This design comes from an exercise in tuning for small area on the open sky130 flow, not from production work. Only simulation tests tie the RTL to the original design; equivalence was not proved. Not every run is shown, and edits may drop behaviour that the tests do not exercise. In runs 12 and 13 the design's own scripts or RTL, not TritonCTS, make the clock network. No driver is modelled on the clock port, so clock power and skew are understated where the tree is cut down; a real chip needs a root buffer or a tree.

## flow/design.v

```verilog
`timescale 1ns / 1ps
module uart_rx(
               input               clk          ,		 
               input               rst_n        ,	
               input               din          ,
               output  reg [7:0]    dout         ,		
               output  reg         dout_vld     
               );
parameter    	   BPS	  =	217;	 
reg   [14:0]        cnt0         ;
wire                add_cnt0     ;
wire                end_cnt0     ;
reg   [ 3:0]        cnt1         ;
wire                add_cnt1     ;
wire                end_cnt1     ;
reg                 rx0          ;	
reg                 rx1          ;	
reg                 rx2          ;	
wire                rx_en        ;
reg                 flag_add     ;
always @ (posedge clk or negedge rst_n) begin
	if(!rst_n) begin
		rx0 <= 1'b1;
        rx1 <= 1'b1;
        rx2 <= 1'b1;
	end
	else begin
		rx0 <= din;
        rx1 <= rx0;
        rx2 <= rx1;
	end
end
assign rx_en = rx2 & ~rx1;	
always @(posedge clk or negedge rst_n)begin
    if(!rst_n)begin
        cnt0 <= 0;
    end
    else if(add_cnt0)begin
        if(end_cnt0)
            cnt0 <= 0;
        else
            cnt0 <= cnt0 + 1;
    end
end
assign add_cnt0 = flag_add;
assign end_cnt0 = add_cnt0 && cnt0==BPS-1 ;
always @(posedge clk or negedge rst_n)begin 
    if(!rst_n)begin
        cnt1 <= 0;
    end
    else if(add_cnt1)begin
        if(end_cnt1)
            cnt1 <= 0;
        else
            cnt1 <= cnt1 + 1;
    end
end
assign add_cnt1 = end_cnt0;
assign end_cnt1 = add_cnt1 && cnt1==9-1 ;  
always @ (posedge clk or negedge rst_n)begin
	if(!rst_n) begin
		flag_add <= 1'b0;
	end
	else if(rx_en) begin		
		flag_add <= 1'b1;	
	end
    else if(end_cnt1) begin		
		flag_add <= 1'b0;	
	end
end
always @ (posedge clk or negedge rst_n)begin
	if(!rst_n) begin
		dout <= 8'd0;
	end
	else if(add_cnt0 && cnt0==BPS/2-1 && cnt1!=0) begin		 
	    dout[cnt1-1]<= rx2 ;
	end
end
always @ (posedge clk or negedge rst_n)begin
	if(!rst_n) begin
		dout_vld <= 1'b0;
	end
    else if(end_cnt1) begin		
		dout_vld <= 1'b1;	
	end
	else begin	
        dout_vld <= 1'b0;			
	end
end
endmodule
`timescale 1ns / 1ps
module uart_tx(
                 input             clk    ,			
                 input             rst_n  ,		
                 input [7:0]       din    ,
                 input             din_vld,	  
                 output reg        rdy    ,   
                 output reg        dout   
             );
parameter         BPS    = 217;
reg   [7:0]       tx_data_tmp;	
reg               flag_add   ;
reg   [14:0]      cnt0       ;
wire              add_cnt0   ;
wire              end_cnt0   ;
reg   [ 3:0]      cnt1       ;
wire              add_cnt1   ;
wire              end_cnt1   ;
wire  [ 9:0]      data       ;
always  @(posedge clk or negedge rst_n)begin
    if(rst_n==1'b0)begin
        flag_add <= 0;
    end
    else if(flag_add==0 && din_vld)begin
        flag_add <= 1;
    end
    else if(end_cnt1)begin
        flag_add <= 0;
    end
end
always @(posedge clk or negedge rst_n)begin
    if(!rst_n)begin
        cnt0 <= 0;
    end
    else if(add_cnt0)begin
        if(end_cnt0)
            cnt0 <= 0;
        else
            cnt0 <= cnt0 + 1;
    end
end
assign add_cnt0 = flag_add;
assign end_cnt0 = add_cnt0 && cnt0==BPS-1 ;
always @(posedge clk or negedge rst_n)begin 
    if(!rst_n)begin
        cnt1 <= 0;
    end
    else if(add_cnt1)begin
        if(end_cnt1)
            cnt1 <= 0;
        else
            cnt1 <= cnt1 + 1;
    end
end
assign add_cnt1 = end_cnt0;
assign end_cnt1 = add_cnt1 && cnt1==10-1 ;
always @ (posedge clk or negedge rst_n) begin
	if(!rst_n) begin
		tx_data_tmp <=8'd0;
	end
	else if(flag_add==1'b0 && din_vld) begin	
		tx_data_tmp <= din;	
	end
end
always @ (posedge clk or negedge rst_n) begin
	if(!rst_n) begin
		dout <= 1'b1;
	end
	else if(add_cnt0 && cnt0==1-1)begin
        dout<= data[cnt1];
    end 
end
assign  data = {1'b1,tx_data_tmp,1'b0};  
always  @(*)begin
    if(din_vld || flag_add)
        rdy = 1'b0;
    else
        rdy = 1'b1;
end
endmodule
module  uart_top(
								input  clk,
								input  rst_n,
								input  din,
								input sw8,
								output  reg  [23:0] pic_out,
								output  reg [16:0] addr,
								output  reg wr_ram,
								output  tx,
								output  reg pic_done,    
								output  reg  pic_download,    
								output  reg [7:0] rgb_led
								);
	wire   dout_vld;
	wire  [7:0] dout;
	reg [3:0] code_p;
	reg  [4:0]  cnt;
	reg  [3:0]  state;
	wire  [3:0]  code;
	wire [7:0]  temp;
	reg [23:0] pic_reg;
	parameter  monitor=0;   
	parameter  second=1 ;
	parameter  third=2 ;
	parameter   fouth=3;
	parameter   fiveth=4;
	parameter   sixth=5;
	parameter   send=6;
	parameter   stop=7;
	assign temp=(dout>8'd57)?(dout-8'd87):(dout-8'd48);
	assign code=temp[3:0];
	always  @ (posedge clk or negedge rst_n)
	    begin
			if  (!rst_n)
			   begin
			      state<=monitor;
				  wr_ram<=1;
				  pic_out<=0;
				  addr<=0;
				  pic_done<=0;
				  end
			else
	case (state)
	monitor:	begin
				   if (dout_vld)
						begin
						    wr_ram<=1;	
							pic_reg[23:20]<=code;
							state<=second;
							code_p<=code;
						end
				 else
				          state<=monitor;
					end
	second:	begin
					if (dout_vld)
							begin
								pic_reg[19:16]<=code;
								state<=third;
								rgb_led<={code_p,code};
							end
					else
							state<=second;
					end
		third:		begin
					if (dout_vld)
						begin
							pic_reg[15:12]<=code;
							state<=fouth;
							code_p<=code;
						end
					else
						state<=third;
					end
		fouth:		begin
					if (dout_vld)
						begin
							pic_reg[11:8]<=code;
							state<=fiveth;
							rgb_led<={code_p,code};
						end
					else
						state<=fouth;
					end
		fiveth:		begin
					if (dout_vld)
						begin
							pic_reg[7:4]<=code;
							state<=sixth;
							code_p<=code;
						end
					else
						state<=fiveth;
					end
        sixth:		begin
					if (dout_vld)
						begin
							pic_reg[3:0]<=code;
							state<=send;
							rgb_led<={code_p,code};
						end
					else
						state<=sixth;
					end
		send: 	 begin
						wr_ram<=0;
						pic_out<=pic_reg;
						if (addr<479)
							begin
								addr<=addr+1;								
								pic_done<=0;
								state<=monitor;
							end
			         else if (addr==479)
					        begin								 
							     addr<=0;		
								 pic_done<=1;
								 state<=stop;								
							end	 
						end
		stop:  begin
					if  (sw8==1)
					    state<=monitor;
					else
						begin
						state<=stop;
						end
				  end
		     endcase
		end
		always  @ (posedge  clk or negedge rst_n)
		    begin
				if (!rst_n)
					cnt<=0;
				else if (state==send)
				    cnt<=cnt+1;
			    else 
					cnt<=cnt;
			end
		always  @ (posedge  clk or negedge rst_n)
			begin
				if (!rst_n)
					pic_download<=1;
		   else if (cnt>=15)
					pic_download<=0;
			else
					pic_download<=1;
			end
		uart_rx #(.BPS(16)) uart_rx(
								.clk(clk),
								.rst_n(rst_n),
								.din(din),
								.dout(dout),
								.dout_vld(dout_vld)
								);
	   uart_tx #(.BPS(16)) uart_tx(
                              .clk(clk)    ,			
                              .rst_n(rst_n)  ,		
							  .din_vld(dout_vld)    ,
							  .din(dout),
							  .dout(tx),
							  .rdy()
							); 
		endmodule 
```

## flow/run.sh

```bash
#!/bin/bash
# synth_recipe.tcl (not shown) runs the flow's synth.tcl, then flattens the netlist and writes it again
# the make line also repeats each setting of config.mk as NAME=value (left out here)
make -C /OpenROAD-flow-scripts/flow DESIGN_CONFIG=/design/flow/config.mk WORK_HOME=/design/flow/orfs CLKGATE_MAP_FILE= SYNTH_SCRIPT=/design/flow/synth_recipe.tcl finish
```

## flow/config.mk

```make
export PLATFORM = sky130hd
export DESIGN_NAME = uart_top
export DESIGN_NICKNAME = uart_top
export VERILOG_FILES = /design/flow/design.v
export SDC_FILE = /design/flow/constraint.sdc
export NUM_CORES = 4
export LEC_CHECK = 0
export CAP_MARGIN = 20
export CORE_MARGIN = 2
export CORE_UTILIZATION = 40
export SLEW_MARGIN = 20
```

## flow/constraint.sdc

```tcl
create_clock -name core_clock -period 10.0 [get_ports {clk}]
set_input_delay 2.0000 -clock core_clock [delete_from_list [all_inputs] [get_ports {clk}]]
set_output_delay 2.0000 -clock core_clock [all_outputs]
set_load 0.01 [all_outputs]
```

==> summary.md, run 1 <==
| Metric | Value |
|---|---|
| YS warnings | 3 |
| Post-synth ARST share | about 76% |
| Simple-Gate Fraction of Synth Area | 19.6% |
| Maximum root-to-sink buffer count | 2 |
| Outcome | timing/DRC/antenna clean |
| MaxCap Viol Count | 0 |
| Final Net Count | 673 |
| Largest cells by area after synthesis | dfrtp_1, edfxtp_1, nand2_1 |
| Final ANT Viol Nets | 0 |
| Clk_buf instances | 17 |
| Setup Crit Path Kind | flip-flop to flip-flop |
| Synth Area in Adders | 4.16% |
| Pre-Repair DR Iteration Count | 5 |
| CTS Buf Count | 17 |
| Setup repair bufs after CTS | 0 |
| Resize count post-CTS | 0 |
| Inverters | 19 |
| Initial DRC count | 192 |
| Remaining global-route overflow | 0 |
| Most frequent cell after synthesis | nand2_1 |
| # Taps | 220 |
| Synth Area in Compound Gates | under 10% |
| Hold Buf Count CTS | 0 |
| Initial Utilization | between 40% and 50% |
| Die Span Y | between 100 and 150 um |
| CTS tree | yes |
| Final hold viol count | 0 |
| Rows | 47 |
| Largest family of logic cells by synthesized area | simple AND/OR/NAND/NOR gates |
| HPWL after detailed placement | 8.82 mm |
| Comb_multi_in | 402 |
| Post-Route WL | 12.4 mm |
| Mapped cell area | 6610 um2 |
| Layout cells sized above 1 | 9.85% |
| Reg area | 3920 um2 |
| Worst Path Required | 10300 ps |
| Maximum clock rate | 253 MHz |
| Synth Area in XOR/XNOR | 4.90% |
| Root buffer selected by CTS | clkbuf_16 |
| Mean Syn Cell Area | 11.0 um2 |
| Number of synthesized flops with an enable pin | 36 |
| Area of the multi-input gates | 2500 um2 |
| Setup TNS | 0 ps |
| Placer Congestion | 0.819 |
| Dpl ws | 6040 ps |
| Multi-input combinational area share | between 30% and 40% |
| Post-synth top cells | nand2_1, dfrtp_1, edfxtp_1 |
| Yosys top cell area share | between 40% and 50% |
| Clock skew | 7.67 ps |
| H-tree Lvls | 4 |
| CORE AREA | ~16000 um2 |
run 1: critical path, cell delays in order (launching register included):
cell,delay [ps]
dfrtp_1,480
inv_1,180
ha_1,280
xor2_1,220
or3_1,410
ha_1,300
or3b_2,460
nor4_1,590
nand3_1,210
nor4_1,340
mux2_2,370
run 1: cells in the final DEF, fill, tap and decap left out, types with 3 or more instances in the layout:
cell             netlist  routed
o31ai_1                3       3
o211ai_1               3       3
a31oi_1                3       3
clkbuf_16              0      17
dfstp_2                6       6
mux2i_1                3       3
nand2_1              117     117
o21ai_0               20      19
mux2_2                17      17
inv_8                  0       3
a21oi_1               10      10
nand3b_1               5       5
nand4_1               12      12
ha_1                  22      22
nand4b_1               3       3
nand3_1               31      31
nor4_1                18      18
and3_1                11      11
dfrtp_1              107     107
edfxtp_1              36      36
xnor2_1               25      25
clkinv_4               0       3
nor3b_1                4       4
inv_1                 19      19
nor3_1                 7       7
or4_1                  3       3
xor2_1                12      12
nor2_1                32      32
clkdlybuf4s50_1        0      55
and4_1                 5       5
or3_1                  5       5
buf_4                  0       3
inv_6                  0       7
run 1: layer usage:
| layer | wire (um) | track usage, % |
|---|---|---|
| met5 | 0 | 0 |
| met2 | 6180 | 25.6 |
| met1 | 5710 | 19.1 |
| met4 | 167 | 4.78 |
| met3 | 376 | 4.21 |
run 1: worst paths after layout:
check | startpoint | endpoint | cells past startpoint
worst max-delay path | uart_rx.cnt1[0]$_DFFE_PN0P_ | uart_rx.dout[7]$_DFFE_PN0P_ | 10
worst min-delay path | uart_rx.rx0$_DFF_PN1_ | uart_rx.rx1$_DFF_PN1_ | 0
min in group asynchronous | rst_n | uart_tx.tx_data_tmp[0]$_DFFE_PN0P_ | 1
max in group asynchronous | rst_n | addr[15]$_DFFE_PN0P_ | 2
worst max register to register | uart_rx.cnt1[0]$_DFFE_PN0P_ | uart_rx.dout[7]$_DFFE_PN0P_ | 10
worst min register to register | uart_rx.rx0$_DFF_PN1_ | uart_rx.rx1$_DFF_PN1_ | 0
run 1: metrics by stage:
step                cell area, um2  hold WS, ps
floorplan                     6610          345
global placement              7340          347
CTS                           7890          363
finish                        7890          361
detailed placement            7340          353
global route                  7890          367
run_1/placed.png
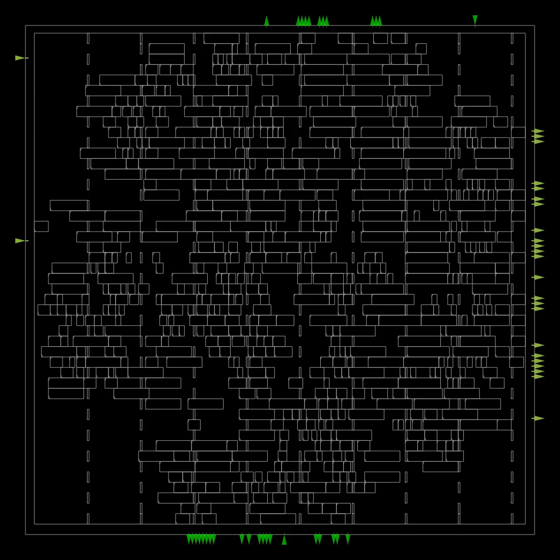
Seq/total area: 49.6%
fillcell total: 1508

run_1/port_trees.png
Bar = 50 um.
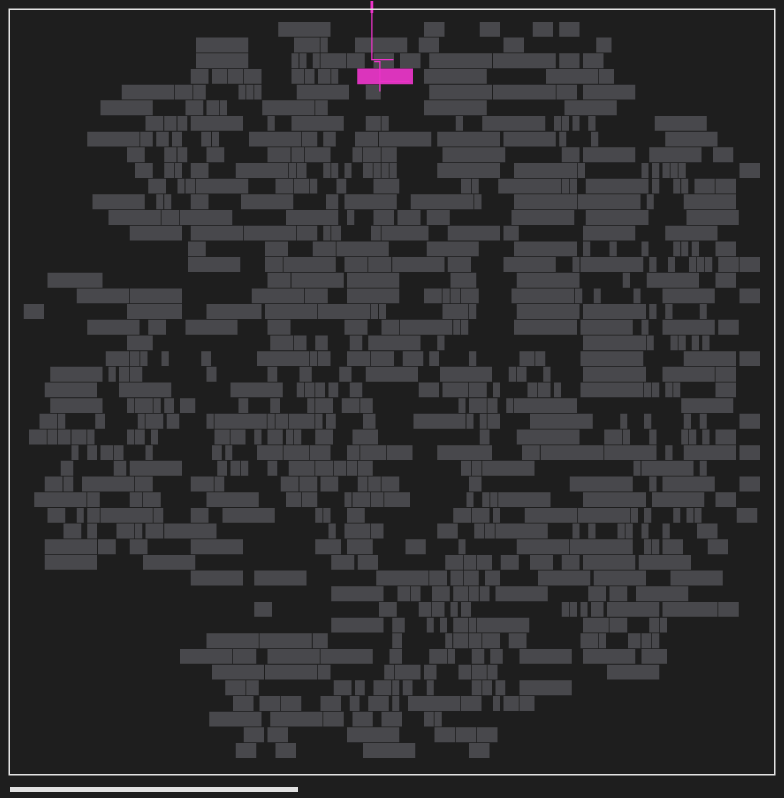
- magenta: `tx` (bits 1; direction output; edge top; end cells 1; buffers 1; wire 23.1 um)
Port Buffer Count: 56
# IOs: 57

run_1/sizing.png
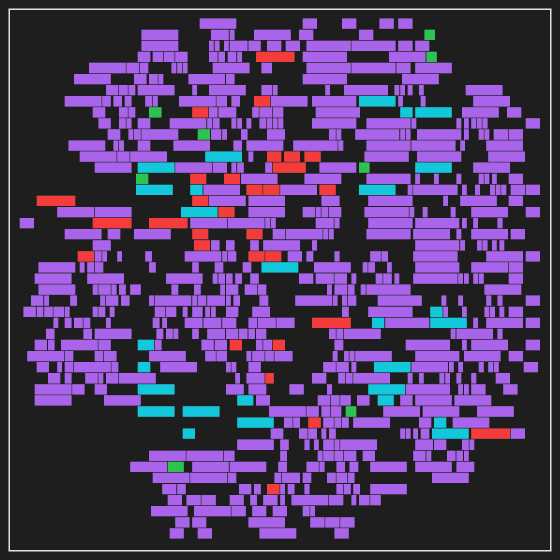
- green: x3 and x4 (cells 8; share 1.2%)
- purple: x1 and smaller (cells 595; share 90%; most used nand2_1)
- cyan: x6 and larger (cells 27; share 4.1%; most used clkbuf_16)
- red: x2 (cells 30; share 4.5%; most used mux2_2)
fin area: 7890 um2
area grow syn2layout: 19.4%
Final WS setup: 6050 ps
Non-clk bufs: 58

==> run 2: changes to the inputs <==
==> flow/design.v (replaced) <==
`timescale 1ns / 1ps
module uart_rx(
    input            clk,
    input            rst_n,
    input            din,
    output reg [7:0] dout,
    output reg       dout_vld
);
reg       rx0, rx1, rx2;
reg [7:0] cnt;
wire rx_en = rx2 & ~rx1;
wire idle  = cnt[7] & ~cnt[6];
wire last  = ~cnt[7] & (&cnt[6:0]);
always @(posedge clk or negedge rst_n) begin
    if (!rst_n) begin
        rx0 <= 1'b1;
        rx1 <= 1'b1;
        rx2 <= 1'b1;
    end else begin
        rx0 <= din;
        rx1 <= rx0;
        rx2 <= rx1;
    end
end
always @(posedge clk or negedge rst_n) begin
    if (!rst_n)
        cnt <= 8'd128;
    else if (rx_en && (idle || last))
        cnt <= 8'd240;
    else if (!idle)
        cnt <= cnt + 8'd1;
end
always @(posedge clk or negedge rst_n) begin
    if (!rst_n)
        dout_vld <= 1'b0;
    else
        dout_vld <= last;
end
always @(posedge clk) begin
    if (!cnt[7] && cnt[3:0] == 4'd7)
        dout[cnt[6:4]] <= rx2;
end
endmodule
`timescale 1ns / 1ps
module uart_tx(
    input            clk,
    input            rst_n,
    input      [7:0] din,
    input            din_vld,
    output reg       dout
);
reg [7:0] cnt;
wire idle = cnt[7] & cnt[5];
reg bitv;
always @(*) begin
    case (cnt[7:4])
        4'd0: bitv = 1'b0;
        4'd1: bitv = din[0];
        4'd2: bitv = din[1];
        4'd3: bitv = din[2];
        4'd4: bitv = din[3];
        4'd5: bitv = din[4];
        4'd6: bitv = din[5];
        4'd7: bitv = din[6];
        4'd8: bitv = din[7];
        default: bitv = 1'b1;
    endcase
end
always @(posedge clk or negedge rst_n) begin
    if (!rst_n)
        cnt <= 8'd160;
    else if (!idle)
        cnt <= cnt + 8'd1;
    else if (din_vld)
        cnt <= 8'd0;
end
always @(posedge clk or negedge rst_n) begin
    if (!rst_n)
        dout <= 1'b1;
    else if (cnt[3:0] == 4'd0)
        dout <= bitv;
end
endmodule
`timescale 1ns / 1ps
module uart_top(
    input             clk,
    input             rst_n,
    input             din,
    input             sw8,
    output reg [23:0] pic_out,
    output     [16:0] addr,
    output reg        wr_ram,
    output            tx,
    output reg        pic_done,
    output reg        pic_download,
    output reg [7:0]  rgb_led
);
localparam MONITOR = 3'd0, SEND = 3'd6, STOP = 3'd7;
wire       dout_vld;
wire [7:0] dout;
reg [2:0]  state;
reg [8:0]  addr_r;
reg [15:0] hold;
assign addr = {8'd0, addr_r};
wire [3:0] code = (dout > 8'd57) ? dout[3:0] + 4'd9 : dout[3:0];
wire last_addr = addr_r[8] & addr_r[7] & addr_r[6] & (&addr_r[4:0]);
always @(posedge clk or negedge rst_n) begin
    if (!rst_n) begin
        state    <= MONITOR;
        wr_ram   <= 1'b1;
        pic_out  <= 24'd0;
        addr_r   <= 9'd0;
        pic_done <= 1'b0;
    end else if (state == SEND) begin
        wr_ram   <= 1'b0;
        pic_out  <= {hold, rgb_led};
        pic_done <= last_addr;
        addr_r   <= last_addr ? 9'd0 : addr_r + 9'd1;
        state    <= last_addr ? STOP : MONITOR;
    end else if (state == STOP) begin
        if (sw8)
            state <= MONITOR;
    end else if (dout_vld) begin
        if (state == MONITOR)
            wr_ram <= 1'b1;
        state <= state + 3'd1;
    end
end
always @(posedge clk) begin
    if (dout_vld) begin
        case (state)
            3'd0, 3'd2, 3'd4: hold[3:0] <= code;
            3'd3: hold[15:8] <= rgb_led;
            3'd5: hold[7:0] <= rgb_led;
            default: ;
        endcase
        case (state)
            3'd1, 3'd3, 3'd5: rgb_led <= {hold[3:0], code};
            default: ;
        endcase
    end
end
always @(posedge clk or negedge rst_n) begin
    if (!rst_n)
        pic_download <= 1'b1;
    else
        pic_download <= ~(addr_r[4] | (&addr_r[3:0]));
end
uart_rx uart_rx(
    .clk(clk), .rst_n(rst_n), .din(din),
    .dout(dout), .dout_vld(dout_vld)
);
uart_tx uart_tx(
    .clk(clk), .rst_n(rst_n),
    .din(dout), .din_vld(dout_vld),
    .dout(tx)
);
endmodule
run_2/util_map.png
The die is cut into 11 by 11 equal tiles; dark purple is low, yellow is high, 0 to 100% covered.
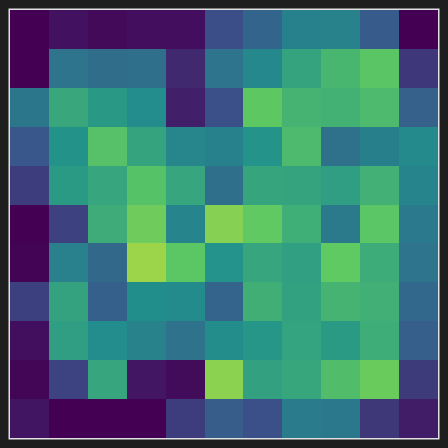
- tiles over 75% full: 5.8%
- mean over tiles: 42%
- fullest tile: 85%
- emptiest ninth of the die: lower left
- nearly empty tiles: 7.4%
Core Util, Final: 47.5%
CORE AREA: 10700 um2
Initial Utilization: 40.5%

run_2/route_heat.png
Bar = 20 um. The die is cut into 22 by 22 equal tiles; dark purple is low, yellow is high, scaled to the fullest tile. Values are wire area over tile area, all layers added.
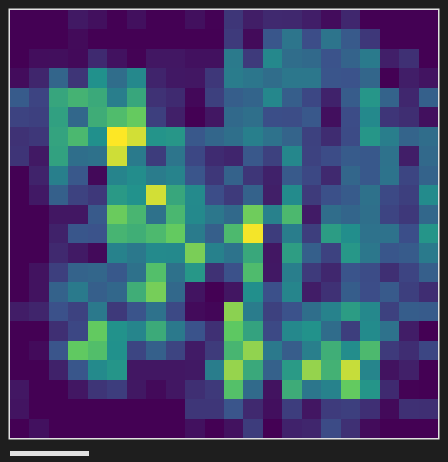
- mean over tiles: 0.11
- emptiest ninth of the die: lower left
- nearly empty tiles: 15%
- densest ninth of the die: center
wire length per cell: 13.5 um
GRT Util Overall: 15.0%
routed vias: 3103
Post-Route WL: 8.29 mm

==> summary.md, run 2 <==
| Metric | Value |
|---|---|
| CTS tree | yes |
| Worst path bufs/invs | 1 (unchanged) |
| Mapped cell area | 4360 um2 (-34%) |
| Rows | 38 (-19%) |
| Mean Syn Cell Area | 10.2 um2 (-8.0%) |
| Die Span Y | 108 um (-18%) |
| Setup repair bufs after CTS | 0 (unchanged) |
| Number of synthesized flops with an enable pin | 32 (-11%) |
| Simple-Gate Fraction of Synth Area | 18.8% (-0.81 points) |
| Synth Area in XOR/XNOR | 2.18% (-2.7 points) |
| Maximum clock rate | 291 MHz (+15%) |
| # IOs | 57 (unchanged) |
| Cell family with most CP delay | flip-flops |
| Synth Area in Adders | 5.46% (+1.3 points) |
| Setup Crit Path Kind | flip-flop to output pin |
| Layout cells sized above 1 | 8.61% (-1.2 points) |
| Commonest non-fill, non-tap cell in the layout | nand2_1 |
| Final Net Count | 494 (-27%) |
| Outcome | timing/DRC/antenna clean |
| Resize count post-CTS | 0 (unchanged) |
| Clock skew | 15.3 ps (+7.66 ps) |
| YS warnings | 3 (unchanged) |
| Remaining global-route overflow | 0 (unchanged) |
| Most frequent cells in the layout | nand2_1, dfrtp_1, clkdlybuf4s50_1 |
| Setup TNS | 0 ps (unchanged) |
| Largest family of logic cells by synthesized area | simple AND/OR/NAND/NOR gates |
| CP max stage cell | dfstp_2 |
| Max incr delay on CP | 550 ps (-40 ps) |
| Yosys top cell area share | 29.3% (-11 points) |
| Root buffer selected by CTS | clkbuf_8 |
| Hold Buf Count CTS | 0 (unchanged) |
| Worst-path cell chain | clkdlybuf4s50_1 |
| Port Buffer Count | 48 (-14%) |
| HPWL after detailed placement | 5.63 mm (-36%) |
| Post-synth top cells | nand2_1, dfrtp_1, edfxtp_1 |
| Final hold viol count | 0 (unchanged) |
| Pre-Repair DR Iteration Count | 4 (-1) |
| Worst Path Required | 8000 ps (-2300 ps) |
| Final ANT Viol Nets | 0 (unchanged) |
| Area grow syn2layout | 17.2% |
| Maximum root-to-sink buffer count | 2 (unchanged) |
| MaxCap Viol Count | 0 (unchanged) |
| Largest cells by area after synthesis | dfrtp_1, edfxtp_1, nand2_1 |
| Initial DRC count | 151 (-21%) |
==> run 2: kinds of logic after synthesis <==
group	count (synthesis)
multiplexers	7
XOR/XNOR	10
AND/OR/NAND/NOR	188
flip-flops	92
AO/OA/AOI/OAI	69
other	1
buffers and inverters	43
adder cells (fa/ha/maj)	19
==> run 2: per-layer routing <==
layer / global-route usage [%] / vias up / share of wire (%)
li1: - / 1529 / -
met5: 0 / - / 0
met1: 21.3 / 1495 / 48
met4: 5.31 / 0 / 1.8
met3: 3.13 / 16 / 4.5
met2: 22.7 / 63 / 45
==> run 2: final cells by class <==
| class | count | area, um2 |
|---|---|---|
| clock inverter | 7 | 65.1 |
| multi-input combinational | 301 | 1710 |
| timing repair buffer | 50 | 490 |
| inverter | 17 | 63.8 |
| tap | 140 | 175 |
| sequential | 92 | 2470 |
| fill | 1022 | 5640 |
| clock buffer | 9 | 124 |
==> run 2: final timing paths <==
kind	from	endpoint	slack, ps	depth (start not counted)
hold reg to reg	uart_rx.rx0$_DFF_PN1_	uart_rx.rx1$_DFF_PN1_	370	0
hold / removal	uart_rx.rx0$_DFF_PN1_	uart_rx.rx1$_DFF_PN1_	370	0
max in group asynchronous	rst_n	uart_tx.cnt[1]$_DFFE_PN0P_	7690	2
setup reg to reg	uart_rx.cnt[4]$_DFFE_PN0P_	uart_rx.dout[4]$_DFFE_PP_	7790	5
min in group asynchronous	rst_n	addr_r[8]$_DFFE_PN0P_	1770	2
setup / recovery	wr_ram$_DFFE_PN1P_	wr_ram	6570	1
==> run 2: through the flow <==
stage	hold slack, ps	setup slack, ps	utilization [%]	instance area, um2
final	372	6570	47.5	5100
after floorplan	345	7450	-	4380
after global placement	349	6960	45.7	4910
after detailed placement	349	6940	45.7	4910
after CTS	377	6540	47.4	5100
after global routing	382	6510	47.5	5100
run_2/port_trees.png
Bar = 20 um.
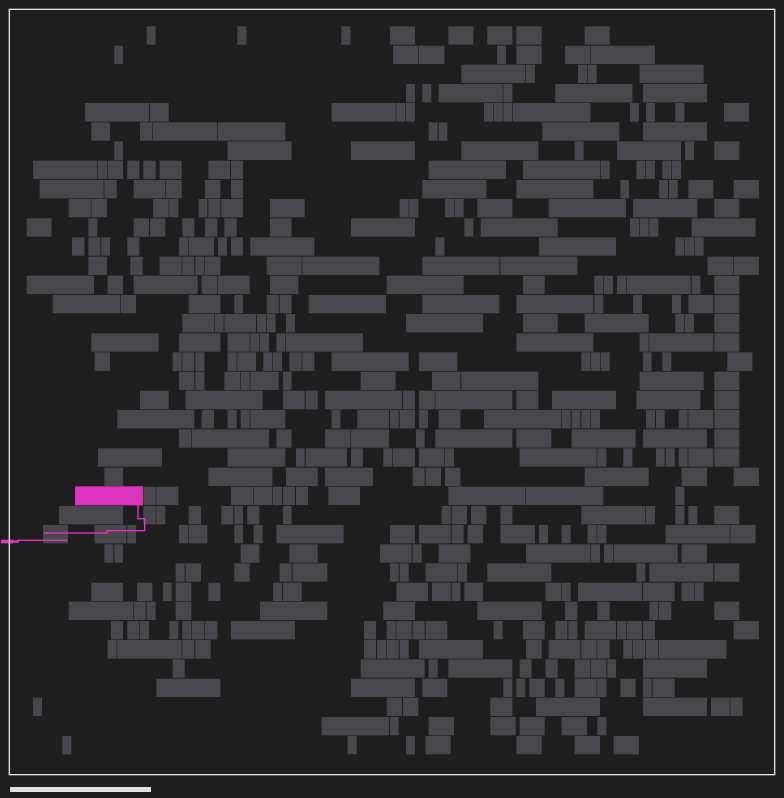

==> run 3: changes to the inputs <==
--- a/flow/design.v
+++ b/flow/design.v
@@ -7,10 +7,11 @@
     output reg       dout_vld
 );
 reg       rx0, rx1, rx2;
-reg [7:0] cnt;
+reg [3:0] ph;
+reg [3:0] bn;
 wire rx_en = rx2 & ~rx1;
-wire idle  = cnt[7] & ~cnt[6];
-wire last  = ~cnt[7] & (&cnt[6:0]);
+wire idle  = bn[3] & ~bn[0];
+wire last  = (bn == 4'd7) & (&ph);
 always @(posedge clk or negedge rst_n) begin
     if (!rst_n) begin
         rx0 <= 1'b1;
@@ -22,13 +23,19 @@
         rx2 <= rx1;
     end
 end
+always @(posedge clk) begin
+    if (rx_en && idle)
+        ph <= 4'd0;
+    else
+        ph <= ph + 4'd1;
+end
 always @(posedge clk or negedge rst_n) begin
     if (!rst_n)
-        cnt <= 8'd128;
+        bn <= 4'd8;
     else if (rx_en && (idle || last))
-        cnt <= 8'd240;
-    else if (!idle)
-        cnt <= cnt + 8'd1;
+        bn <= 4'd15;
+    else if (!idle && (&ph))
+        bn <= bn + 4'd1;
 end
 always @(posedge clk or negedge rst_n) begin
     if (!rst_n)
@@ -37,8 +44,8 @@
         dout_vld <= last;
 end
 always @(posedge clk) begin
-    if (!cnt[7] && cnt[3:0] == 4'd7)
-        dout[cnt[6:4]] <= rx2;
+    if (!bn[3] && ph == 4'd7)
+        dout[bn[2:0]] <= rx2;
 end
 endmodule
 `timescale 1ns / 1ps
--- a/flow/config.mk
+++ b/flow/config.mk
@@ -5,6 +5,7 @@
 export SDC_FILE = /design/flow/constraint.sdc
 export NUM_CORES = 4
 export LEC_CHECK = 0
+export ABC_AREA = 1
 export CAP_MARGIN = 20
 export CORE_MARGIN = 2
 export CORE_UTILIZATION = 40
run_3/port_trees.png
Bar = 20 um.
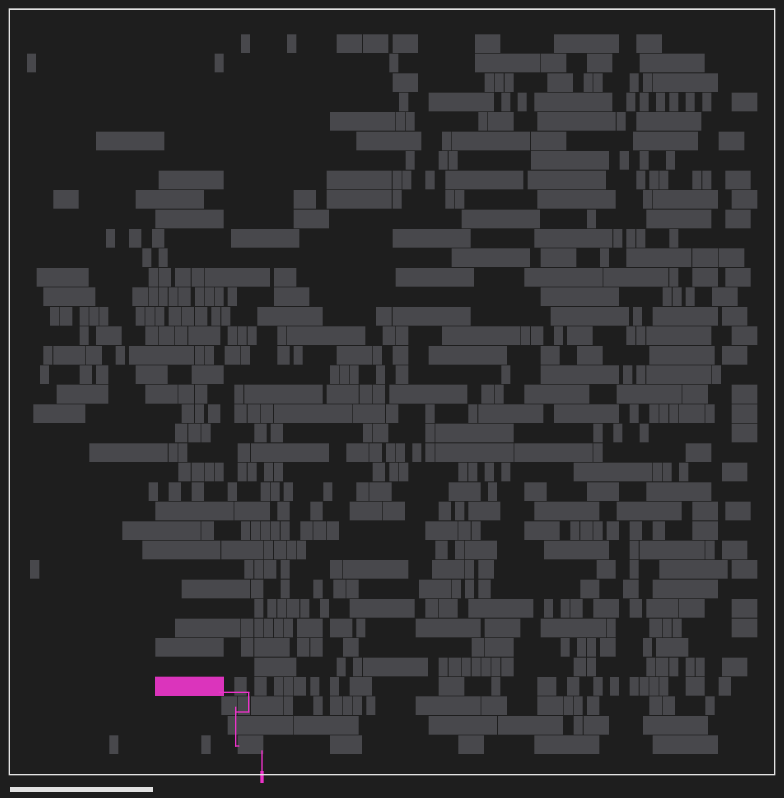
Port Buffer Count: 48

==> summary.md, run 3 <==
| Metric | Value |
|---|---|
| Fillcell total | 1016 (-0.59%) |
| Largest cells by area after synthesis | dfrtp_1, edfxtp_1, nand2_1 |
| Initial DRC count | 91 (-40%) |
| Maximum root-to-sink buffer count | 2 (unchanged) |
| Routed vias | 3012 (-2.9%) |
| Dpl ws | 6960 ps (+27.4 ps) |
| Mean Syn Cell Area | 9.33 um2 (-8.1%) |
| MaxCap Viol Count | 0 (unchanged) |
| Commonest non-fill, non-tap cell in the layout | nand2_1 |
| Pre-Repair DR Iteration Count | 4 (unchanged) |
| Outcome | timing/DRC/antenna clean |
| Remaining global-route overflow | 0 (unchanged) |
| GRT Util Overall | 14.8% (-0.24 points) |
| Max incr delay on CP | 540 ps (about the same) |
| Worst path bufs/invs | 1 (unchanged) |
| Setup repair bufs after CTS | 0 (unchanged) |
| Area grow syn2layout | 18.5% |
| Final Net Count | 527 (+6.7%) |
| Cell family with most CP delay | flip-flops |
| Root buffer selected by CTS | clkbuf_8 |
| Rows | 37 (-2.6%) |
| Post-synth top cells | nand2_1, inv_1, dfrtp_1 |
| Number of synthesized flops with an enable pin | 32 (unchanged) |
| Fin area | 5000 um2 (-2.1%) |
| Maximum clock rate | 291 MHz (about the same) |
| Placed cell areas | 4800 um2 (-2.3%) |
| Worst Path Required | 8000 ps (about the same) |
| Post-Route WL | 7.63 mm (-7.9%) |
| Clock skew | 7.55 ps (-7.78 ps) |
| CP max stage cell | dfstp_2 |
| Layout cells sized above 1 | 7.07% (-1.5 points) |
| Final ANT Viol Nets | 0 (unchanged) |
| Wire length per cell | 11.8 um (-12%) |
| Die Span Y | 107 um (-1.5%) |
| CORE AREA | 10300 um2 (-4.4%) |
| HPWL after detailed placement | 5.54 mm (-1.5%) |
| Final WS setup | 6570 ps (-0.100 ps) |
run_3/placed.png
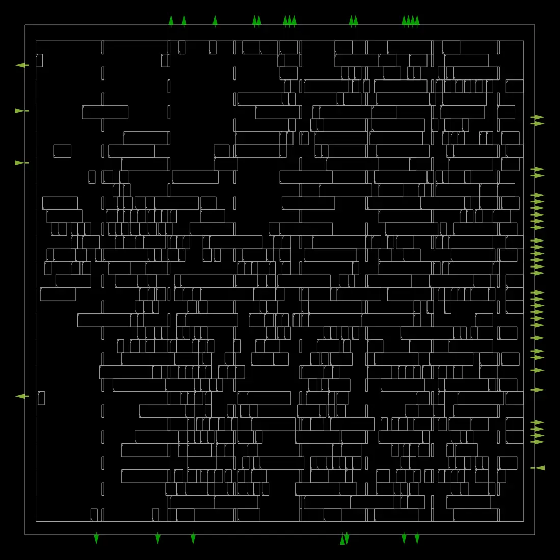
Post-Layout Cell Count: 645
Seq/total area: 49.1%
# Taps: 136

[run 3: cell count changes in the layout (fill, tap and decap cells not counted), sizes merged, moves of 5 or more]
cell and delta:
a31oi -6, xnor2 -7, nand3 +21, inv +34, nor3 +5, nor2 +16
nand2 +14, o21ai +5
[run 3: worst paths after layout]
check,startpoint,endpoint,slack [ps],cells past startpoint
max,wr_ram$_DFFE_PN1P_,wr_ram,6570,1
min,uart_rx.rx0$_DFF_PN1_,uart_rx.rx1$_DFF_PN1_,370,0
max reg2reg,state[0]$_DFFE_PN0P_,addr_r[7]$_DFFE_PN0P_,7590,9
min reg2reg,uart_rx.rx0$_DFF_PN1_,uart_rx.rx1$_DFF_PN1_,370,0
max in group asynchronous,rst_n,pic_out[10]$_DFFE_PN0P_,7770,2
min in group asynchronous,rst_n,addr_r[3]$_DFFE_PN0P_,1750,2
[run 3: final cells by class]
class | instances | area [um2] | share of cell area, %
inverters | 51 | 191 | 3.83
clock inverters | 7 | 77.6 | 1.55
repair buffers | 49 | 483 | 9.66
flip-flops and latches | 92 | 2450 | 49.1
clock buffers | 9 | 124 | 2.48
multi-input cells | 301 | 1500 | 30.0
well taps | 136 | 170 | 3.40
[run 3: cell families (layout without fill, tap and decap cells)]
logic type,after synthesis,after routing,synth area share (%)
AO/OA/AOI/OAI,51,51,6.62
adder cells (fa/ha/maj),19,19,5.64
XOR/XNOR,3,3,0.623
flip-flops,92,92,58.2
other,1,8,0.0889
buffers and inverters,66,116,7.00
AND/OR/NAND/NOR,220,220,21.9
[run 3: metrics by stage]
stage	hold WS (ps)	util (%)
2_1_floorplan	345	-
3_3_place_gp	347	46.6
3_5_place_dp	353	46.7
4_1_cts	368	48.6
5_1_grt	371	48.6
6_report	365	48.6
[run 3: metal layers]
| metal | routed length (um) | track usage [%] |
|---|---|---|
| met5 | 0 | 0 |
| met2 | 3660 | 24.5 |
| met4 | 144 | 6.40 |
| met1 | 3540 | 19.1 |
| met3 | 286 | 2.37 |
==> run 4: changes to the inputs <==
==> flow/flow/run.sh (new file) <==
#!/bin/bash
# Standard ORFS layout with the smallest port buffers, one tie cell per
# constant value and a clock tree without dummy loads.
set -e
export BUFFER_PORTS_ARGS="-buffer_cell sky130_fd_sc_hd__buf_1"
export SKIP_REPAIR_TIE_FANOUT=1
export CTS_ARGS="-sink_clustering_enable -repair_clock_nets -dont_use_dummy_load"
bash standard.sh > standard.log 2>&1
==> flow/standard.sh (new file) <==
#!/bin/bash
# synth_recipe.tcl (not shown) runs the flow's synth.tcl, then flattens the netlist and writes it again
# the make line also repeats each setting of config.mk as NAME=value (left out here)
make -C /OpenROAD-flow-scripts/flow DESIGN_CONFIG=/design/flow/config.mk WORK_HOME=/design/flow/orfs CLKGATE_MAP_FILE= SYNTH_SCRIPT=/design/flow/synth_recipe.tcl "${@:-finish}"
removed: flow/run.sh
run_4/util_map.png
The die is cut into 11 by 11 equal tiles; dark purple is low, yellow is high, 0 to 100% covered.
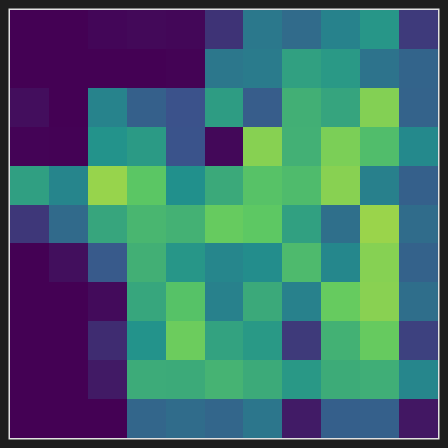
Core Util, Final: 44.8%
Initial Utilization: 41.0%
CORE AREA: 10300 um2

run_4/route_heat.png
Bar = 20 um. The die is cut into 21 by 21 equal tiles; dark purple is low, yellow is high, scaled to the fullest tile. Values are wire area over tile area, all layers added.
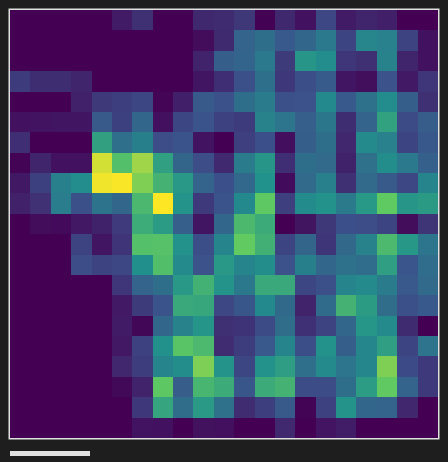
wire length per cell: 12.4 um
Post-Route WL: 7.81 mm
GRT Util Overall: 14.5%

==> summary.md, run 4 <==
| Metric | Value |
|---|---|
| Outcome | timing/DRC/antenna clean |
| Final hold viol count | 0 |
| Routed vias | 3062 (+1.7%) |
| Reg2reg start | state[0]$_DFFE_PN0P_ |
| Post-synth top cells | nand2_1, inv_1, dfrtp_1 |
| Area grow syn2layout | 9.11% |
| Worst Hold End | uart_rx.rx2$_DFF_PN1_ |
| Root buffer selected by CTS | clkbuf_8 |
| Worst path bufs/invs | 1 (unchanged) |
| Reg2Reg Setup Slack | 7550 ps (-40 ps) |
| Rows | 37 (unchanged) |
| Minimum clock period after layout | about 3000 ps |
| Port Buffer Count | 48 (unchanged) |
| Cell family with most CP delay | flip-flops |
| Die Span Y | 107 um (unchanged) |
| R2R depth | 9 (unchanged) |
| Max incr delay on CP | 530 ps (about the same) |
| Hold_sp | uart_rx.rx1$_DFF_PN1_ |
| Final ANT Viol Nets | 0 (unchanged) |
| Sequential-to-total area share from yosys stat | approximately 58% |
| Maximum root-to-sink buffer count | 2 (unchanged) |
| Clock skew | 29.8 ps (+22.3 ps) |
| HPWL after detailed placement | 5.65 mm (+1.9%) |
| Commonest non-fill, non-tap cell in the layout | nand2_1 |
| Number of unique standard cell types used by synthesis | 36 |
| MaxCap Viol Count | 0 (unchanged) |
| Mean Syn Cell Area | 9.33 um2 (unchanged) |
| CP max stage cell | dfstp_2 |
| Hold path depth | 0 (unchanged) |
| Initial DRC count | 204 (+120%) |
| Largest cells by area after synthesis | dfrtp_1, edfxtp_1, nand2_1 |
| Primary FF master, synth | dfrtp_1 |
| Final Net Count | 521 (-1.1%) |
| Fillcell total | 1021 (+0.49%) |
| CTS tree | yes |
| Setup repair bufs after CTS | 0 (unchanged) |
| Crit Reg-Reg Endpoint | addr_r[7]$_DFFE_PN0P_ |
| Initial antenna violation count | 0 |
| Remaining global-route overflow | 0 (unchanged) |
| Layout cells sized above 1 | 5.85% (-1.2 points) |
| Tcrit/Tclk final | 30.1% |
| Maximum clock rate | 333 MHz (+14%) |
| Pre-Repair DR Iteration Count | 4 (unchanged) |
| First-pass GRT wire length | approximately 13 mm |
| Post-Layout Cell Count | 632 (-2.0%) |
-- run 4: metrics by stage --
stage | utilization [%] | cell area (um2) | hold WS [ps] | setup slack (ps)
3_3_place_gp | 43.5 | 4470 | 346 | 7330
5_1_grt | 44.8 | 4600 | 366 | 6950
2_1_floorplan | - | 4220 | 345 | 7470
6_report | 44.8 | 4600 | 359 | 6990
3_5_place_dp | 43.6 | 4480 | 351 | 7320
4_1_cts | 44.8 | 4600 | 362 | 6980
-- run 4: layout make-up --
type                            instances  area (um2)  share of cell area [%]
Sequential cell                        92        2450                    53.3
Multi-Input combinational cell        294        1470                    31.9
Timing Repair Buffer                   50         194                    4.21
Inverter                               51         191                    4.16
Tap cell                              136         170                    3.70
Clock buffer                            9         124                    2.69
-- run 4: routing by layer --
metal  vias to the layer above  global-route usage [%]  share of wire, %
li1                       1545                       -                 -
met1                      1437                    18.2                46
met2                        74                    24.8                48
met3                         6                    4.01               4.9
met4                         0                    3.71              0.91
met5                         -                       0                 0
-- run 4: worst max path at each step --
| stage | cells past startpoint | to | start | slack, ps |
|---|---|---|---|---|
| after floorplan | 0 | wr_ram | wr_ram$_DFFE_PN1P_ | 7470 |
| after global placement | 2 | uart_rx.bn[1]$_DFFE_PN0P_ | rst_n | 7330 |
| after detailed placement | 2 | pic_out[11]$_DFFE_PN0P_ | rst_n | 7320 |
| after CTS | 1 | pic_download | pic_download$_DFF_PN1_ | 6980 |
| after global routing | 1 | tx | uart_tx.dout$_DFFE_PN1N_ | 6950 |
| final | 1 | tx | uart_tx.dout$_DFFE_PN1N_ | 6990 |
-- run 4: logic make-up after synthesis --
family	share of synthesized area [%]
AOI/OAI and AO/OA	6.62
xor gates and xnor gates	0.623
adders and majority gates	5.64
buffers and inverters	7.00
DFF	58.2
other	0.0889
and+or+nand+nor	21.9
run_4/placed.png
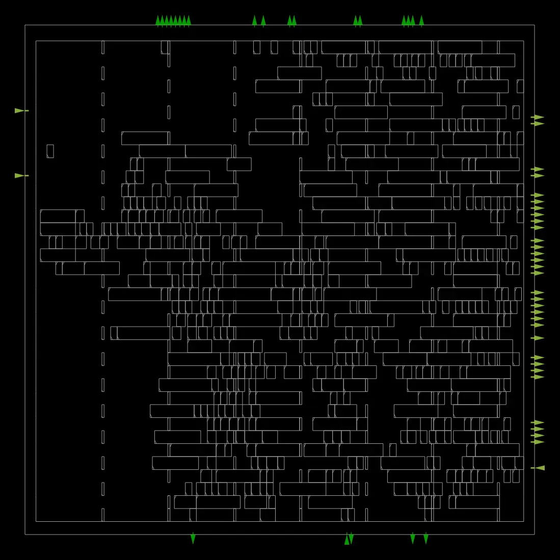

==> run 5: changes to the inputs <==
==> flow/flow/run.sh (replaced) <==
#!/bin/bash
# ORFS layout of the design with:
#  - the standard synthesis, except that ABC maps the logic with the
#    smallest of several area scripts (abc_override.tcl),
#  - the smallest buffer on the ports,
#  - one tie cell per constant value,
#  - a clock tree without dummy loads.
set -e
FLOWDIR=$(cd "$(dirname "$0")" && pwd)
{ cat "$FLOWDIR/abc_override.tcl"; cat synth_recipe.tcl; } > synth_area.tcl
sed "s#SYNTH_SCRIPT=[^ ]*#SYNTH_SCRIPT=$PWD/synth_area.tcl#" standard.sh > standard_area.sh
grep -q "SYNTH_SCRIPT=$PWD/synth_area.tcl" standard_area.sh
export BUFFER_PORTS_ARGS="-buffer_cell sky130_fd_sc_hd__buf_1"
export SKIP_REPAIR_TIE_FANOUT=1
export ABC_FLOW_DIR="$FLOWDIR"
export CTS_ARGS="-sink_clustering_enable -repair_clock_nets -dont_use_dummy_load -buf_list {sky130_fd_sc_hd__clkbuf_4 sky130_fd_sc_hd__clkbuf_8}"
bash standard_area.sh > standard.log 2>&1
==> flow/flow/abc_override.tcl (new file) <==
# Sourced before synth_recipe.tcl's body: maps the combinational logic with
# several area-oriented ABC scripts and keeps the smallest result. Only the
# -script argument of ORFS's abc call changes; flip-flops are mapped before
# abc runs, so the registers are those of the standard synthesis.
set ::abc_flow_dir $::env(ABC_FLOW_DIR)
proc abc {args} {
  set i [lsearch -exact $args -script]
  set lib [lindex $args [expr {[lsearch -exact $args -liberty] + 1}]]
  set scripts [list [lindex $args [expr {$i + 1}]]]
  foreach s [lsort [glob -nocomplain $::abc_flow_dir/area_*.abc]] {
    lappend scripts $s
  }
  yosys design -save pre_abc
  set best_area ""
  set best_script ""
  foreach s $scripts {
    yosys design -load pre_abc
    yosys abc {*}[lreplace $args [expr {$i + 1}] [expr {$i + 1}] $s]
    yosys opt_clean -purge
    set out [yosys tee -q -s result.string stat -liberty $lib]
    regexp {Chip area for module[^:]*:\s*([0-9.]+)} $out -> area
    puts "ABC script $s: area $area"
    if { $best_area eq "" || $area < $best_area } {
      set best_area $area
      set best_script $s
    }
  }
  puts "ABC script chosen: $best_script (area $best_area)"
  yosys design -load pre_abc
  yosys abc {*}[lreplace $args [expr {$i + 1}] [expr {$i + 1}] $best_script]
}
==> flow/flow/area_1.abc (new file) <==
strash
&get -n
&dch -f
&nf -R 1000
&put
topo
==> flow/flow/area_2.abc (new file) <==
strash
&get -n
&dc2
&dch -f
&nf -R 2000
&put
topo
==> flow/flow/area_3.abc (new file) <==
strash
dch
map -a
topo
==> flow/flow/area_4.abc (new file) <==
strash
dch -f
map -a
strash
dch -f
map -a
strash
dch -f
map -a
topo
run_5/placed.png
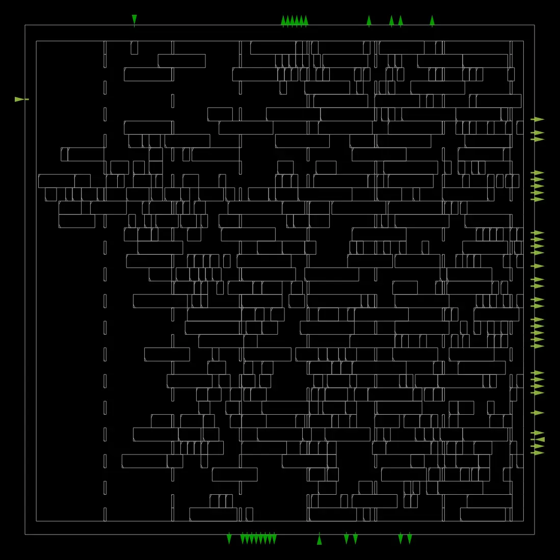
fillcell total: 953
CORE AREA: 9730 um2
# Taps: 133
Core Util, Final: 45.6%
Rows: 36

==> summary.md, run 5 <==
| Metric | Value |
|---|---|
| Mean Syn Cell Area | 11.3 um2 (+21%) |
| Post-Route WL | 6.92 mm (-11%) |
| Final Net Count | 430 (-17%) |
| Post-Layout Cell Count | 538 (-15%) |
| Dpl ws | 7240 ps (-74.0 ps) |
| Max incr delay on CP | 530 ps (about the same) |
| Routed vias | 2694 (-12%) |
| Tcrit/Tclk final | 30.2% (+0.18 points) |
| Clock skew | 30.9 ps (+1.13 ps) |
| MaxCap Viol Count | 0 (unchanged) |
| Remaining global-route overflow | 0 (unchanged) |
| Cell family with most CP delay | flip-flops |
| Setup repair bufs after CTS | 0 (unchanged) |
| CP max stage cell | dfstp_2 |
| Hold_sp | uart_rx.rx0$_DFF_PN1_ |
| Root buffer selected by CTS | clkbuf_8 |
| First-pass GRT wire length | 11.9 mm (-11%) |
| Maximum clock rate | 331 MHz (-0.58%) |
| Initial antenna violation count | 0 (unchanged) |
| Number of unique standard cell types used by synthesis | 43 (+19%) |
| Primary FF master, synth | dfrtp_1 |
| Port Buffer Count | 48 (unchanged) |
| Layout cells sized above 1 | 5.93% (+0.079 points) |
| Final hold viol count | 0 (unchanged) |
| Minimum clock period after layout | 3020 ps (+17.7 ps) |
| Initial Utilization | 41.0% (about the same) |
| Worst path bufs/invs | 1 (unchanged) |
| CP startpoint | wr_ram$_DFFE_PN1P_ |
| Maximum root-to-sink buffer count | 2 (unchanged) |
| Initial DRC count | 137 (-33%) |
| GRT Util Overall | 13.6% (-0.88 points) |
| Sequential-to-total area share from yosys stat | 61.5% (+3.3 points) |
| Outcome | timing/DRC/antenna clean |
| Commonest non-fill, non-tap cell in the layout | nor2_1 |
| Pre-Repair DR Iteration Count | 4 (unchanged) |
run_5/sizing.png
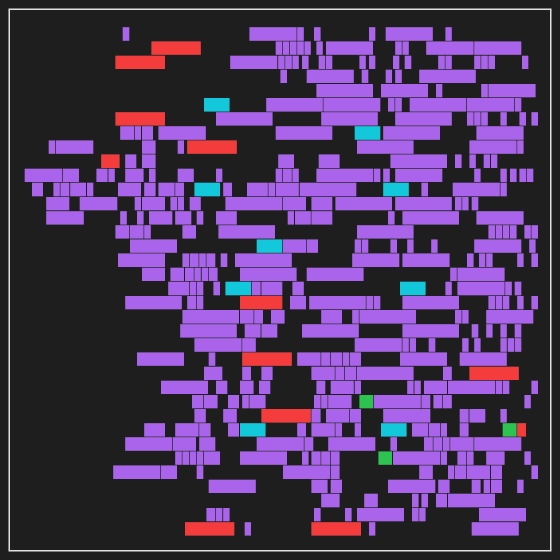
- purple: x1 and smaller (cells 381; share 94%; most used nor2_1)
- red: x2 (cells 12; share 3.0%; most used dfstp_2)
- cyan: x6 and larger (cells 9; share 2.2%; most used clkbuf_8)
- green: x3 and x4 (cells 3; share 0.74%; most used buf_4)
Non-clk bufs: 51
area grow syn2layout: 11.0%
fin area: 4430 um2
Final WS setup: 6980 ps

-- run 5: changes by cell type after synthesis, moves of 12 or more --
cell and delta:
o21ai_0 -20, clkinv_1 +12, nand3_1 -25, inv_1 -49
nand2_1 -108, nor2_1 +58
-- run 5: worst paths after layout --
kind                                                   to  slack [ps]  cells past startpoint
worst max-delay path                               wr_ram        6980                      1
worst min-delay path                uart_rx.rx1$_DFF_PN1_         360                      0
worst max register to register          hold[3]$_DFFE_PP_        7680                      8
worst min register to register      uart_rx.rx1$_DFF_PN1_         360                      0
max in group asynchronous       uart_rx.bn[0]$_DFFE_PN0P_        7730                      2
min in group asynchronous           addr_r[2]$_DFFE_PN0P_        1770                      2
-- run 5: area by class of cell --
class | count | area (um2)
sequential | 92 | 2450
tap | 133 | 166
inverter | 12 | 45.0
fill | 953 | 5300
timing repair buffer | 51 | 204
multi-input combinational | 241 | 1440
clock buffer | 9 | 124
-- run 5: worst register-to-register path, stage by stage (launching register included) --
cell and delay (ps):
edfxtp_1 510, clkinv_1 110, ha_1 140, nor2_1 50
o2111a_1 220, nor3_1 470, a31oi_1 110, xor2_1 180
mux2_1 290
-- run 5: metal layers --
metal | track usage [%] | share of wire [%] | vias up
met1 | 17.2 | 45 | 1295
li1 | - | - | 1330
met5 | 0 | 0 | -
met3 | 3.57 | 4.8 | 8
met4 | 5.69 | 1.0 | 0
met2 | 22.3 | 49 | 61
-- run 5: cell families after synthesis --
kind of cell	count (synthesis)	share of synthesized area [%]
xor gates and xnor gates	10	2.19
other	1	0.0939
muxes	10	3.07
buffers and inverters	20	2.63
DFF	92	61.5
AOI/OAI and AO/OA	52	8.40
adders and majority gates	19	5.95
and+or+nand+nor	149	16.2
-- run 5: stage by stage --
step | instance area (um2) | hold slack [ps]
floorplan | 3990 | 345
global placement | 4300 | 347
detailed placement | 4310 | 347
CTS | 4430 | 359
global route | 4430 | 363
finish | 4430 | 357
==> run 6: changes to the inputs <==
--- a/flow/flow/run.sh
+++ b/flow/flow/run.sh
@@ -13,5 +13,5 @@
 export BUFFER_PORTS_ARGS="-buffer_cell sky130_fd_sc_hd__buf_1"
 export SKIP_REPAIR_TIE_FANOUT=1
 export ABC_FLOW_DIR="$FLOWDIR"
-export CTS_ARGS="-sink_clustering_enable -repair_clock_nets -dont_use_dummy_load -buf_list {sky130_fd_sc_hd__clkbuf_4 sky130_fd_sc_hd__clkbuf_8}"
+export CTS_ARGS="-sink_clustering_enable -repair_clock_nets -dont_use_dummy_load"
 bash standard_area.sh > standard.log 2>&1
run_6/port_trees.png
Bar = 20 um.
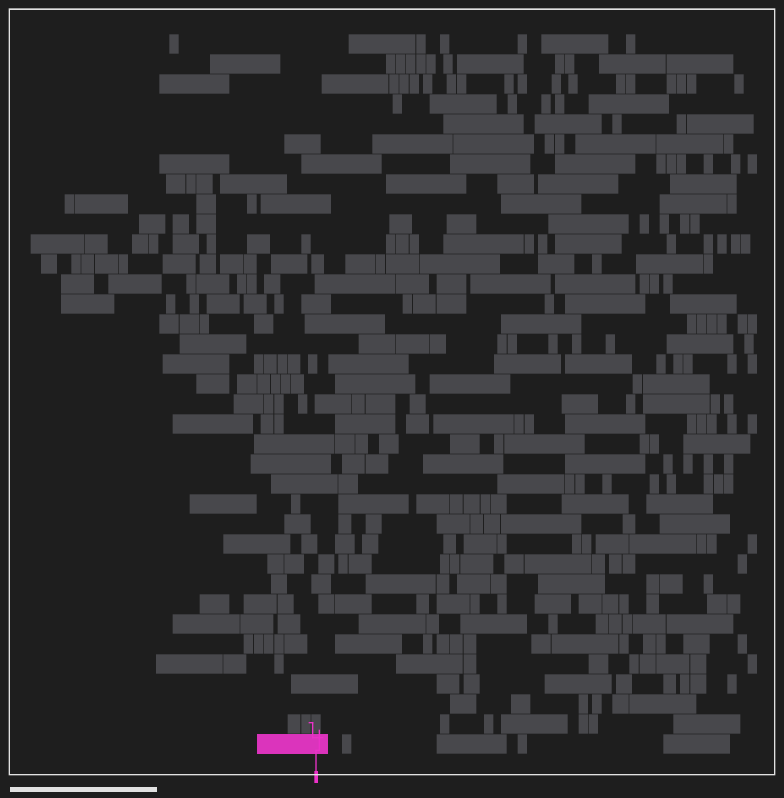
- magenta: `tx` (bits 1; direction output; edge bottom; end cells 1; buffers 1; wire 9.90 um)

run_6/route_heat.png
Bar = 20 um. The die is cut into 21 by 21 equal tiles; dark purple is low, yellow is high, scaled to the fullest tile. Values are wire area over tile area, all layers added.
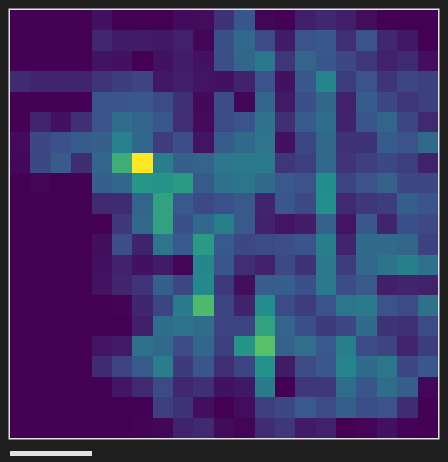
- fullest tile: 0.57
- densest ninth of the die: center
- emptiest ninth of the die: lower left
- tiles over half the peak: 2.9%
- mean over tiles: 0.10
- nearly empty tiles: 23%
GRT Util Overall: 13.6%
routed vias: 2694
Post-Route WL: 6.92 mm
wire length per cell: 12.9 um

==> summary.md, run 6 <==
| Metric | Value |
|---|---|
| Setup repair bufs after CTS | 0 (unchanged) |
| Remaining global-route overflow | 0 (unchanged) |
| Maximum clock rate | 331 MHz (unchanged) |
| DP Cell Count | 529 |
| Cells after Synth | 353 |
| Pin count of the biggest net entering global routing | 57 |
| First-pass GRT wire length | 11.9 mm (unchanged) |
| Clock skew | 30.9 ps (unchanged) |
| Final hold viol count | 0 (unchanged) |
| MaxCap Viol Count | 0 (unchanged) |
| Reg area | 2450 um2 (unchanged) |
| Commonest non-fill, non-tap cell in the layout | nor2_1 |
| Area of the multi-input gates | 1440 um2 (unchanged) |
| Max incr delay on CP | 530 ps (about the same) |
| Post-synth top cells | nor2_1, dfrtp_1, edfxtp_1 |
| Minimum clock period after layout | 3020 ps (unchanged) |
| Rows | 36 (unchanged) |
| Initial antenna violation count | 0 (unchanged) |
| Final Net Count | 430 (unchanged) |
| Pre-Repair DR Iteration Count | 4 (unchanged) |
| Worst path bufs/invs | 1 (unchanged) |
| # DRC | 0 |
| Maximum root-to-sink buffer count | 2 (unchanged) |
| Number of unique standard cell types used by synthesis | 43 (unchanged) |
| Area leader, netlist | dfrtp_1 |
| Outcome | timing/DRC/antenna clean |
| Final WS setup | 6980 ps (unchanged) |
| Area grow syn2layout | 11.0% (unchanged) |
| Pins over their slew limit | 0 |
| Final hold slack | 357 ps (unchanged) |
| Initial Utilization | 41.0% (unchanged) |
| CP max stage cell | dfstp_2 |
| Sequential-to-total area share from yosys stat | 61.5% (unchanged) |
| Primary FF master, synth | dfrtp_1 |
| Initial DRC count | 137 (unchanged) |
| Port Buffer Count | 48 (unchanged) |
| Mean Syn Cell Area | 11.3 um2 (unchanged) |
| Post-Layout Cell Count | 538 (unchanged) |
| Root buffer selected by CTS | clkbuf_8 |
| Dpl ws | 7240 ps (unchanged) |
| Cell family with most CP delay | flip-flops |
| Fillcell total | 953 (unchanged) |
-- run 6: cell counts after synthesis --
No cell type changed its count.
-- run 6: path summary, 6_finish.rpt --
check | slack [ps] | startpoint | end | cells past startpoint
worst max-delay path | 6980 | wr_ram$_DFFE_PN1P_ | wr_ram | 1
worst min-delay path | 360 | uart_rx.rx0$_DFF_PN1_ | uart_rx.rx1$_DFF_PN1_ | 0
worst max register to register | 7680 | uart_rx.dout[0]$_DFFE_PP_ | hold[3]$_DFFE_PP_ | 8
worst min register to register | 360 | uart_rx.rx0$_DFF_PN1_ | uart_rx.rx1$_DFF_PN1_ | 0
max in group asynchronous | 7730 | rst_n | uart_rx.bn[0]$_DFFE_PN0P_ | 2
min in group asynchronous | 1770 | rst_n | addr_r[2]$_DFFE_PN0P_ | 2
-- run 6: kinds of logic (layout without fill, tap and decap cells) --
logic type / after synthesis / in the layout / share of synthesized area, %
adder cells (fa/ha/maj): 19 / 19 / 5.95
buffers and inverters: 20 / 72 / 2.63
multiplexers: 10 / 10 / 3.07
AO/OA/AOI/OAI: 52 / 52 / 8.40
other: 1 / 1 / 0.0939
XOR/XNOR: 10 / 10 / 2.19
AND/OR/NAND/NOR: 149 / 149 / 16.2
flip-flops: 92 / 92 / 61.5
-- run 6: stage by stage --
stage	instance area, um2	utilization, %
after detailed placement	4310	44.3
after CTS	4430	45.6
final	4430	45.6
after floorplan	3990	-
after global placement	4300	44.2
after global routing	4430	45.6
-- run 6: area by class of cell --
cell class                      instances  area share [%]
Sequential cell                        92            55.4
Multi-Input combinational cell        241            32.5
Timing Repair Buffer                   51            4.60
Tap cell                              133            3.75
Clock buffer                            9            2.80
Inverter                               12            1.02
-- run 6: metal layers --
layer	vias to the layer above	GRT usage [%]	wire length, um
met3	8	3.57	334
met4	0	5.69	71
met2	61	22.3	3390
met5	-	0	0
li1	1330	-	-
met1	1295	17.2	3120
==> run 7: changes to the inputs <==
--- a/flow/flow/run.sh
+++ b/flow/flow/run.sh
@@ -1,6 +1,7 @@
 #!/bin/bash
 # ORFS layout of the design with:
-#  - the standard synthesis, except that ABC maps the logic with the
+#  - the standard synthesis, except that ABC maps all the logic, adders
+#    included, with the
 #    smallest of several area scripts (abc_override.tcl),
 #  - the smallest buffer on the ports,
 #  - one tie cell per constant value,
--- a/flow/flow/abc_override.tcl
+++ b/flow/flow/abc_override.tcl
@@ -2,6 +2,10 @@
 # several area-oriented ABC scripts and keeps the smallest result. Only the
 # -script argument of ORFS's abc call changes; flip-flops are mapped before
 # abc runs, so the registers are those of the standard synthesis.
+# Half and full adders are left to ABC too, instead of ORFS's extract_fa
+# turning the adders into fixed ha/fa cells first.
+proc extract_fa {args} { puts "extract_fa skipped: adders are mapped by ABC" }
+
 set ::abc_flow_dir $::env(ABC_FLOW_DIR)
 proc abc {args} {
   set i [lsearch -exact $args -script]
run_7/sizing.png
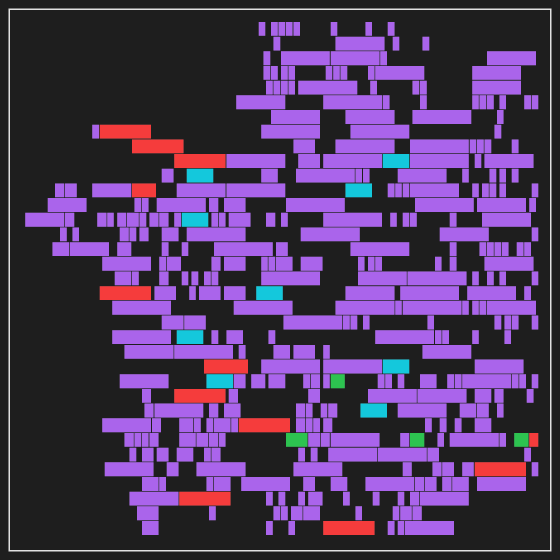
- red: x2 (cells 12; share 3.2%; most used dfstp_2)
- green: x3 and x4 (cells 4; share 1.1%; most used buf_4)
- cyan: x6 and larger (cells 9; share 2.4%; most used clkbuf_8)
- purple: x1 and smaller (cells 350; share 93%; most used nand2_1)
Final WS setup: 6970 ps
fin area: 4110 um2
area grow syn2layout: 11.4%

run_7/route_heat.png
Bar = 20 um. The die is cut into 20 by 20 equal tiles; dark purple is low, yellow is high, scaled to the fullest tile. Values are wire area over tile area, all layers added.
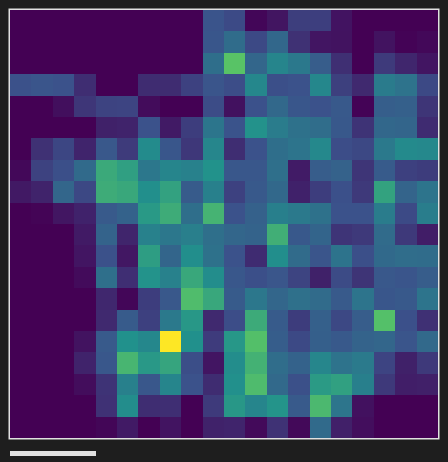
- fullest tile: 0.46
- tiles over half the peak: 8.5%
- emptiest ninth of the die: upper left
- densest ninth of the die: center
- mean over tiles: 0.10
wire length per cell: 13.6 um
GRT Util Overall: 14.2%

==> summary.md, run 7 <==
| Metric | Value |
|---|---|
| CP startpoint | wr_ram$_DFFE_PN1P_ |
| First-pass GRT wire length | 11.3 mm (-5.0%) |
| Reg2reg start | uart_rx.dout[1]$_DFFE_PP_ |
| Dpl ws | 7270 ps (+27.8 ps) |
| # DRC | 0 (unchanged) |
| Mean Syn Cell Area | 11.4 um2 (+1.0%) |
| Cell family with most CP delay | flip-flops |
| Synth Area in Adders | 0% (-6.0 points) |
| Primary FF master, synth | dfrtp_1 |
| Met3 routed WL | 248 um (-26%) |
| Final hold viol count | 0 (unchanged) |
| R2R depth | 5 (-3) |
| Cells after Synth | 323 (-8.5%) |
| Wire length on met2 | 3.25 mm (-4.0%) |
| CP max stage cell | dfstp_2 |
| Initial Utilization | 40.5% (-0.51 points) |
| Largest family of logic cells by synthesized area | simple AND/OR/NAND/NOR gates |
| Final hold slack | 358 ps (+1.39 ps) |
| Simple-Gate Fraction of Synth Area | 17.8% (+1.6 points) |
| Post-synth top cells | nand2_1, dfrtp_1, edfxtp_1 |
| Synth Area in XOR/XNOR | 2.37% (+0.18 points) |
| Routed vias | 2510 (-6.8%) |
| Initial antenna violation count | 0 (unchanged) |
| Setup repair bufs after CTS | 0 (unchanged) |
| Root buffer selected by CTS | clkbuf_8 |
| Reg2Reg Setup Slack | 8040 ps (+360 ps) |
| Number of unique standard cell types used by synthesis | 38 (-12%) |
| Multiplexer share of the synthesized area | 4.58% (+1.5 points) |
| Wire length on met1 | 3.00 mm (-3.9%) |
| Max incr delay on CP | 540 ps (about the same) |
| Maximum root-to-sink buffer count | 2 (unchanged) |
| Synth Area in Compound Gates | 6.54% (-1.9 points) |
| RSZ-0062 raised after global routing | false |
| Final Net Count | 381 (-11%) |
| Remaining global-route overflow | 0 (unchanged) |
| CP endpoint | wr_ram |
| Port Buffer Count | 48 (unchanged) |
| Clock skew | 31.2 ps (+0.278 ps) |
| Sequential-to-total area share from yosys stat | 66.5% (+5.0 points) |
| Post-Route WL | 6.59 mm (-4.7%) |
| Routed vias/inst | between 5 and 6 |
| Setup Crit Path Kind | flip-flop to output pin |
| Crit Reg-Reg Endpoint | hold[2]$_DFFE_PP_ |
| Commonest non-fill, non-tap cell in the layout | nand2_1 |
| MaxCap Viol Count | 0 (unchanged) |
| Top Metal Used | met4 |
| Outcome | timing/DRC/antenna clean |
| Fillcell total | 865 (-9.2%) |
| Minimum clock period after layout | 3030 ps (+7.47 ps) |
| Rows | 35 (-2.8%) |
| Initial DRC count | 92 (-33%) |
==> run 7: routing by layer <==
metal	GRT usage (%)	vias to the layer above
met5	0	-
met1	17.6	1228
met2	24.1	55
li1	-	1219
met3	3.20	8
met4	5.69	0
==> run 7: cell type report <==
| cell class | instances | area [um2] | area share [%] |
|---|---|---|---|
| inverters | 5 | 18.8 | 0.457 |
| flip-flops and latches | 92 | 2450 | 59.7 |
| clock buffers | 9 | 124 | 3.01 |
| multi-input cells | 218 | 1170 | 28.5 |
| repair buffers | 51 | 204 | 4.96 |
| well taps | 111 | 139 | 3.38 |
==> run 7: worst min-delay path by stage <==
stage | cells after the start | slack [ps] | end | from
3_3_place_gp | 0 | 350 | uart_rx.rx1$_DFF_PN1_ | uart_rx.rx0$_DFF_PN1_
5_1_grt | 0 | 370 | uart_rx.rx1$_DFF_PN1_ | uart_rx.rx0$_DFF_PN1_
3_5_place_dp | 0 | 350 | uart_rx.rx1$_DFF_PN1_ | uart_rx.rx0$_DFF_PN1_
6_report | 0 | 360 | uart_rx.rx1$_DFF_PN1_ | uart_rx.rx0$_DFF_PN1_
2_1_floorplan | 0 | 350 | uart_rx.rx1$_DFF_PN1_ | uart_rx.rx0$_DFF_PN1_
4_1_cts | 0 | 360 | uart_rx.rx1$_DFF_PN1_ | uart_rx.rx0$_DFF_PN1_
==> run 7: through the flow <==
stage | cell area (um2) | std cells | utilization [%]
5_1_grt | 4110 | 486 | 45.1
4_1_cts | 4110 | 486 | 45.1
3_5_place_dp | 3980 | 477 | 43.7
6_report | 4110 | 486 | 45.1
2_1_floorplan | 3690 | 323 | -
3_3_place_gp | 3980 | 477 | 43.7
==> run 7: cells by family after synthesis <==
logic type	after synthesis
AOI/OAI and AO/OA	37
muxes	14
DFF	92
and+or+nand+nor	156
other	1
xor gates and xnor gates	10
buffers and inverters	13
==> run 8: changes to the inputs <==
--- a/flow/design.v
+++ b/flow/design.v
@@ -56,11 +56,12 @@
     input            din_vld,
     output reg       dout
 );
-reg [7:0] cnt;
-wire idle = cnt[7] & cnt[5];
+reg [3:0] ph;
+reg [3:0] bn;
+wire idle = bn[3] & bn[1];
 reg bitv;
 always @(*) begin
-    case (cnt[7:4])
+    case (bn)
         4'd0: bitv = 1'b0;
         4'd1: bitv = din[0];
         4'd2: bitv = din[1];
@@ -73,18 +74,25 @@
         default: bitv = 1'b1;
     endcase
 end
+always @(posedge clk) begin
+    if (idle && din_vld)
+        ph <= 4'd0;
+    else
+        ph <= ph + 4'd1;
+end
 always @(posedge clk or negedge rst_n) begin
     if (!rst_n)
-        cnt <= 8'd160;
-    else if (!idle)
-        cnt <= cnt + 8'd1;
-    else if (din_vld)
-        cnt <= 8'd0;
+        bn <= 4'd10;
+    else if (idle) begin
+        if (din_vld)
+            bn <= 4'd0;
+    end else if (&ph)
+        bn <= bn + 4'd1;
 end
 always @(posedge clk or negedge rst_n) begin
     if (!rst_n)
         dout <= 1'b1;
-    else if (cnt[3:0] == 4'd0)
+    else if (ph == 4'd0)
         dout <= bitv;
 end
 endmodule
run_8/sizing.png
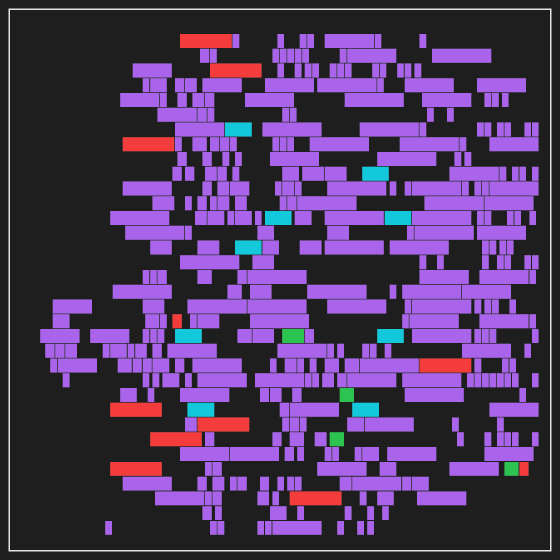
Non-clk bufs: 52
area grow syn2layout: 11.4%
fin area: 4070 um2
Final WS setup: 6990 ps

==> summary.md, run 8 <==
| Metric | Value |
|---|---|
| Reg2Reg Setup Slack | 7680 ps (-360 ps) |
| Remaining global-route overflow | 0 (unchanged) |
| MaxCap Viol Count | 0 (unchanged) |
| Reg2reg start | state[2]$_DFFE_PN0P_ |
| CP max stage cell | dfstp_2 |
| Max incr delay on CP | 530 ps (about the same) |
| Setup repair bufs after CTS | 0 (unchanged) |
| Clock skew | 26.6 ps (-4.62 ps) |
| Maximum root-to-sink buffer count | 2 (unchanged) |
| R2R depth | 7 (+2) |
| GRT Util Overall | 13.4% (-0.73 points) |
| First-pass GRT wire length | 10.6 mm (-6.2%) |
| Initial DRC count | 120 (+30%) |
| RSZ-0062 raised after global routing | false |
| Mean Syn Cell Area | 11.2 um2 (-1.7%) |
| Dpl ws | 7110 ps (-161 ps) |
| Cells after Synth | 325 (+0.62%) |
| Post-synth top cells | nand2_1, dfrtp_1, edfxtp_1 |
| Final Net Count | 384 (+0.79%) |
| Fillcell total | 826 (-4.5%) |
| # DRC | 0 (unchanged) |
| Outcome | timing/DRC/antenna clean |
| Post-Route WL | 6.26 mm (-5.0%) |
| Hold path depth | 0 (unchanged) |
| Crit Reg-Reg Endpoint | addr_r[7]$_DFFE_PN0P_ |
| Setup Crit Path Kind | flip-flop to output pin |
| Commonest non-fill, non-tap cell in the layout | nand2_1 |
| Rows | 34 (-2.9%) |
| Number of unique standard cell types used by synthesis | 35 (-7.9%) |
| Sequential-to-total area share from yosys stat | 66.6% (+0.16 points) |
| Final hold viol count | 0 (unchanged) |
run_8/port_trees.png
Bar = 20 um.
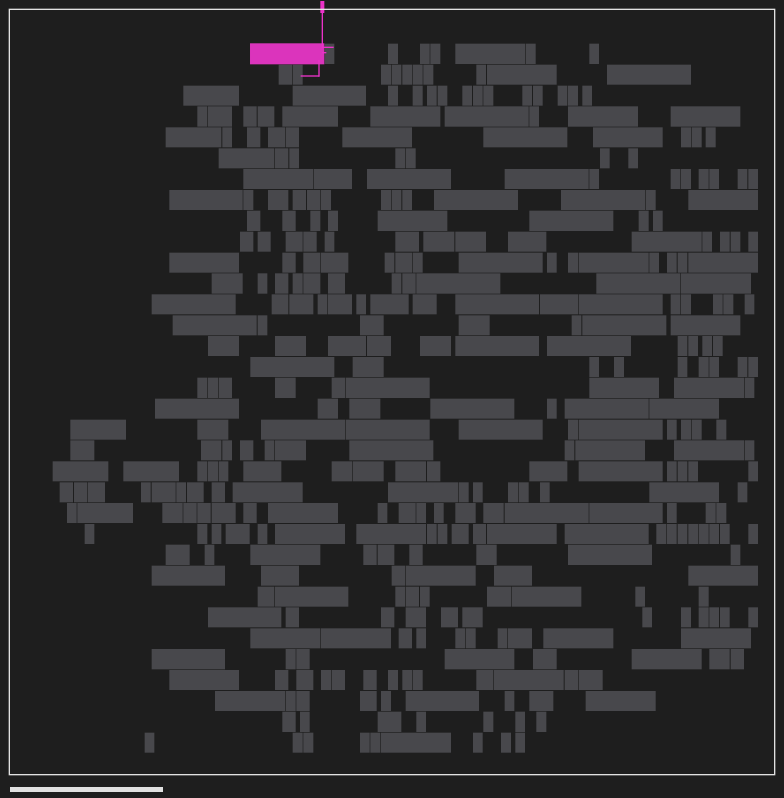

run 8: cell count changes after synthesis, moves of 3 or more:
cell and change:
nand3_1 -3, dfrtp_1 -4, nand2_1 -3, a21oi_1 +10, dfxtp_1 +4, nor3_1 -4, nor2_1 +4
run 8: metal layers:
metal,up-vias,GRT usage [%],routed length (um)
li1,1212,-,-
met1,1147,17.4,2990
met2,40,22.1,3000
met3,7,2.88,195
met4,0,5.37,75
met5,-,0,0
run 8: how the worst max path moves through the flow:
stage	slack (ps)	from	end	cells after the start
2_1_floorplan	7360	sw8	state[1]$_DFFE_PN0P_	5
3_3_place_gp	7190	sw8	state[1]$_DFFE_PN0P_	6
3_5_place_dp	7110	sw8	state[2]$_DFFE_PN0P_	7
4_1_cts	6960	uart_tx.dout$_DFFE_PN1N_	tx	1
5_1_grt	6930	uart_tx.dout$_DFFE_PN1N_	tx	1
6_report	6990	wr_ram$_DFFE_PN1P_	wr_ram	1
run 8: cell type report:
class                      instances  area, um2  area share (%)
sequential                        92       2430            59.8
multi-input combinational        220       1150            28.2
timing repair buffer              52        209            5.14
tap                              108        135            3.32
clock buffer                       9        124            3.05
inverter                           5       18.8           0.461
run 8: cell families after synthesis:
logic type / count (synthesis) / share of synthesized area [%]
other: 1 / 0.103
buffers and inverters: 13 / 2.16
AO/OA/AOI/OAI: 42 / 6.85
XOR/XNOR: 11 / 2.64
AND/OR/NAND/NOR: 154 / 17.9
multiplexers: 12 / 3.70
flip-flops: 92 / 66.6
run 8: stage by stage:
stage               hold slack [ps]  instance area (um2)  util [%]  instances
floorplan                       345                 3650         -        325
global placement                348                 3930      44.7        476
detailed placement              349                 3940      44.8        477
CTS                             359                 4070      46.2        486
global route                    363                 4070      46.2        486
finish                          356                 4070      46.2        486
==> run 9: changes to the inputs <==
--- a/flow/flow/run.sh
+++ b/flow/flow/run.sh
@@ -14,5 +14,5 @@
 export BUFFER_PORTS_ARGS="-buffer_cell sky130_fd_sc_hd__buf_1"
 export SKIP_REPAIR_TIE_FANOUT=1
 export ABC_FLOW_DIR="$FLOWDIR"
-export CTS_ARGS="-sink_clustering_enable -repair_clock_nets -dont_use_dummy_load"
+export CTS_ARGS="-sink_clustering_enable -repair_clock_nets -dont_use_dummy_load -buf_list sky130_fd_sc_hd__clkbuf_16 -sink_buffer_max_cap_derate 1.0"
 bash standard_area.sh > standard.log 2>&1
==> summary.md, run 9 <==
| Metric | Value |
|---|---|
| Final Net Count | 384 (unchanged) |
| CP max stage cell | dfstp_2 |
| Reg2reg start | state[2]$_DFFE_PN0P_ |
| Maximum root-to-sink buffer count | 2 (unchanged) |
| Final hold viol count | 0 (unchanged) |
| Area of the multi-input gates | 1150 um2 (unchanged) |
| Simple-Gate Fraction of Synth Area | 17.9% (unchanged) |
| Setup repair bufs after CTS | 0 (unchanged) |
| R2R depth | 7 (unchanged) |
| Number of unique standard cell types used by synthesis | 35 (unchanged) |
| RSZ-0062 raised after global routing | false |
| Cells after Synth | 325 (unchanged) |
| Sequential-to-total area share from yosys stat | 66.6% (unchanged) |
| First-pass GRT wire length | 10.7 mm (+0.92%) |
| Largest family of logic cells by synthesized area | simple AND/OR/NAND/NOR gates |
| Final WS setup | 7010 ps (+21.5 ps) |
| Max incr delay on CP | 520 ps (about the same) |
| # DRC | 0 (unchanged) |
| Clock skew | 18.5 ps (-8.08 ps) |
| Hold path depth | 0 (unchanged) |
| Routing usage on met2 | 22.4% (+0.31 points) |
| Reg area | 2430 um2 (unchanged) |
| Synth Area in Adders | 0% (unchanged) |
| Remaining global-route overflow | 0 (unchanged) |
| Outcome | timing/DRC/antenna clean |
| WP depth | 1 (unchanged) |
| Multiplexer share of the synthesized area | 3.70% (unchanged) |
| Core Util, Final | 47.3% (+1.2 points) |
| Synth Area in Compound Gates | 6.85% (unchanged) |
| Synth Area in XOR/XNOR | 2.64% (unchanged) |
| Mean Syn Cell Area | 11.2 um2 (unchanged) |
| Reg2Reg Setup Slack | 7690 ps (about the same) |
| MaxCap Viol Count | 0 (unchanged) |
| Commonest non-fill, non-tap cell in the layout | nand2_1 |
| Dpl ws | 7110 ps (unchanged) |
[run 9: cell counts after synthesis]
No cell type changed its count.
[run 9: layout make-up]
cell class	count	share of cell area [%]
clock buffer	9	5.40
inverter	5	0.450
multi-input combinational	220	27.5
sequential	92	58.4
tap	108	3.24
timing repair buffer	52	5.01
[run 9: routing by layer]
layer	share of wire [%]	vias to the layer above
met1	48	1154
li1	-	1212
met4	0.98	0
met3	2.8	7
met5	0	-
met2	48	33
[run 9: cells by family after synthesis]
| logic type | Yosys count |
|---|---|
| and+or+nand+nor | 154 |
| DFF | 92 |
| AOI/OAI and AO/OA | 42 |
| buffers and inverters | 13 |
| muxes | 12 |
| xor gates and xnor gates | 11 |
| other | 1 |
[run 9: worst max-delay path by stage]
| stage | startpoint | end |
|---|---|---|
| floorplan | sw8 | state[1]$_DFFE_PN0P_ |
| CTS | uart_tx.dout$_DFFE_PN1N_ | tx |
| global route | uart_tx.dout$_DFFE_PN1N_ | tx |
| global placement | sw8 | state[1]$_DFFE_PN0P_ |
| finish | uart_tx.dout$_DFFE_PN1N_ | tx |
| detailed placement | sw8 | state[2]$_DFFE_PN0P_ |
[run 9: per-stage QoR]
step,instance area (um2),instances
6_report,4170,486
5_1_grt,4170,486
4_1_cts,4170,486
3_5_place_dp,3940,477
3_3_place_gp,3930,476
2_1_floorplan,3650,325
run_9/util_map.png
The die is cut into 10 by 10 equal tiles; dark purple is low, yellow is high, 0 to 100% covered.
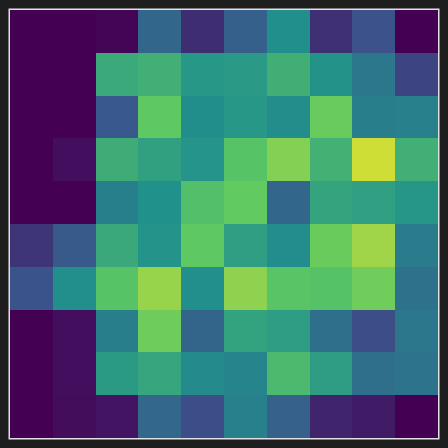
- emptiest ninth of the die: upper left
- nearly empty tiles: 15%
- mean over tiles: 41%
CORE AREA: 8810 um2
Initial Utilization: 41.5%

run_9/route_heat.png
Bar = 20 um. The die is cut into 20 by 20 equal tiles; dark purple is low, yellow is high, scaled to the fullest tile. Values are wire area over tile area, all layers added.
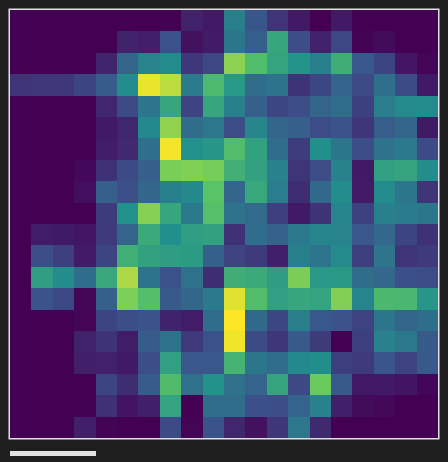
GRT Util Overall: 13.6%
wire length per cell: 13.0 um

==> run 10: changes to the inputs <==
--- a/flow/flow/run.sh
+++ b/flow/flow/run.sh
@@ -14,5 +14,6 @@
 export BUFFER_PORTS_ARGS="-buffer_cell sky130_fd_sc_hd__buf_1"
 export SKIP_REPAIR_TIE_FANOUT=1
 export ABC_FLOW_DIR="$FLOWDIR"
-export CTS_ARGS="-sink_clustering_enable -repair_clock_nets -dont_use_dummy_load -buf_list sky130_fd_sc_hd__clkbuf_16 -sink_buffer_max_cap_derate 1.0"
+export CTS_ARGS="-sink_clustering_enable -repair_clock_nets -dont_use_dummy_load -buf_list sky130_fd_sc_hd__clkbuf_16 -sink_clustering_size 30 -sink_clustering_max_diameter 200"
+export PRE_CTS_TCL="$FLOWDIR/pre_cts.tcl"
 bash standard_area.sh > standard.log 2>&1
==> flow/flow/pre_cts.tcl (new file) <==
set_cts_config -sink_clustering_size 30
run_10/port_trees.png
Bar = 20 um.
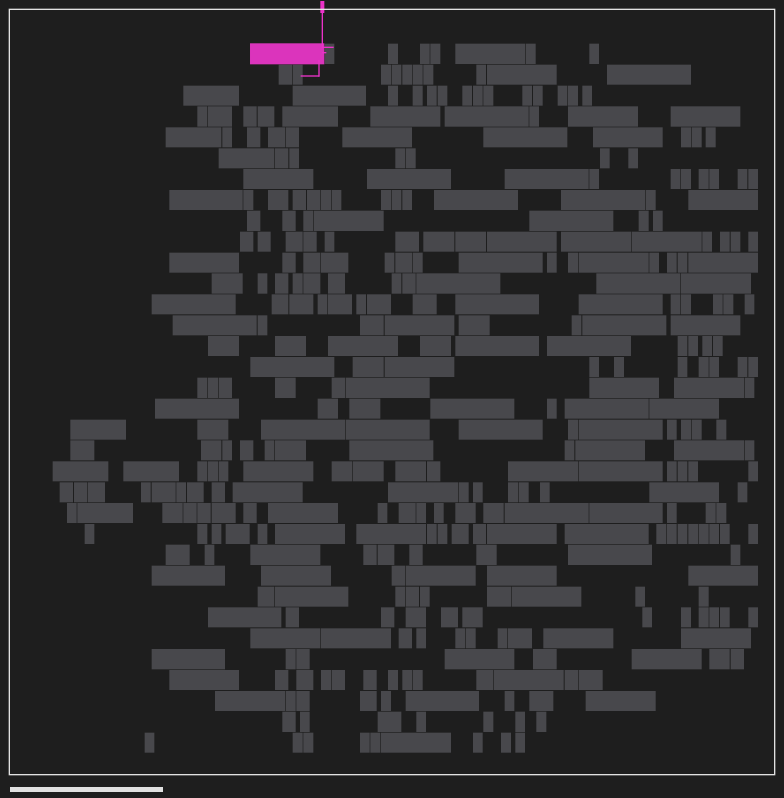

run_10/sizing.png
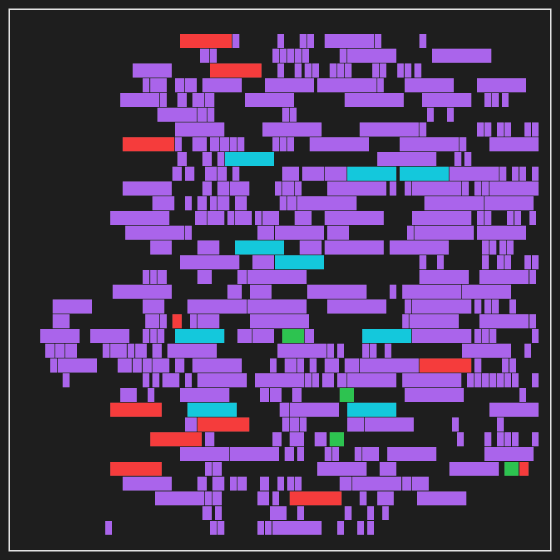
- cyan: x6 and larger (cells 9; share 2.4%; most used clkbuf_16)
- red: x2 (cells 11; share 2.9%; most used dfstp_2)
- green: x3 and x4 (cells 4; share 1.1%; most used buf_4)
- purple: x1 and smaller (cells 354; share 94%; most used nand2_1)
Final WS setup: 7010 ps
area grow syn2layout: 14.1%
fin area: 4170 um2

==> summary.md, run 10 <==
| Metric | Value |
|---|---|
| Relative slew slack | 55.7% |
| # DRC | 0 (unchanged) |
| Initial DRC count | 98 |
| Most frequent cells in the layout | nand2_1, buf_1, dfrtp_1 |
| CTS tree | yes |
| Max reg flops | 24 |
| Setup TNS | 0 ps |
| Final hold viol count | 0 (unchanged) |
| Chip width | 99.6 um |
| Final Net Count | 384 (unchanged) |
| Largest family of logic cells by synthesized area | simple AND/OR/NAND/NOR gates |
| Wire length per cell | 13.0 um (unchanged) |
| First-pass GRT wire length | 10.7 mm (unchanged) |
| Worst path bufs/invs | 1 |
| Synth Area in Compound Gates | 6.85% (unchanged) |
| CP max stage cell | dfstp_2 |
| CTS Buf Count | 9 |
| Pre-Repair DR Iteration Count | 4 |
| Dpl ws | 7110 ps (unchanged) |
| Synth Area in XOR/XNOR | 2.64% (unchanged) |
| Simple-Gate Fraction of Synth Area | 17.9% (unchanged) |
| Synth Area in Adders | 0% (unchanged) |
| Setup repair bufs after CTS | 0 (unchanged) |
| Multiplexer share of the synthesized area | 3.70% (unchanged) |
| CORE AREA | 8810 um2 (unchanged) |
| HPWL after detailed placement | roughly 4.2 mm |
| Port Buffer Count | 48 |
| Layout cells sized above 1 | between 6 and 7% |
| Max incr delay on CP | 520 ps (about the same) |
| Remaining global-route overflow | 0 (unchanged) |
| Initial antenna violation count | 0 |
| Critical Path Start Type | flip-flop |
| Initial Utilization | 41.5% (unchanged) |
| Setup Crit Path Kind | flip-flop to output pin |
| Number of unique standard cell types used by synthesis | 35 (unchanged) |
| Mean Syn Cell Area | 11.2 um2 (unchanged) |
| Commonest non-fill, non-tap cell in the layout | nand2_1 |
| RSZ-0062 raised after global routing | false |
| Placed cell areas | 3940 um2 (unchanged) |
| GRT Util Overall | 13.6% (unchanged) |
| Sequential-to-total area share from yosys stat | 66.6% (unchanged) |
| MaxCap Viol Count | 0 (unchanged) |
| Core Util, Final | 47.3% (unchanged) |
| Cells after Synth | 325 (unchanged) |
| Final hold slack | about 350 ps |
| Number of synthesized flops with an enable pin | 32 |
| Clock skew | 18.5 ps (unchanged) |
| Outcome | timing/DRC/antenna clean |
-- run 10: cell counts after synthesis --
No cell type changed its count.
-- run 10: path summary, 6_finish.rpt --
kind / startpoint / end / slack [ps] / cells past startpoint
min reg2reg: uart_rx.rx0$_DFF_PN1_ / uart_rx.rx1$_DFF_PN1_ / 350 / 0
min: uart_rx.rx0$_DFF_PN1_ / uart_rx.rx1$_DFF_PN1_ / 350 / 0
max in group asynchronous: rst_n / addr_r[5]$_DFFE_PN0P_ / 7770 / 2
max reg2reg: state[2]$_DFFE_PN0P_ / addr_r[7]$_DFFE_PN0P_ / 7690 / 7
min in group asynchronous: rst_n / pic_out[6]$_DFFE_PN0P_ / 1790 / 2
max: uart_tx.dout$_DFFE_PN1N_ / tx / 7010 / 1
-- run 10: area by class of cell --
cell class              count  area, um2
well taps                 108        135
inverters                   5       18.8
multi-input cells         220       1150
fillers                   812       4640
repair buffers             52        209
clock buffers               9        225
flip-flops and latches     92       2430
-- run 10: routing by layer --
| metal | track usage [%] | up-vias | part of all wire, % | wire, um |
|---|---|---|---|---|
| li1 | - | 1212 | - | - |
| met1 | 17.5 | 1154 | 48 | 3030 |
| met2 | 22.4 | 33 | 48 | 3040 |
| met3 | 3.09 | 7 | 2.8 | 178 |
| met4 | 5.37 | 0 | 0.98 | 62 |
| met5 | 0 | - | 0 | 0 |
-- run 10: cells by family after synthesis --
family,after synthesis
AND/OR/NAND/NOR,154
flip-flops,92
buffers and inverters,13
multiplexers,12
XOR/XNOR,11
AO/OA/AOI/OAI,42
other,1
-- run 10: stage by stage --
stage / instances
after detailed placement: 477
final: 486
after floorplan: 325
after global routing: 486
after global placement: 476
after CTS: 486
==> run 11: changes to the inputs <==
--- a/flow/flow/run.sh
+++ b/flow/flow/run.sh
@@ -14,6 +14,6 @@
 export BUFFER_PORTS_ARGS="-buffer_cell sky130_fd_sc_hd__buf_1"
 export SKIP_REPAIR_TIE_FANOUT=1
 export ABC_FLOW_DIR="$FLOWDIR"
-export CTS_ARGS="-sink_clustering_enable -repair_clock_nets -dont_use_dummy_load -buf_list sky130_fd_sc_hd__clkbuf_16 -sink_clustering_size 30 -sink_clustering_max_diameter 200"
+export CTS_ARGS="-sink_clustering_enable -repair_clock_nets -dont_use_dummy_load -buf_list sky130_fd_sc_hd__clkbuf_16"
 export PRE_CTS_TCL="$FLOWDIR/pre_cts.tcl"
 bash standard_area.sh > standard.log 2>&1
==> flow/flow/pre_cts.tcl (replaced) <==
set_max_fanout 24 [current_design]
run_11/util_map.png
The die is cut into 10 by 10 equal tiles; dark purple is low, yellow is high, 0 to 100% covered.
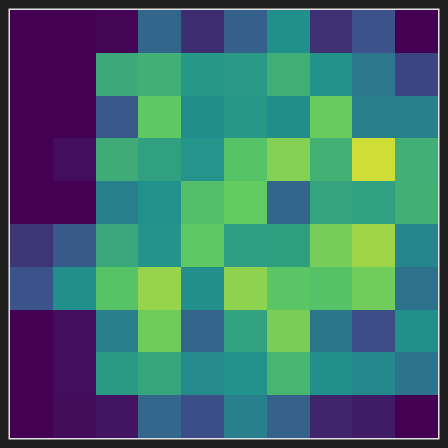
- mean over tiles: 41%
- fullest tile: 93%
- emptiest ninth of the die: upper left
- nearly empty tiles: 15%
- tiles over 75% full: 12%
Core Util, Final: 48.1%

==> summary.md, run 11 <==
| Metric | Value |
|---|---|
| Outcome | timing/DRC/antenna clean |
| Sequential-to-total area share from yosys stat | 66.6% (unchanged) |
| Largest family of logic cells by synthesized area | simple AND/OR/NAND/NOR gates |
| Relative slew slack | 40.4% (-15 points) |
| Max incr delay on CP | 890 ps (+370 ps) |
| Post-Layout Cell Count | 492 (+1.2%) |
| Mean Syn Cell Area | 11.2 um2 (unchanged) |
| CP max stage cell | clkdlybuf4s50_1 |
| Initial Utilization | 41.5% (unchanged) |
| First-pass GRT wire length | 10.7 mm (unchanged) |
| Cells after Synth | 325 (unchanged) |
| Wire length per cell | 13.4 um (+3.6%) |
| Number of unique standard cell types used by synthesis | 35 (unchanged) |
| CP endpoint | uart_rx.rx1$_DFF_PN1_ |
| Simple-Gate Fraction of Synth Area | 17.9% (unchanged) |
| R2R depth | 8 (+1) |
| Crit Reg-Reg Endpoint | addr_r[7]$_DFFE_PN0P_ |
| RSZ-0062 raised after global routing | false |
| Setup repair bufs after CTS | 0 (unchanged) |
| CTS Buf Count | 9 (unchanged) |
| Critical Path Start Type | primary input |
| Setup Crit Path Kind | primary input to asynchronous set/reset pin |
| Reg2Reg Setup Slack | 6890 ps (-800 ps) |
| Remaining global-route overflow | 0 (unchanged) |
| Pre-Repair DR Iteration Count | 4 (unchanged) |
| Commonest non-fill, non-tap cell in the layout | nand2_1 |
| Number of synthesized flops with an enable pin | 32 (unchanged) |
| Initial antenna violation count | 0 (unchanged) |
| Final Net Count | 390 (+1.6%) |
| GRT Util Overall | 13.6% (unchanged) |
| Port Buffer Count | 48 (unchanged) |
run_11/sizing.png
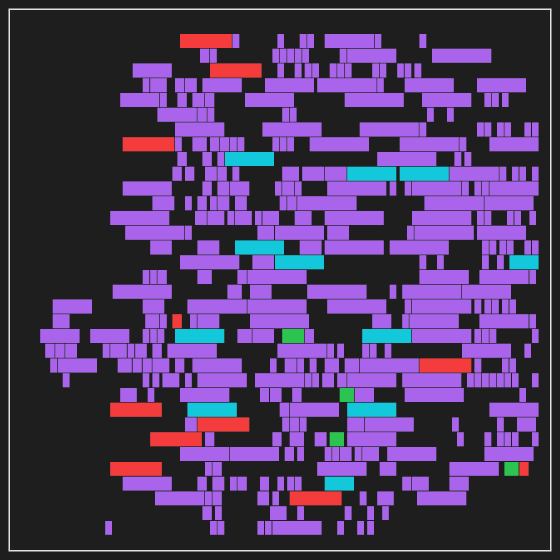
fin area: 4240 um2
area grow syn2layout: 16.1%
Non-clk bufs: 58

[run 11: cell counts after synthesis]
No cell type changed its count.
[run 11: kinds of logic after synthesis]
family | after synthesis
compound gates | 42
xor+xnor | 11
buf+inv | 13
flops | 92
mux | 12
other cells | 1
simple gates | 154
[run 11: critical path: cells and delay by family]
kind | cells | cell delay (ps)
buf+inv | 5 | 2200
[run 11: cell type report]
type                    count  area, um2
fillers                   805       4570
flip-flops and latches     92       2430
multi-input cells         220       1150
repair buffers             58        279
clock buffers               9        225
well taps                 108        135
inverters                   5       18.8
[run 11: worst min-delay path by stage]
stage                           from               endpoint  slack [ps]  cells past startpoint
6_report       uart_rx.rx0$_DFF_PN1_  uart_rx.rx1$_DFF_PN1_         350                      0
5_1_grt        uart_rx.rx0$_DFF_PN1_  uart_rx.rx1$_DFF_PN1_         360                      0
4_1_cts        uart_rx.rx0$_DFF_PN1_  uart_rx.rx1$_DFF_PN1_         360                      0
3_5_place_dp   uart_rx.rx0$_DFF_PN1_  uart_rx.rx1$_DFF_PN1_         350                      0
3_3_place_gp   uart_rx.rx0$_DFF_PN1_  uart_rx.rx1$_DFF_PN1_         350                      0
2_1_floorplan  uart_rx.rx0$_DFF_PN1_  uart_rx.rx1$_DFF_PN1_         350                      0
[run 11: metrics by stage]
stage               hold slack [ps]  setup WS (ps)
global route                    361           6040
finish                          354           6240
CTS                             356           6990
floorplan                       345           7360
detailed placement              349           7110
global placement                348           7190
[run 11: per-layer routing]
metal	global-route usage, %	wire [um]
met4	5.37	62
met3	3.09	213
met2	22.4	3200
met5	0	0
met1	17.5	3140
==> run 12: changes to the inputs <==
--- a/flow/flow/run.sh
+++ b/flow/flow/run.sh
@@ -14,6 +14,8 @@
 export BUFFER_PORTS_ARGS="-buffer_cell sky130_fd_sc_hd__buf_1"
 export SKIP_REPAIR_TIE_FANOUT=1
 export ABC_FLOW_DIR="$FLOWDIR"
-export CTS_ARGS="-sink_clustering_enable -repair_clock_nets -dont_use_dummy_load -buf_list sky130_fd_sc_hd__clkbuf_16"
-export PRE_CTS_TCL="$FLOWDIR/pre_cts.tcl"
+export CTS_ARGS="-sink_clustering_enable -repair_clock_nets -dont_use_dummy_load"
+export POST_CTS_TCL="$FLOWDIR/post_cts.tcl"
+export CLK_GROUPS=4
+export CLK_BUF=sky130_fd_sc_hd__clkbuf_16
 bash standard_area.sh > standard.log 2>&1
==> flow/flow/post_cts.tcl (new file) <==
# Rebuilds the clock tree that CTS made as one level of large clock buffers
# fed straight from the clock port: the flip-flops are split into
# $::env(CLK_GROUPS) compact groups of equal size (so every register's clock
# goes through one buffer of the same kind), each driven by one
# $::env(CLK_BUF) placed at the centre of its group.
set block [ord::get_db_block]
set db [ord::get_db]
set clk_net [[$block findBTerm clk] getNet]

# flip-flop clock pins, and the buffers and nets between them and the port
set sinks {}
set tree_insts {}
set tree_nets {}
set todo [list $clk_net]
while { [llength $todo] > 0 } {
  set net [lindex $todo 0]
  set todo [lrange $todo 1 end]
  foreach it [$net getITerms] {
    if { ![$it isInputSignal] && [[$it getMTerm] getIoType] ne "INPUT" } { continue }
    set inst [$it getInst]
    set mname [[$inst getMaster] getName]
    if { [string match "sky130_fd_sc_hd__clkbuf_*" $mname] || [string match "sky130_fd_sc_hd__buf_*" $mname] || [string match "sky130_fd_sc_hd__clkinv*" $mname] } {
      lappend tree_insts $inst
      set out [[$inst findITerm [expr {[string match "*inv*" $mname] ? "Y" : "X"}]] getNet]
      lappend tree_nets $out
      lappend todo $out
    } else {
      lappend sinks $it
    }
  }
}
puts "clock tree rebuild: [llength $sinks] sinks, removing [llength $tree_insts] buffers"
foreach it $sinks { $it disconnect }
foreach inst $tree_insts { odb::dbInst_destroy $inst }
foreach net $tree_nets { odb::dbNet_destroy $net }

# split the sinks into compact groups of equal size: halves by x, then
# each half by y when four groups are asked for
set pts {}
foreach it $sinks {
  set inst [$it getInst]
  set bb [$inst getBBox]
  lappend pts [list [expr {([$bb xMin] + [$bb xMax]) / 2}] [expr {([$bb yMin] + [$bb yMax]) / 2}] $it]
}
proc split_pts { pts idx k } {
  set pts [lsort -integer -index $idx $pts]
  set n [llength $pts]
  set out {}
  for { set g 0 } { $g < $k } { incr g } {
    lappend out [lrange $pts [expr {$g * $n / $k}] [expr {($g + 1) * $n / $k - 1}]]
  }
  return $out
}
set k $::env(CLK_GROUPS)
if { $k == 4 } {
  set groups {}
  foreach half [split_pts $pts 0 2] {
    lappend groups {*}[split_pts $half 1 2]
  }
} else {
  set groups [split_pts $pts 0 $k]
}
set master [$db findMaster $::env(CLK_BUF)]
set g 0
foreach grp $groups {
  set sx 0
  set sy 0
  foreach p $grp { incr sx [lindex $p 0]; incr sy [lindex $p 1] }
  set cx [expr {$sx / [llength $grp]}]
  set cy [expr {$sy / [llength $grp]}]
  set buf [odb::dbInst_create $block $master "clkbuf_leaf_$g"]
  $buf setLocation $cx $cy
  $buf setPlacementStatus PLACED
  set net [odb::dbNet_create $block "clknet_leaf_$g"]
  $net setSigType CLOCK
  [$buf findITerm A] connect $clk_net
  [$buf findITerm X] connect $net
  foreach p $grp { [lindex $p 2] connect $net }
  puts "clock group $g: [llength $grp] sinks, buffer at $cx $cy"
  incr g
}
detailed_placement
check_placement -verbose
estimate_parasitics -placement
report_clock_skew
removed: flow/flow/pre_cts.tcl
==> summary.md, run 12 <==
| Metric | Value |
|---|---|
| Outcome | timing/DRC/antenna clean |
| Final setup vio count | 0 |
| Cells after Synth | 325 (unchanged) |
| Initial Utilization | 41.5% (unchanged) |
| First-pass GRT wire length | 10.6 mm (-0.52%) |
| CP max stage cell | dfstp_2 |
| CORE AREA | 8810 um2 |
| Pre-Repair DR Iteration Count | 4 (unchanged) |
| Number of synthesized flops with an enable pin | 32 (unchanged) |
| Crit Reg-Reg Endpoint | addr_r[7]$_DFFE_PN0P_ |
| Final Net Count | 379 (-2.8%) |
| Initial DRC count | 83 |
| Cell family with most CP delay | flip-flops |
| Worst path bufs/invs | 1 (-4) |
| Post-Layout Cell Count | 481 (-2.2%) |
| Relative slew slack | 56.2% (+16 points) |
| Reg2Reg Setup Slack | 7700 ps (+810 ps) |
| WP depth | 1 (-4) |
| Setup Crit Path Kind | flip-flop to output pin |
| Commonest non-fill, non-tap cell in the layout | nand2_1 |
| R2R depth | 7 (-1) |
| CP startpoint | uart_tx.dout$_DFFE_PN1N_ |
| Max incr delay on CP | 530 ps (-360 ps) |
| Port Buffer Count | 48 (unchanged) |
| Mean Syn Cell Area | 11.2 um2 (unchanged) |
| Remaining global-route overflow | 0 (unchanged) |
| Most frequent cell after synthesis | nand2_1 |
| Number of unique standard cell types used by synthesis | 35 (unchanged) |
| Sequential-to-total area share from yosys stat | 66.6% (unchanged) |
| Initial antenna violation count | 0 (unchanged) |
| Fillcell total | 827 (+2.7%) |
| Area leader, netlist | dfrtp_1 |
| Worst Hold Class | flip-flop to flip-flop |
| CP endpoint | tx |
| Post-synth ARST share | 56.5% |
-- run 12: cell count changes in the layout (fill, tap and decap cells not counted) --
cell             delta
buf_8               -2
clkbuf_16           -5
clkdlybuf4s50_1     -4
-- run 12: routing by layer --
layer | up-vias | part of all wire (%) | track usage (%)
met5 | - | 0 | 0
met2 | 37 | 49 | 22.7
met4 | 0 | 0.95 | 2.63
met3 | 5 | 4.0 | 3.72
met1 | 1131 | 46 | 17.2
li1 | 1201 | - | -
-- run 12: layout make-up --
type                            count  area [um2]  share of cell area [%]
Sequential cell                    92        2430                    60.2
Multi-Input combinational cell    220        1150                    28.4
Timing Repair Buffer               52         209                    5.17
Tap cell                          108         135                    3.34
Buffer                              4         100                    2.48
Inverter                            5        18.8                   0.464
-- run 12: cells by family after synthesis --
group / synth area share, %
other cells: 0.103
mux: 3.70
buf+inv: 2.16
compound gates: 6.85
flops: 66.6
xor+xnor: 2.64
simple gates: 17.9
-- run 12: per-stage QoR --
stage / hold WS, ps / util, % / worst slack (ps) / instance area (um2)
global placement: 348 / 44.7 / 7190 / 3930
global route: 369 / 45.9 / 7130 / 4040
floorplan: 345 / - / 7360 / 3650
finish: 360 / 45.9 / 7170 / 4040
detailed placement: 349 / 44.8 / 7110 / 3940
-- run 12: worst min-delay path by stage --
stage | from | to | slack (ps) | depth (start not counted)
2_1_floorplan | uart_rx.rx0$_DFF_PN1_ | uart_rx.rx1$_DFF_PN1_ | 350 | 0
3_3_place_gp | uart_rx.rx0$_DFF_PN1_ | uart_rx.rx1$_DFF_PN1_ | 350 | 0
3_5_place_dp | uart_rx.rx0$_DFF_PN1_ | uart_rx.rx1$_DFF_PN1_ | 350 | 0
5_1_grt | uart_rx.rx0$_DFF_PN1_ | uart_rx.rx1$_DFF_PN1_ | 370 | 0
6_report | uart_rx.rx0$_DFF_PN1_ | uart_rx.rx1$_DFF_PN1_ | 360 | 0
run_12/route_heat.png
Bar = 20 um. The die is cut into 20 by 20 equal tiles; dark purple is low, yellow is high, scaled to the fullest tile. Values are wire area over tile area, all layers added.
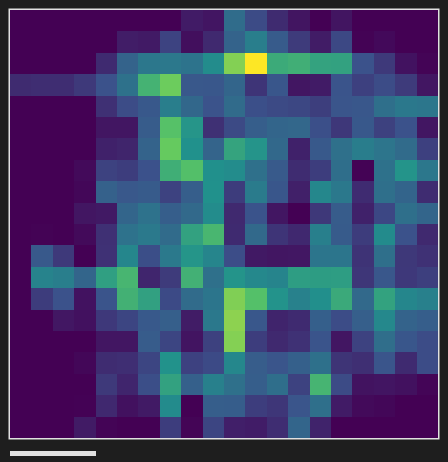
- fullest tile: 0.44
- mean over tiles: 0.098
- tiles over half the peak: 9.5%
routed vias: 2374
Post-Route WL: 6.24 mm
wire length per cell: 13.0 um
GRT Util Overall: 13.3%

run_12/port_trees.png
Bar = 20 um.
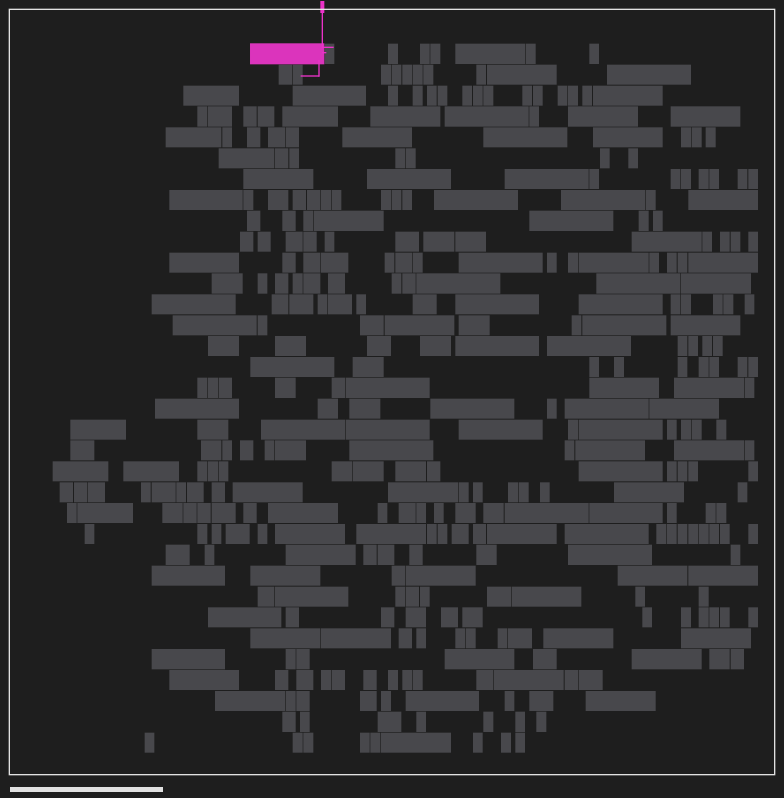
- magenta: `tx` (bits 1; direction output; edge top; end cells 1; buffers 1; wire 10.8 um)

run_12/util_map.png
The die is cut into 10 by 10 equal tiles; dark purple is low, yellow is high, 0 to 100% covered.
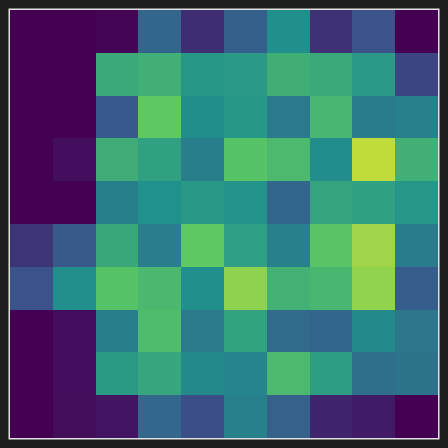

==> run 13: changes to the inputs <==
--- a/flow/flow/run.sh
+++ b/flow/flow/run.sh
@@ -17,5 +17,5 @@
 export CTS_ARGS="-sink_clustering_enable -repair_clock_nets -dont_use_dummy_load"
 export POST_CTS_TCL="$FLOWDIR/post_cts.tcl"
 export CLK_GROUPS=4
-export CLK_BUF=sky130_fd_sc_hd__clkbuf_16
+export CLK_BUF=sky130_fd_sc_hd__buf_12
 bash standard_area.sh > standard.log 2>&1
run_13/util_map.png
The die is cut into 10 by 10 equal tiles; dark purple is low, yellow is high, 0 to 100% covered.
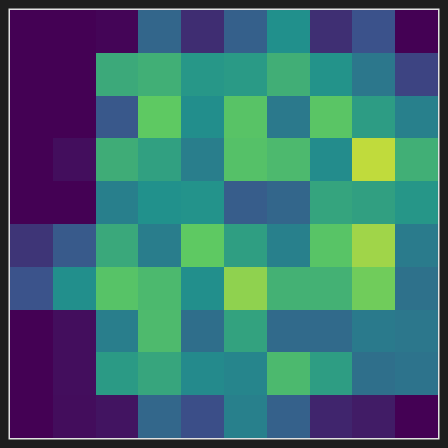
Core Util, Final: 45.7%

==> summary.md, run 13 <==
| Metric | Value |
|---|---|
| Layout cells sized above 1 | 5.09% |
| Number of synthesized flops with an enable pin | 32 (unchanged) |
| Outcome | timing/DRC/antenna clean |
| Number of unique standard cell types used by synthesis | 35 (unchanged) |
| Post-Layout Cell Count | 481 (unchanged) |
| Setup TNS | 0 ps |
| Chip width | 99.6 um |
| Area of the multi-input gates | 1150 um2 (unchanged) |
| Reg area | 2430 um2 (unchanged) |
| Remaining global-route overflow | 0 (unchanged) |
| Post-synth ARST share | 56.5% (unchanged) |
| Fillcell total | 830 (+0.36%) |
| Initial DRC count | 81 (-2.4%) |
| CP max stage cell | dfstp_2 |
| Most frequent cells in the layout | nand2_1, buf_1, dfrtp_1 |
| Initial Utilization | 41.5% (unchanged) |
| Post-synth top cells | nand2_1, dfrtp_1, edfxtp_1 |
| First-pass GRT wire length | 10.5 mm (-1.2%) |
| Relative slew slack | 56.3% (+0.11 points) |
| Worst path bufs/invs | 1 (unchanged) |
| Worst-path cell chain | buf_1 |
| Area leader, netlist | dfrtp_1 |
| # DRC | 0 |
| Mean Syn Cell Area | 11.2 um2 (unchanged) |
| Final WS setup | 7190 ps (+23.2 ps) |
| Sequential-to-total area share from yosys stat | 66.6% (unchanged) |
| Most frequent cell after synthesis | nand2_1 |
| Pre-Repair DR Iteration Count | 4 (unchanged) |
| Max incr delay on CP | 540 ps (about the same) |
| Final setup vio count | 0 (unchanged) |
| Cell family with most CP delay | flip-flops |
| Commonest non-fill, non-tap cell in the layout | nand2_1 |
| Dpl ws | 7110 ps (unchanged) |
| Port Buffer Count | 48 (unchanged) |
| Final Net Count | 379 (unchanged) |
| Yosys top cell area share | 29.5% |
| Final hold viol count | 0 |
| Cells after Synth | 325 (unchanged) |
| Setup Crit Path Kind | flip-flop to output pin |
| Initial antenna violation count | 0 (unchanged) |
| Worst Hold Class | flip-flop to flip-flop |
| CORE AREA | 8810 um2 (unchanged) |
| Clock Pin Slew Worst Setup and Hold Paths | 90 ps |
run_13/route_heat.png
Bar = 20 um. The die is cut into 20 by 20 equal tiles; dark purple is low, yellow is high, scaled to the fullest tile. Values are wire area over tile area, all layers added.
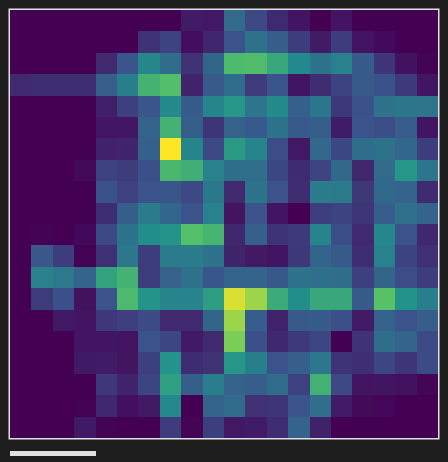
- mean over tiles: 0.097
- fullest tile: 0.45
- nearly empty tiles: 23%
Post-Route WL: 6.17 mm
routed vias: 2371
GRT Util Overall: 13.2%
wire length per cell: 12.8 um

run 13: cell counts after synthesis:
Identical to the previous run, type by type.
run 13: area by class of cell:
cell class                      instances  share of cell area (%)
Sequential cell                        92                    60.5
Multi-Input combinational cell        220                    28.5
Timing Repair Buffer                   52                    5.19
Tap cell                              108                    3.36
Buffer                                  4                    1.99
Inverter                                5                   0.466
run 13: metal layers:
layer / GRT usage [%] / vias to the layer above / part of all wire, %
met1: 17.2 / 1122 / 47
li1: - / 1202 / -
met2: 22.2 / 45 / 48
met3: 3.72 / 2 / 4.1
met4: 2.63 / 0 / 0.60
met5: 0 / - / 0
run 13: per-stage QoR:
step / hold WS (ps) / instance area, um2
floorplan: 345 / 3650
global placement: 348 / 3930
detailed placement: 349 / 3940
global route: 369 / 4020
finish: 362 / 4020
run 13: kinds of logic after synthesis:
kind of cell / count (synthesis) / share of synthesized area, %
buf+inv: 13 / 2.16
flops: 92 / 66.6
mux: 12 / 3.70
other cells: 1 / 0.103
xor+xnor: 11 / 2.64
simple gates: 154 / 17.9
compound gates: 42 / 6.85
run 13: worst paths after layout:
kind / startpoint / end / slack [ps] / cells after the start
max: wr_ram$_DFFE_PN1P_ / wr_ram / 7190 / 1
min: uart_rx.rx0$_DFF_PN1_ / uart_rx.rx1$_DFF_PN1_ / 360 / 0
max reg2reg: state[2]$_DFFE_PN0P_ / addr_r[7]$_DFFE_PN0P_ / 7690 / 7
min reg2reg: uart_rx.rx0$_DFF_PN1_ / uart_rx.rx1$_DFF_PN1_ / 360 / 0
max in group asynchronous: rst_n / pic_out[1]$_DFFE_PN0P_ / 7580 / 2
min in group asynchronous: rst_n / pic_out[7]$_DFFE_PN0P_ / 1970 / 2

## Gallery

Cell area per tile.
image #1
The die is cut into 10 by 10 equal tiles; dark purple is low, yellow is high, 0 to 100% covered.
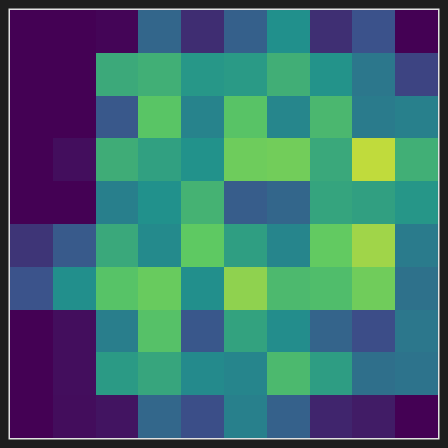
image #2
The die is cut into 11 by 11 equal tiles; dark purple is low, yellow is high, 0 to 100% covered.
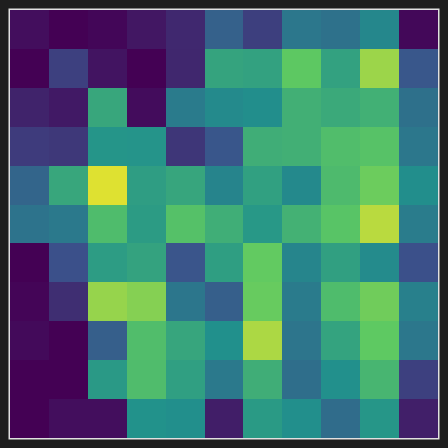
image #3
The die is cut into 13 by 13 equal tiles; dark purple is low, yellow is high, 0 to 100% covered.
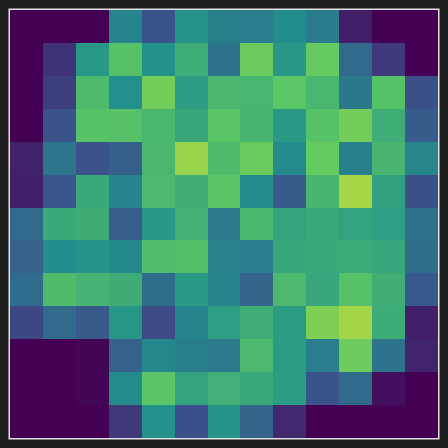
image #4
The die is cut into 10 by 10 equal tiles; dark purple is low, yellow is high, 0 to 100% covered.
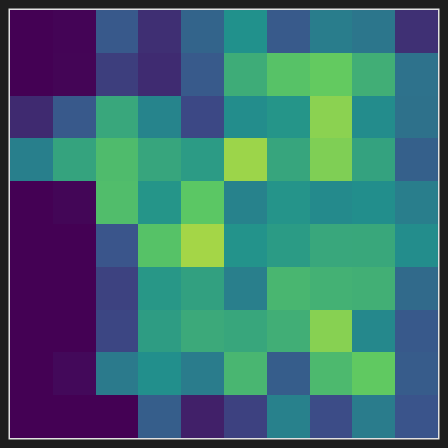
image #2: run 3
image #4: run 5
image #1: run 8
image #3: run 1


==> screenshots <==
Signal metal coverage by tile.
Plate I
Bar = 20 um. The die is cut into 21 by 21 equal tiles; dark purple is low, yellow is high, scaled to the fullest tile. Values are wire area over tile area, all layers added.
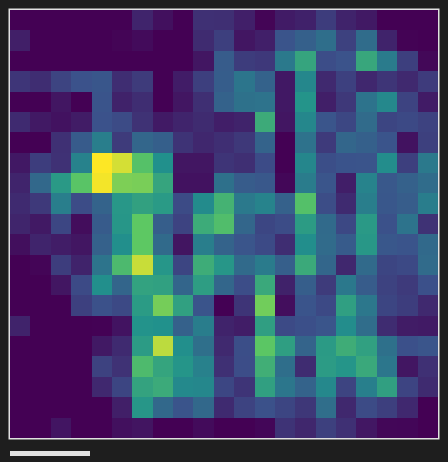
Plate II
Bar = 20 um. The die is cut into 20 by 20 equal tiles; dark purple is low, yellow is high, scaled to the fullest tile. Values are wire area over tile area, all layers added.
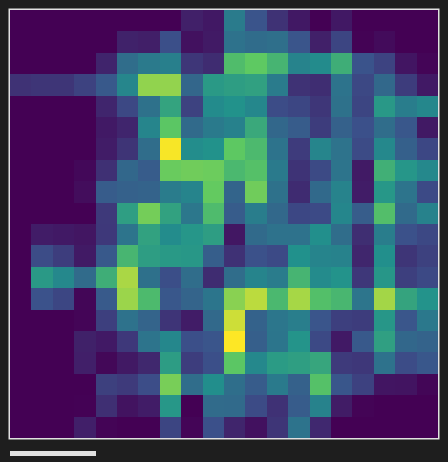
Plate III
Bar = 50 um. The die is cut into 27 by 27 equal tiles; dark purple is low, yellow is high, scaled to the fullest tile. Values are wire area over tile area, all layers added.
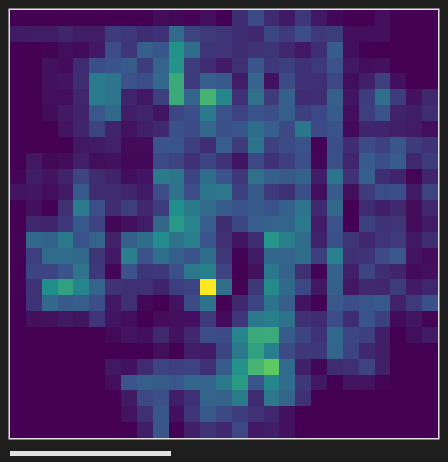
Run 11 is Plate II.
Run 1 is Plate III.
Run 3 is Plate I.

-- re-timing with driven ports --
Ports are ideal in the flow. The routed layouts listed here were re-timed in OpenROAD.
Step 1, drivers: a clkbuf_16 drives clk and a buf_2 each remaining input, both assumed.
Step 2 also shifts input and output timing later by t, the mid clock arrival at the registers, as if the neighbouring blocks saw the same clock.
Slacks: no drivers / after step 1 / after step 2; pairs: no drivers / after step 1.
run | t (ns) | setup slack, ns | pins driven straight from the clock port
run 1 | 0.456 | 6.047 / 6.047 / 6.047 | 1
run 2 | 0.391 | 6.565 / 6.534 / 6.906 | 1
run 3 | 0.394 | 6.565 / 6.537 / 6.931 | 1
run 4 | 0.365 | 6.994 / 6.966 / 7.331 | 1
run 5 | 0.376 | 6.976 / 6.946 / 7.233 | 1
run 6 | 0.376 | 6.976 / 6.946 / 7.233 | 1
run 7 | 0.369 | 6.969 / 6.939 / 7.286 | 1
run 8 | 0.363 | 6.989 / 6.963 / 7.093 | 1
run 9 | 0.353 | 7.011 / 6.976 / 7.092 | 1
run 10 | 0.353 | 7.011 / 6.976 / 7.092 | 1
run 11 | 0.353 | 6.238 / 6.248 / 5.895 | 1
run 12 | 0.230 | 7.168 / 7.089 / 7.096 | 4
run 13 | 0.208 | 7.191 / 7.109 / 7.099 | 4
After both steps setup and hold are still met in every run listed. For run 11, which loses most, drivers alone change the setup slack by +0.010 ns; drivers and shift together by -0.343 ns. The worst setup slack also covers recovery checks on asynchronous resets.
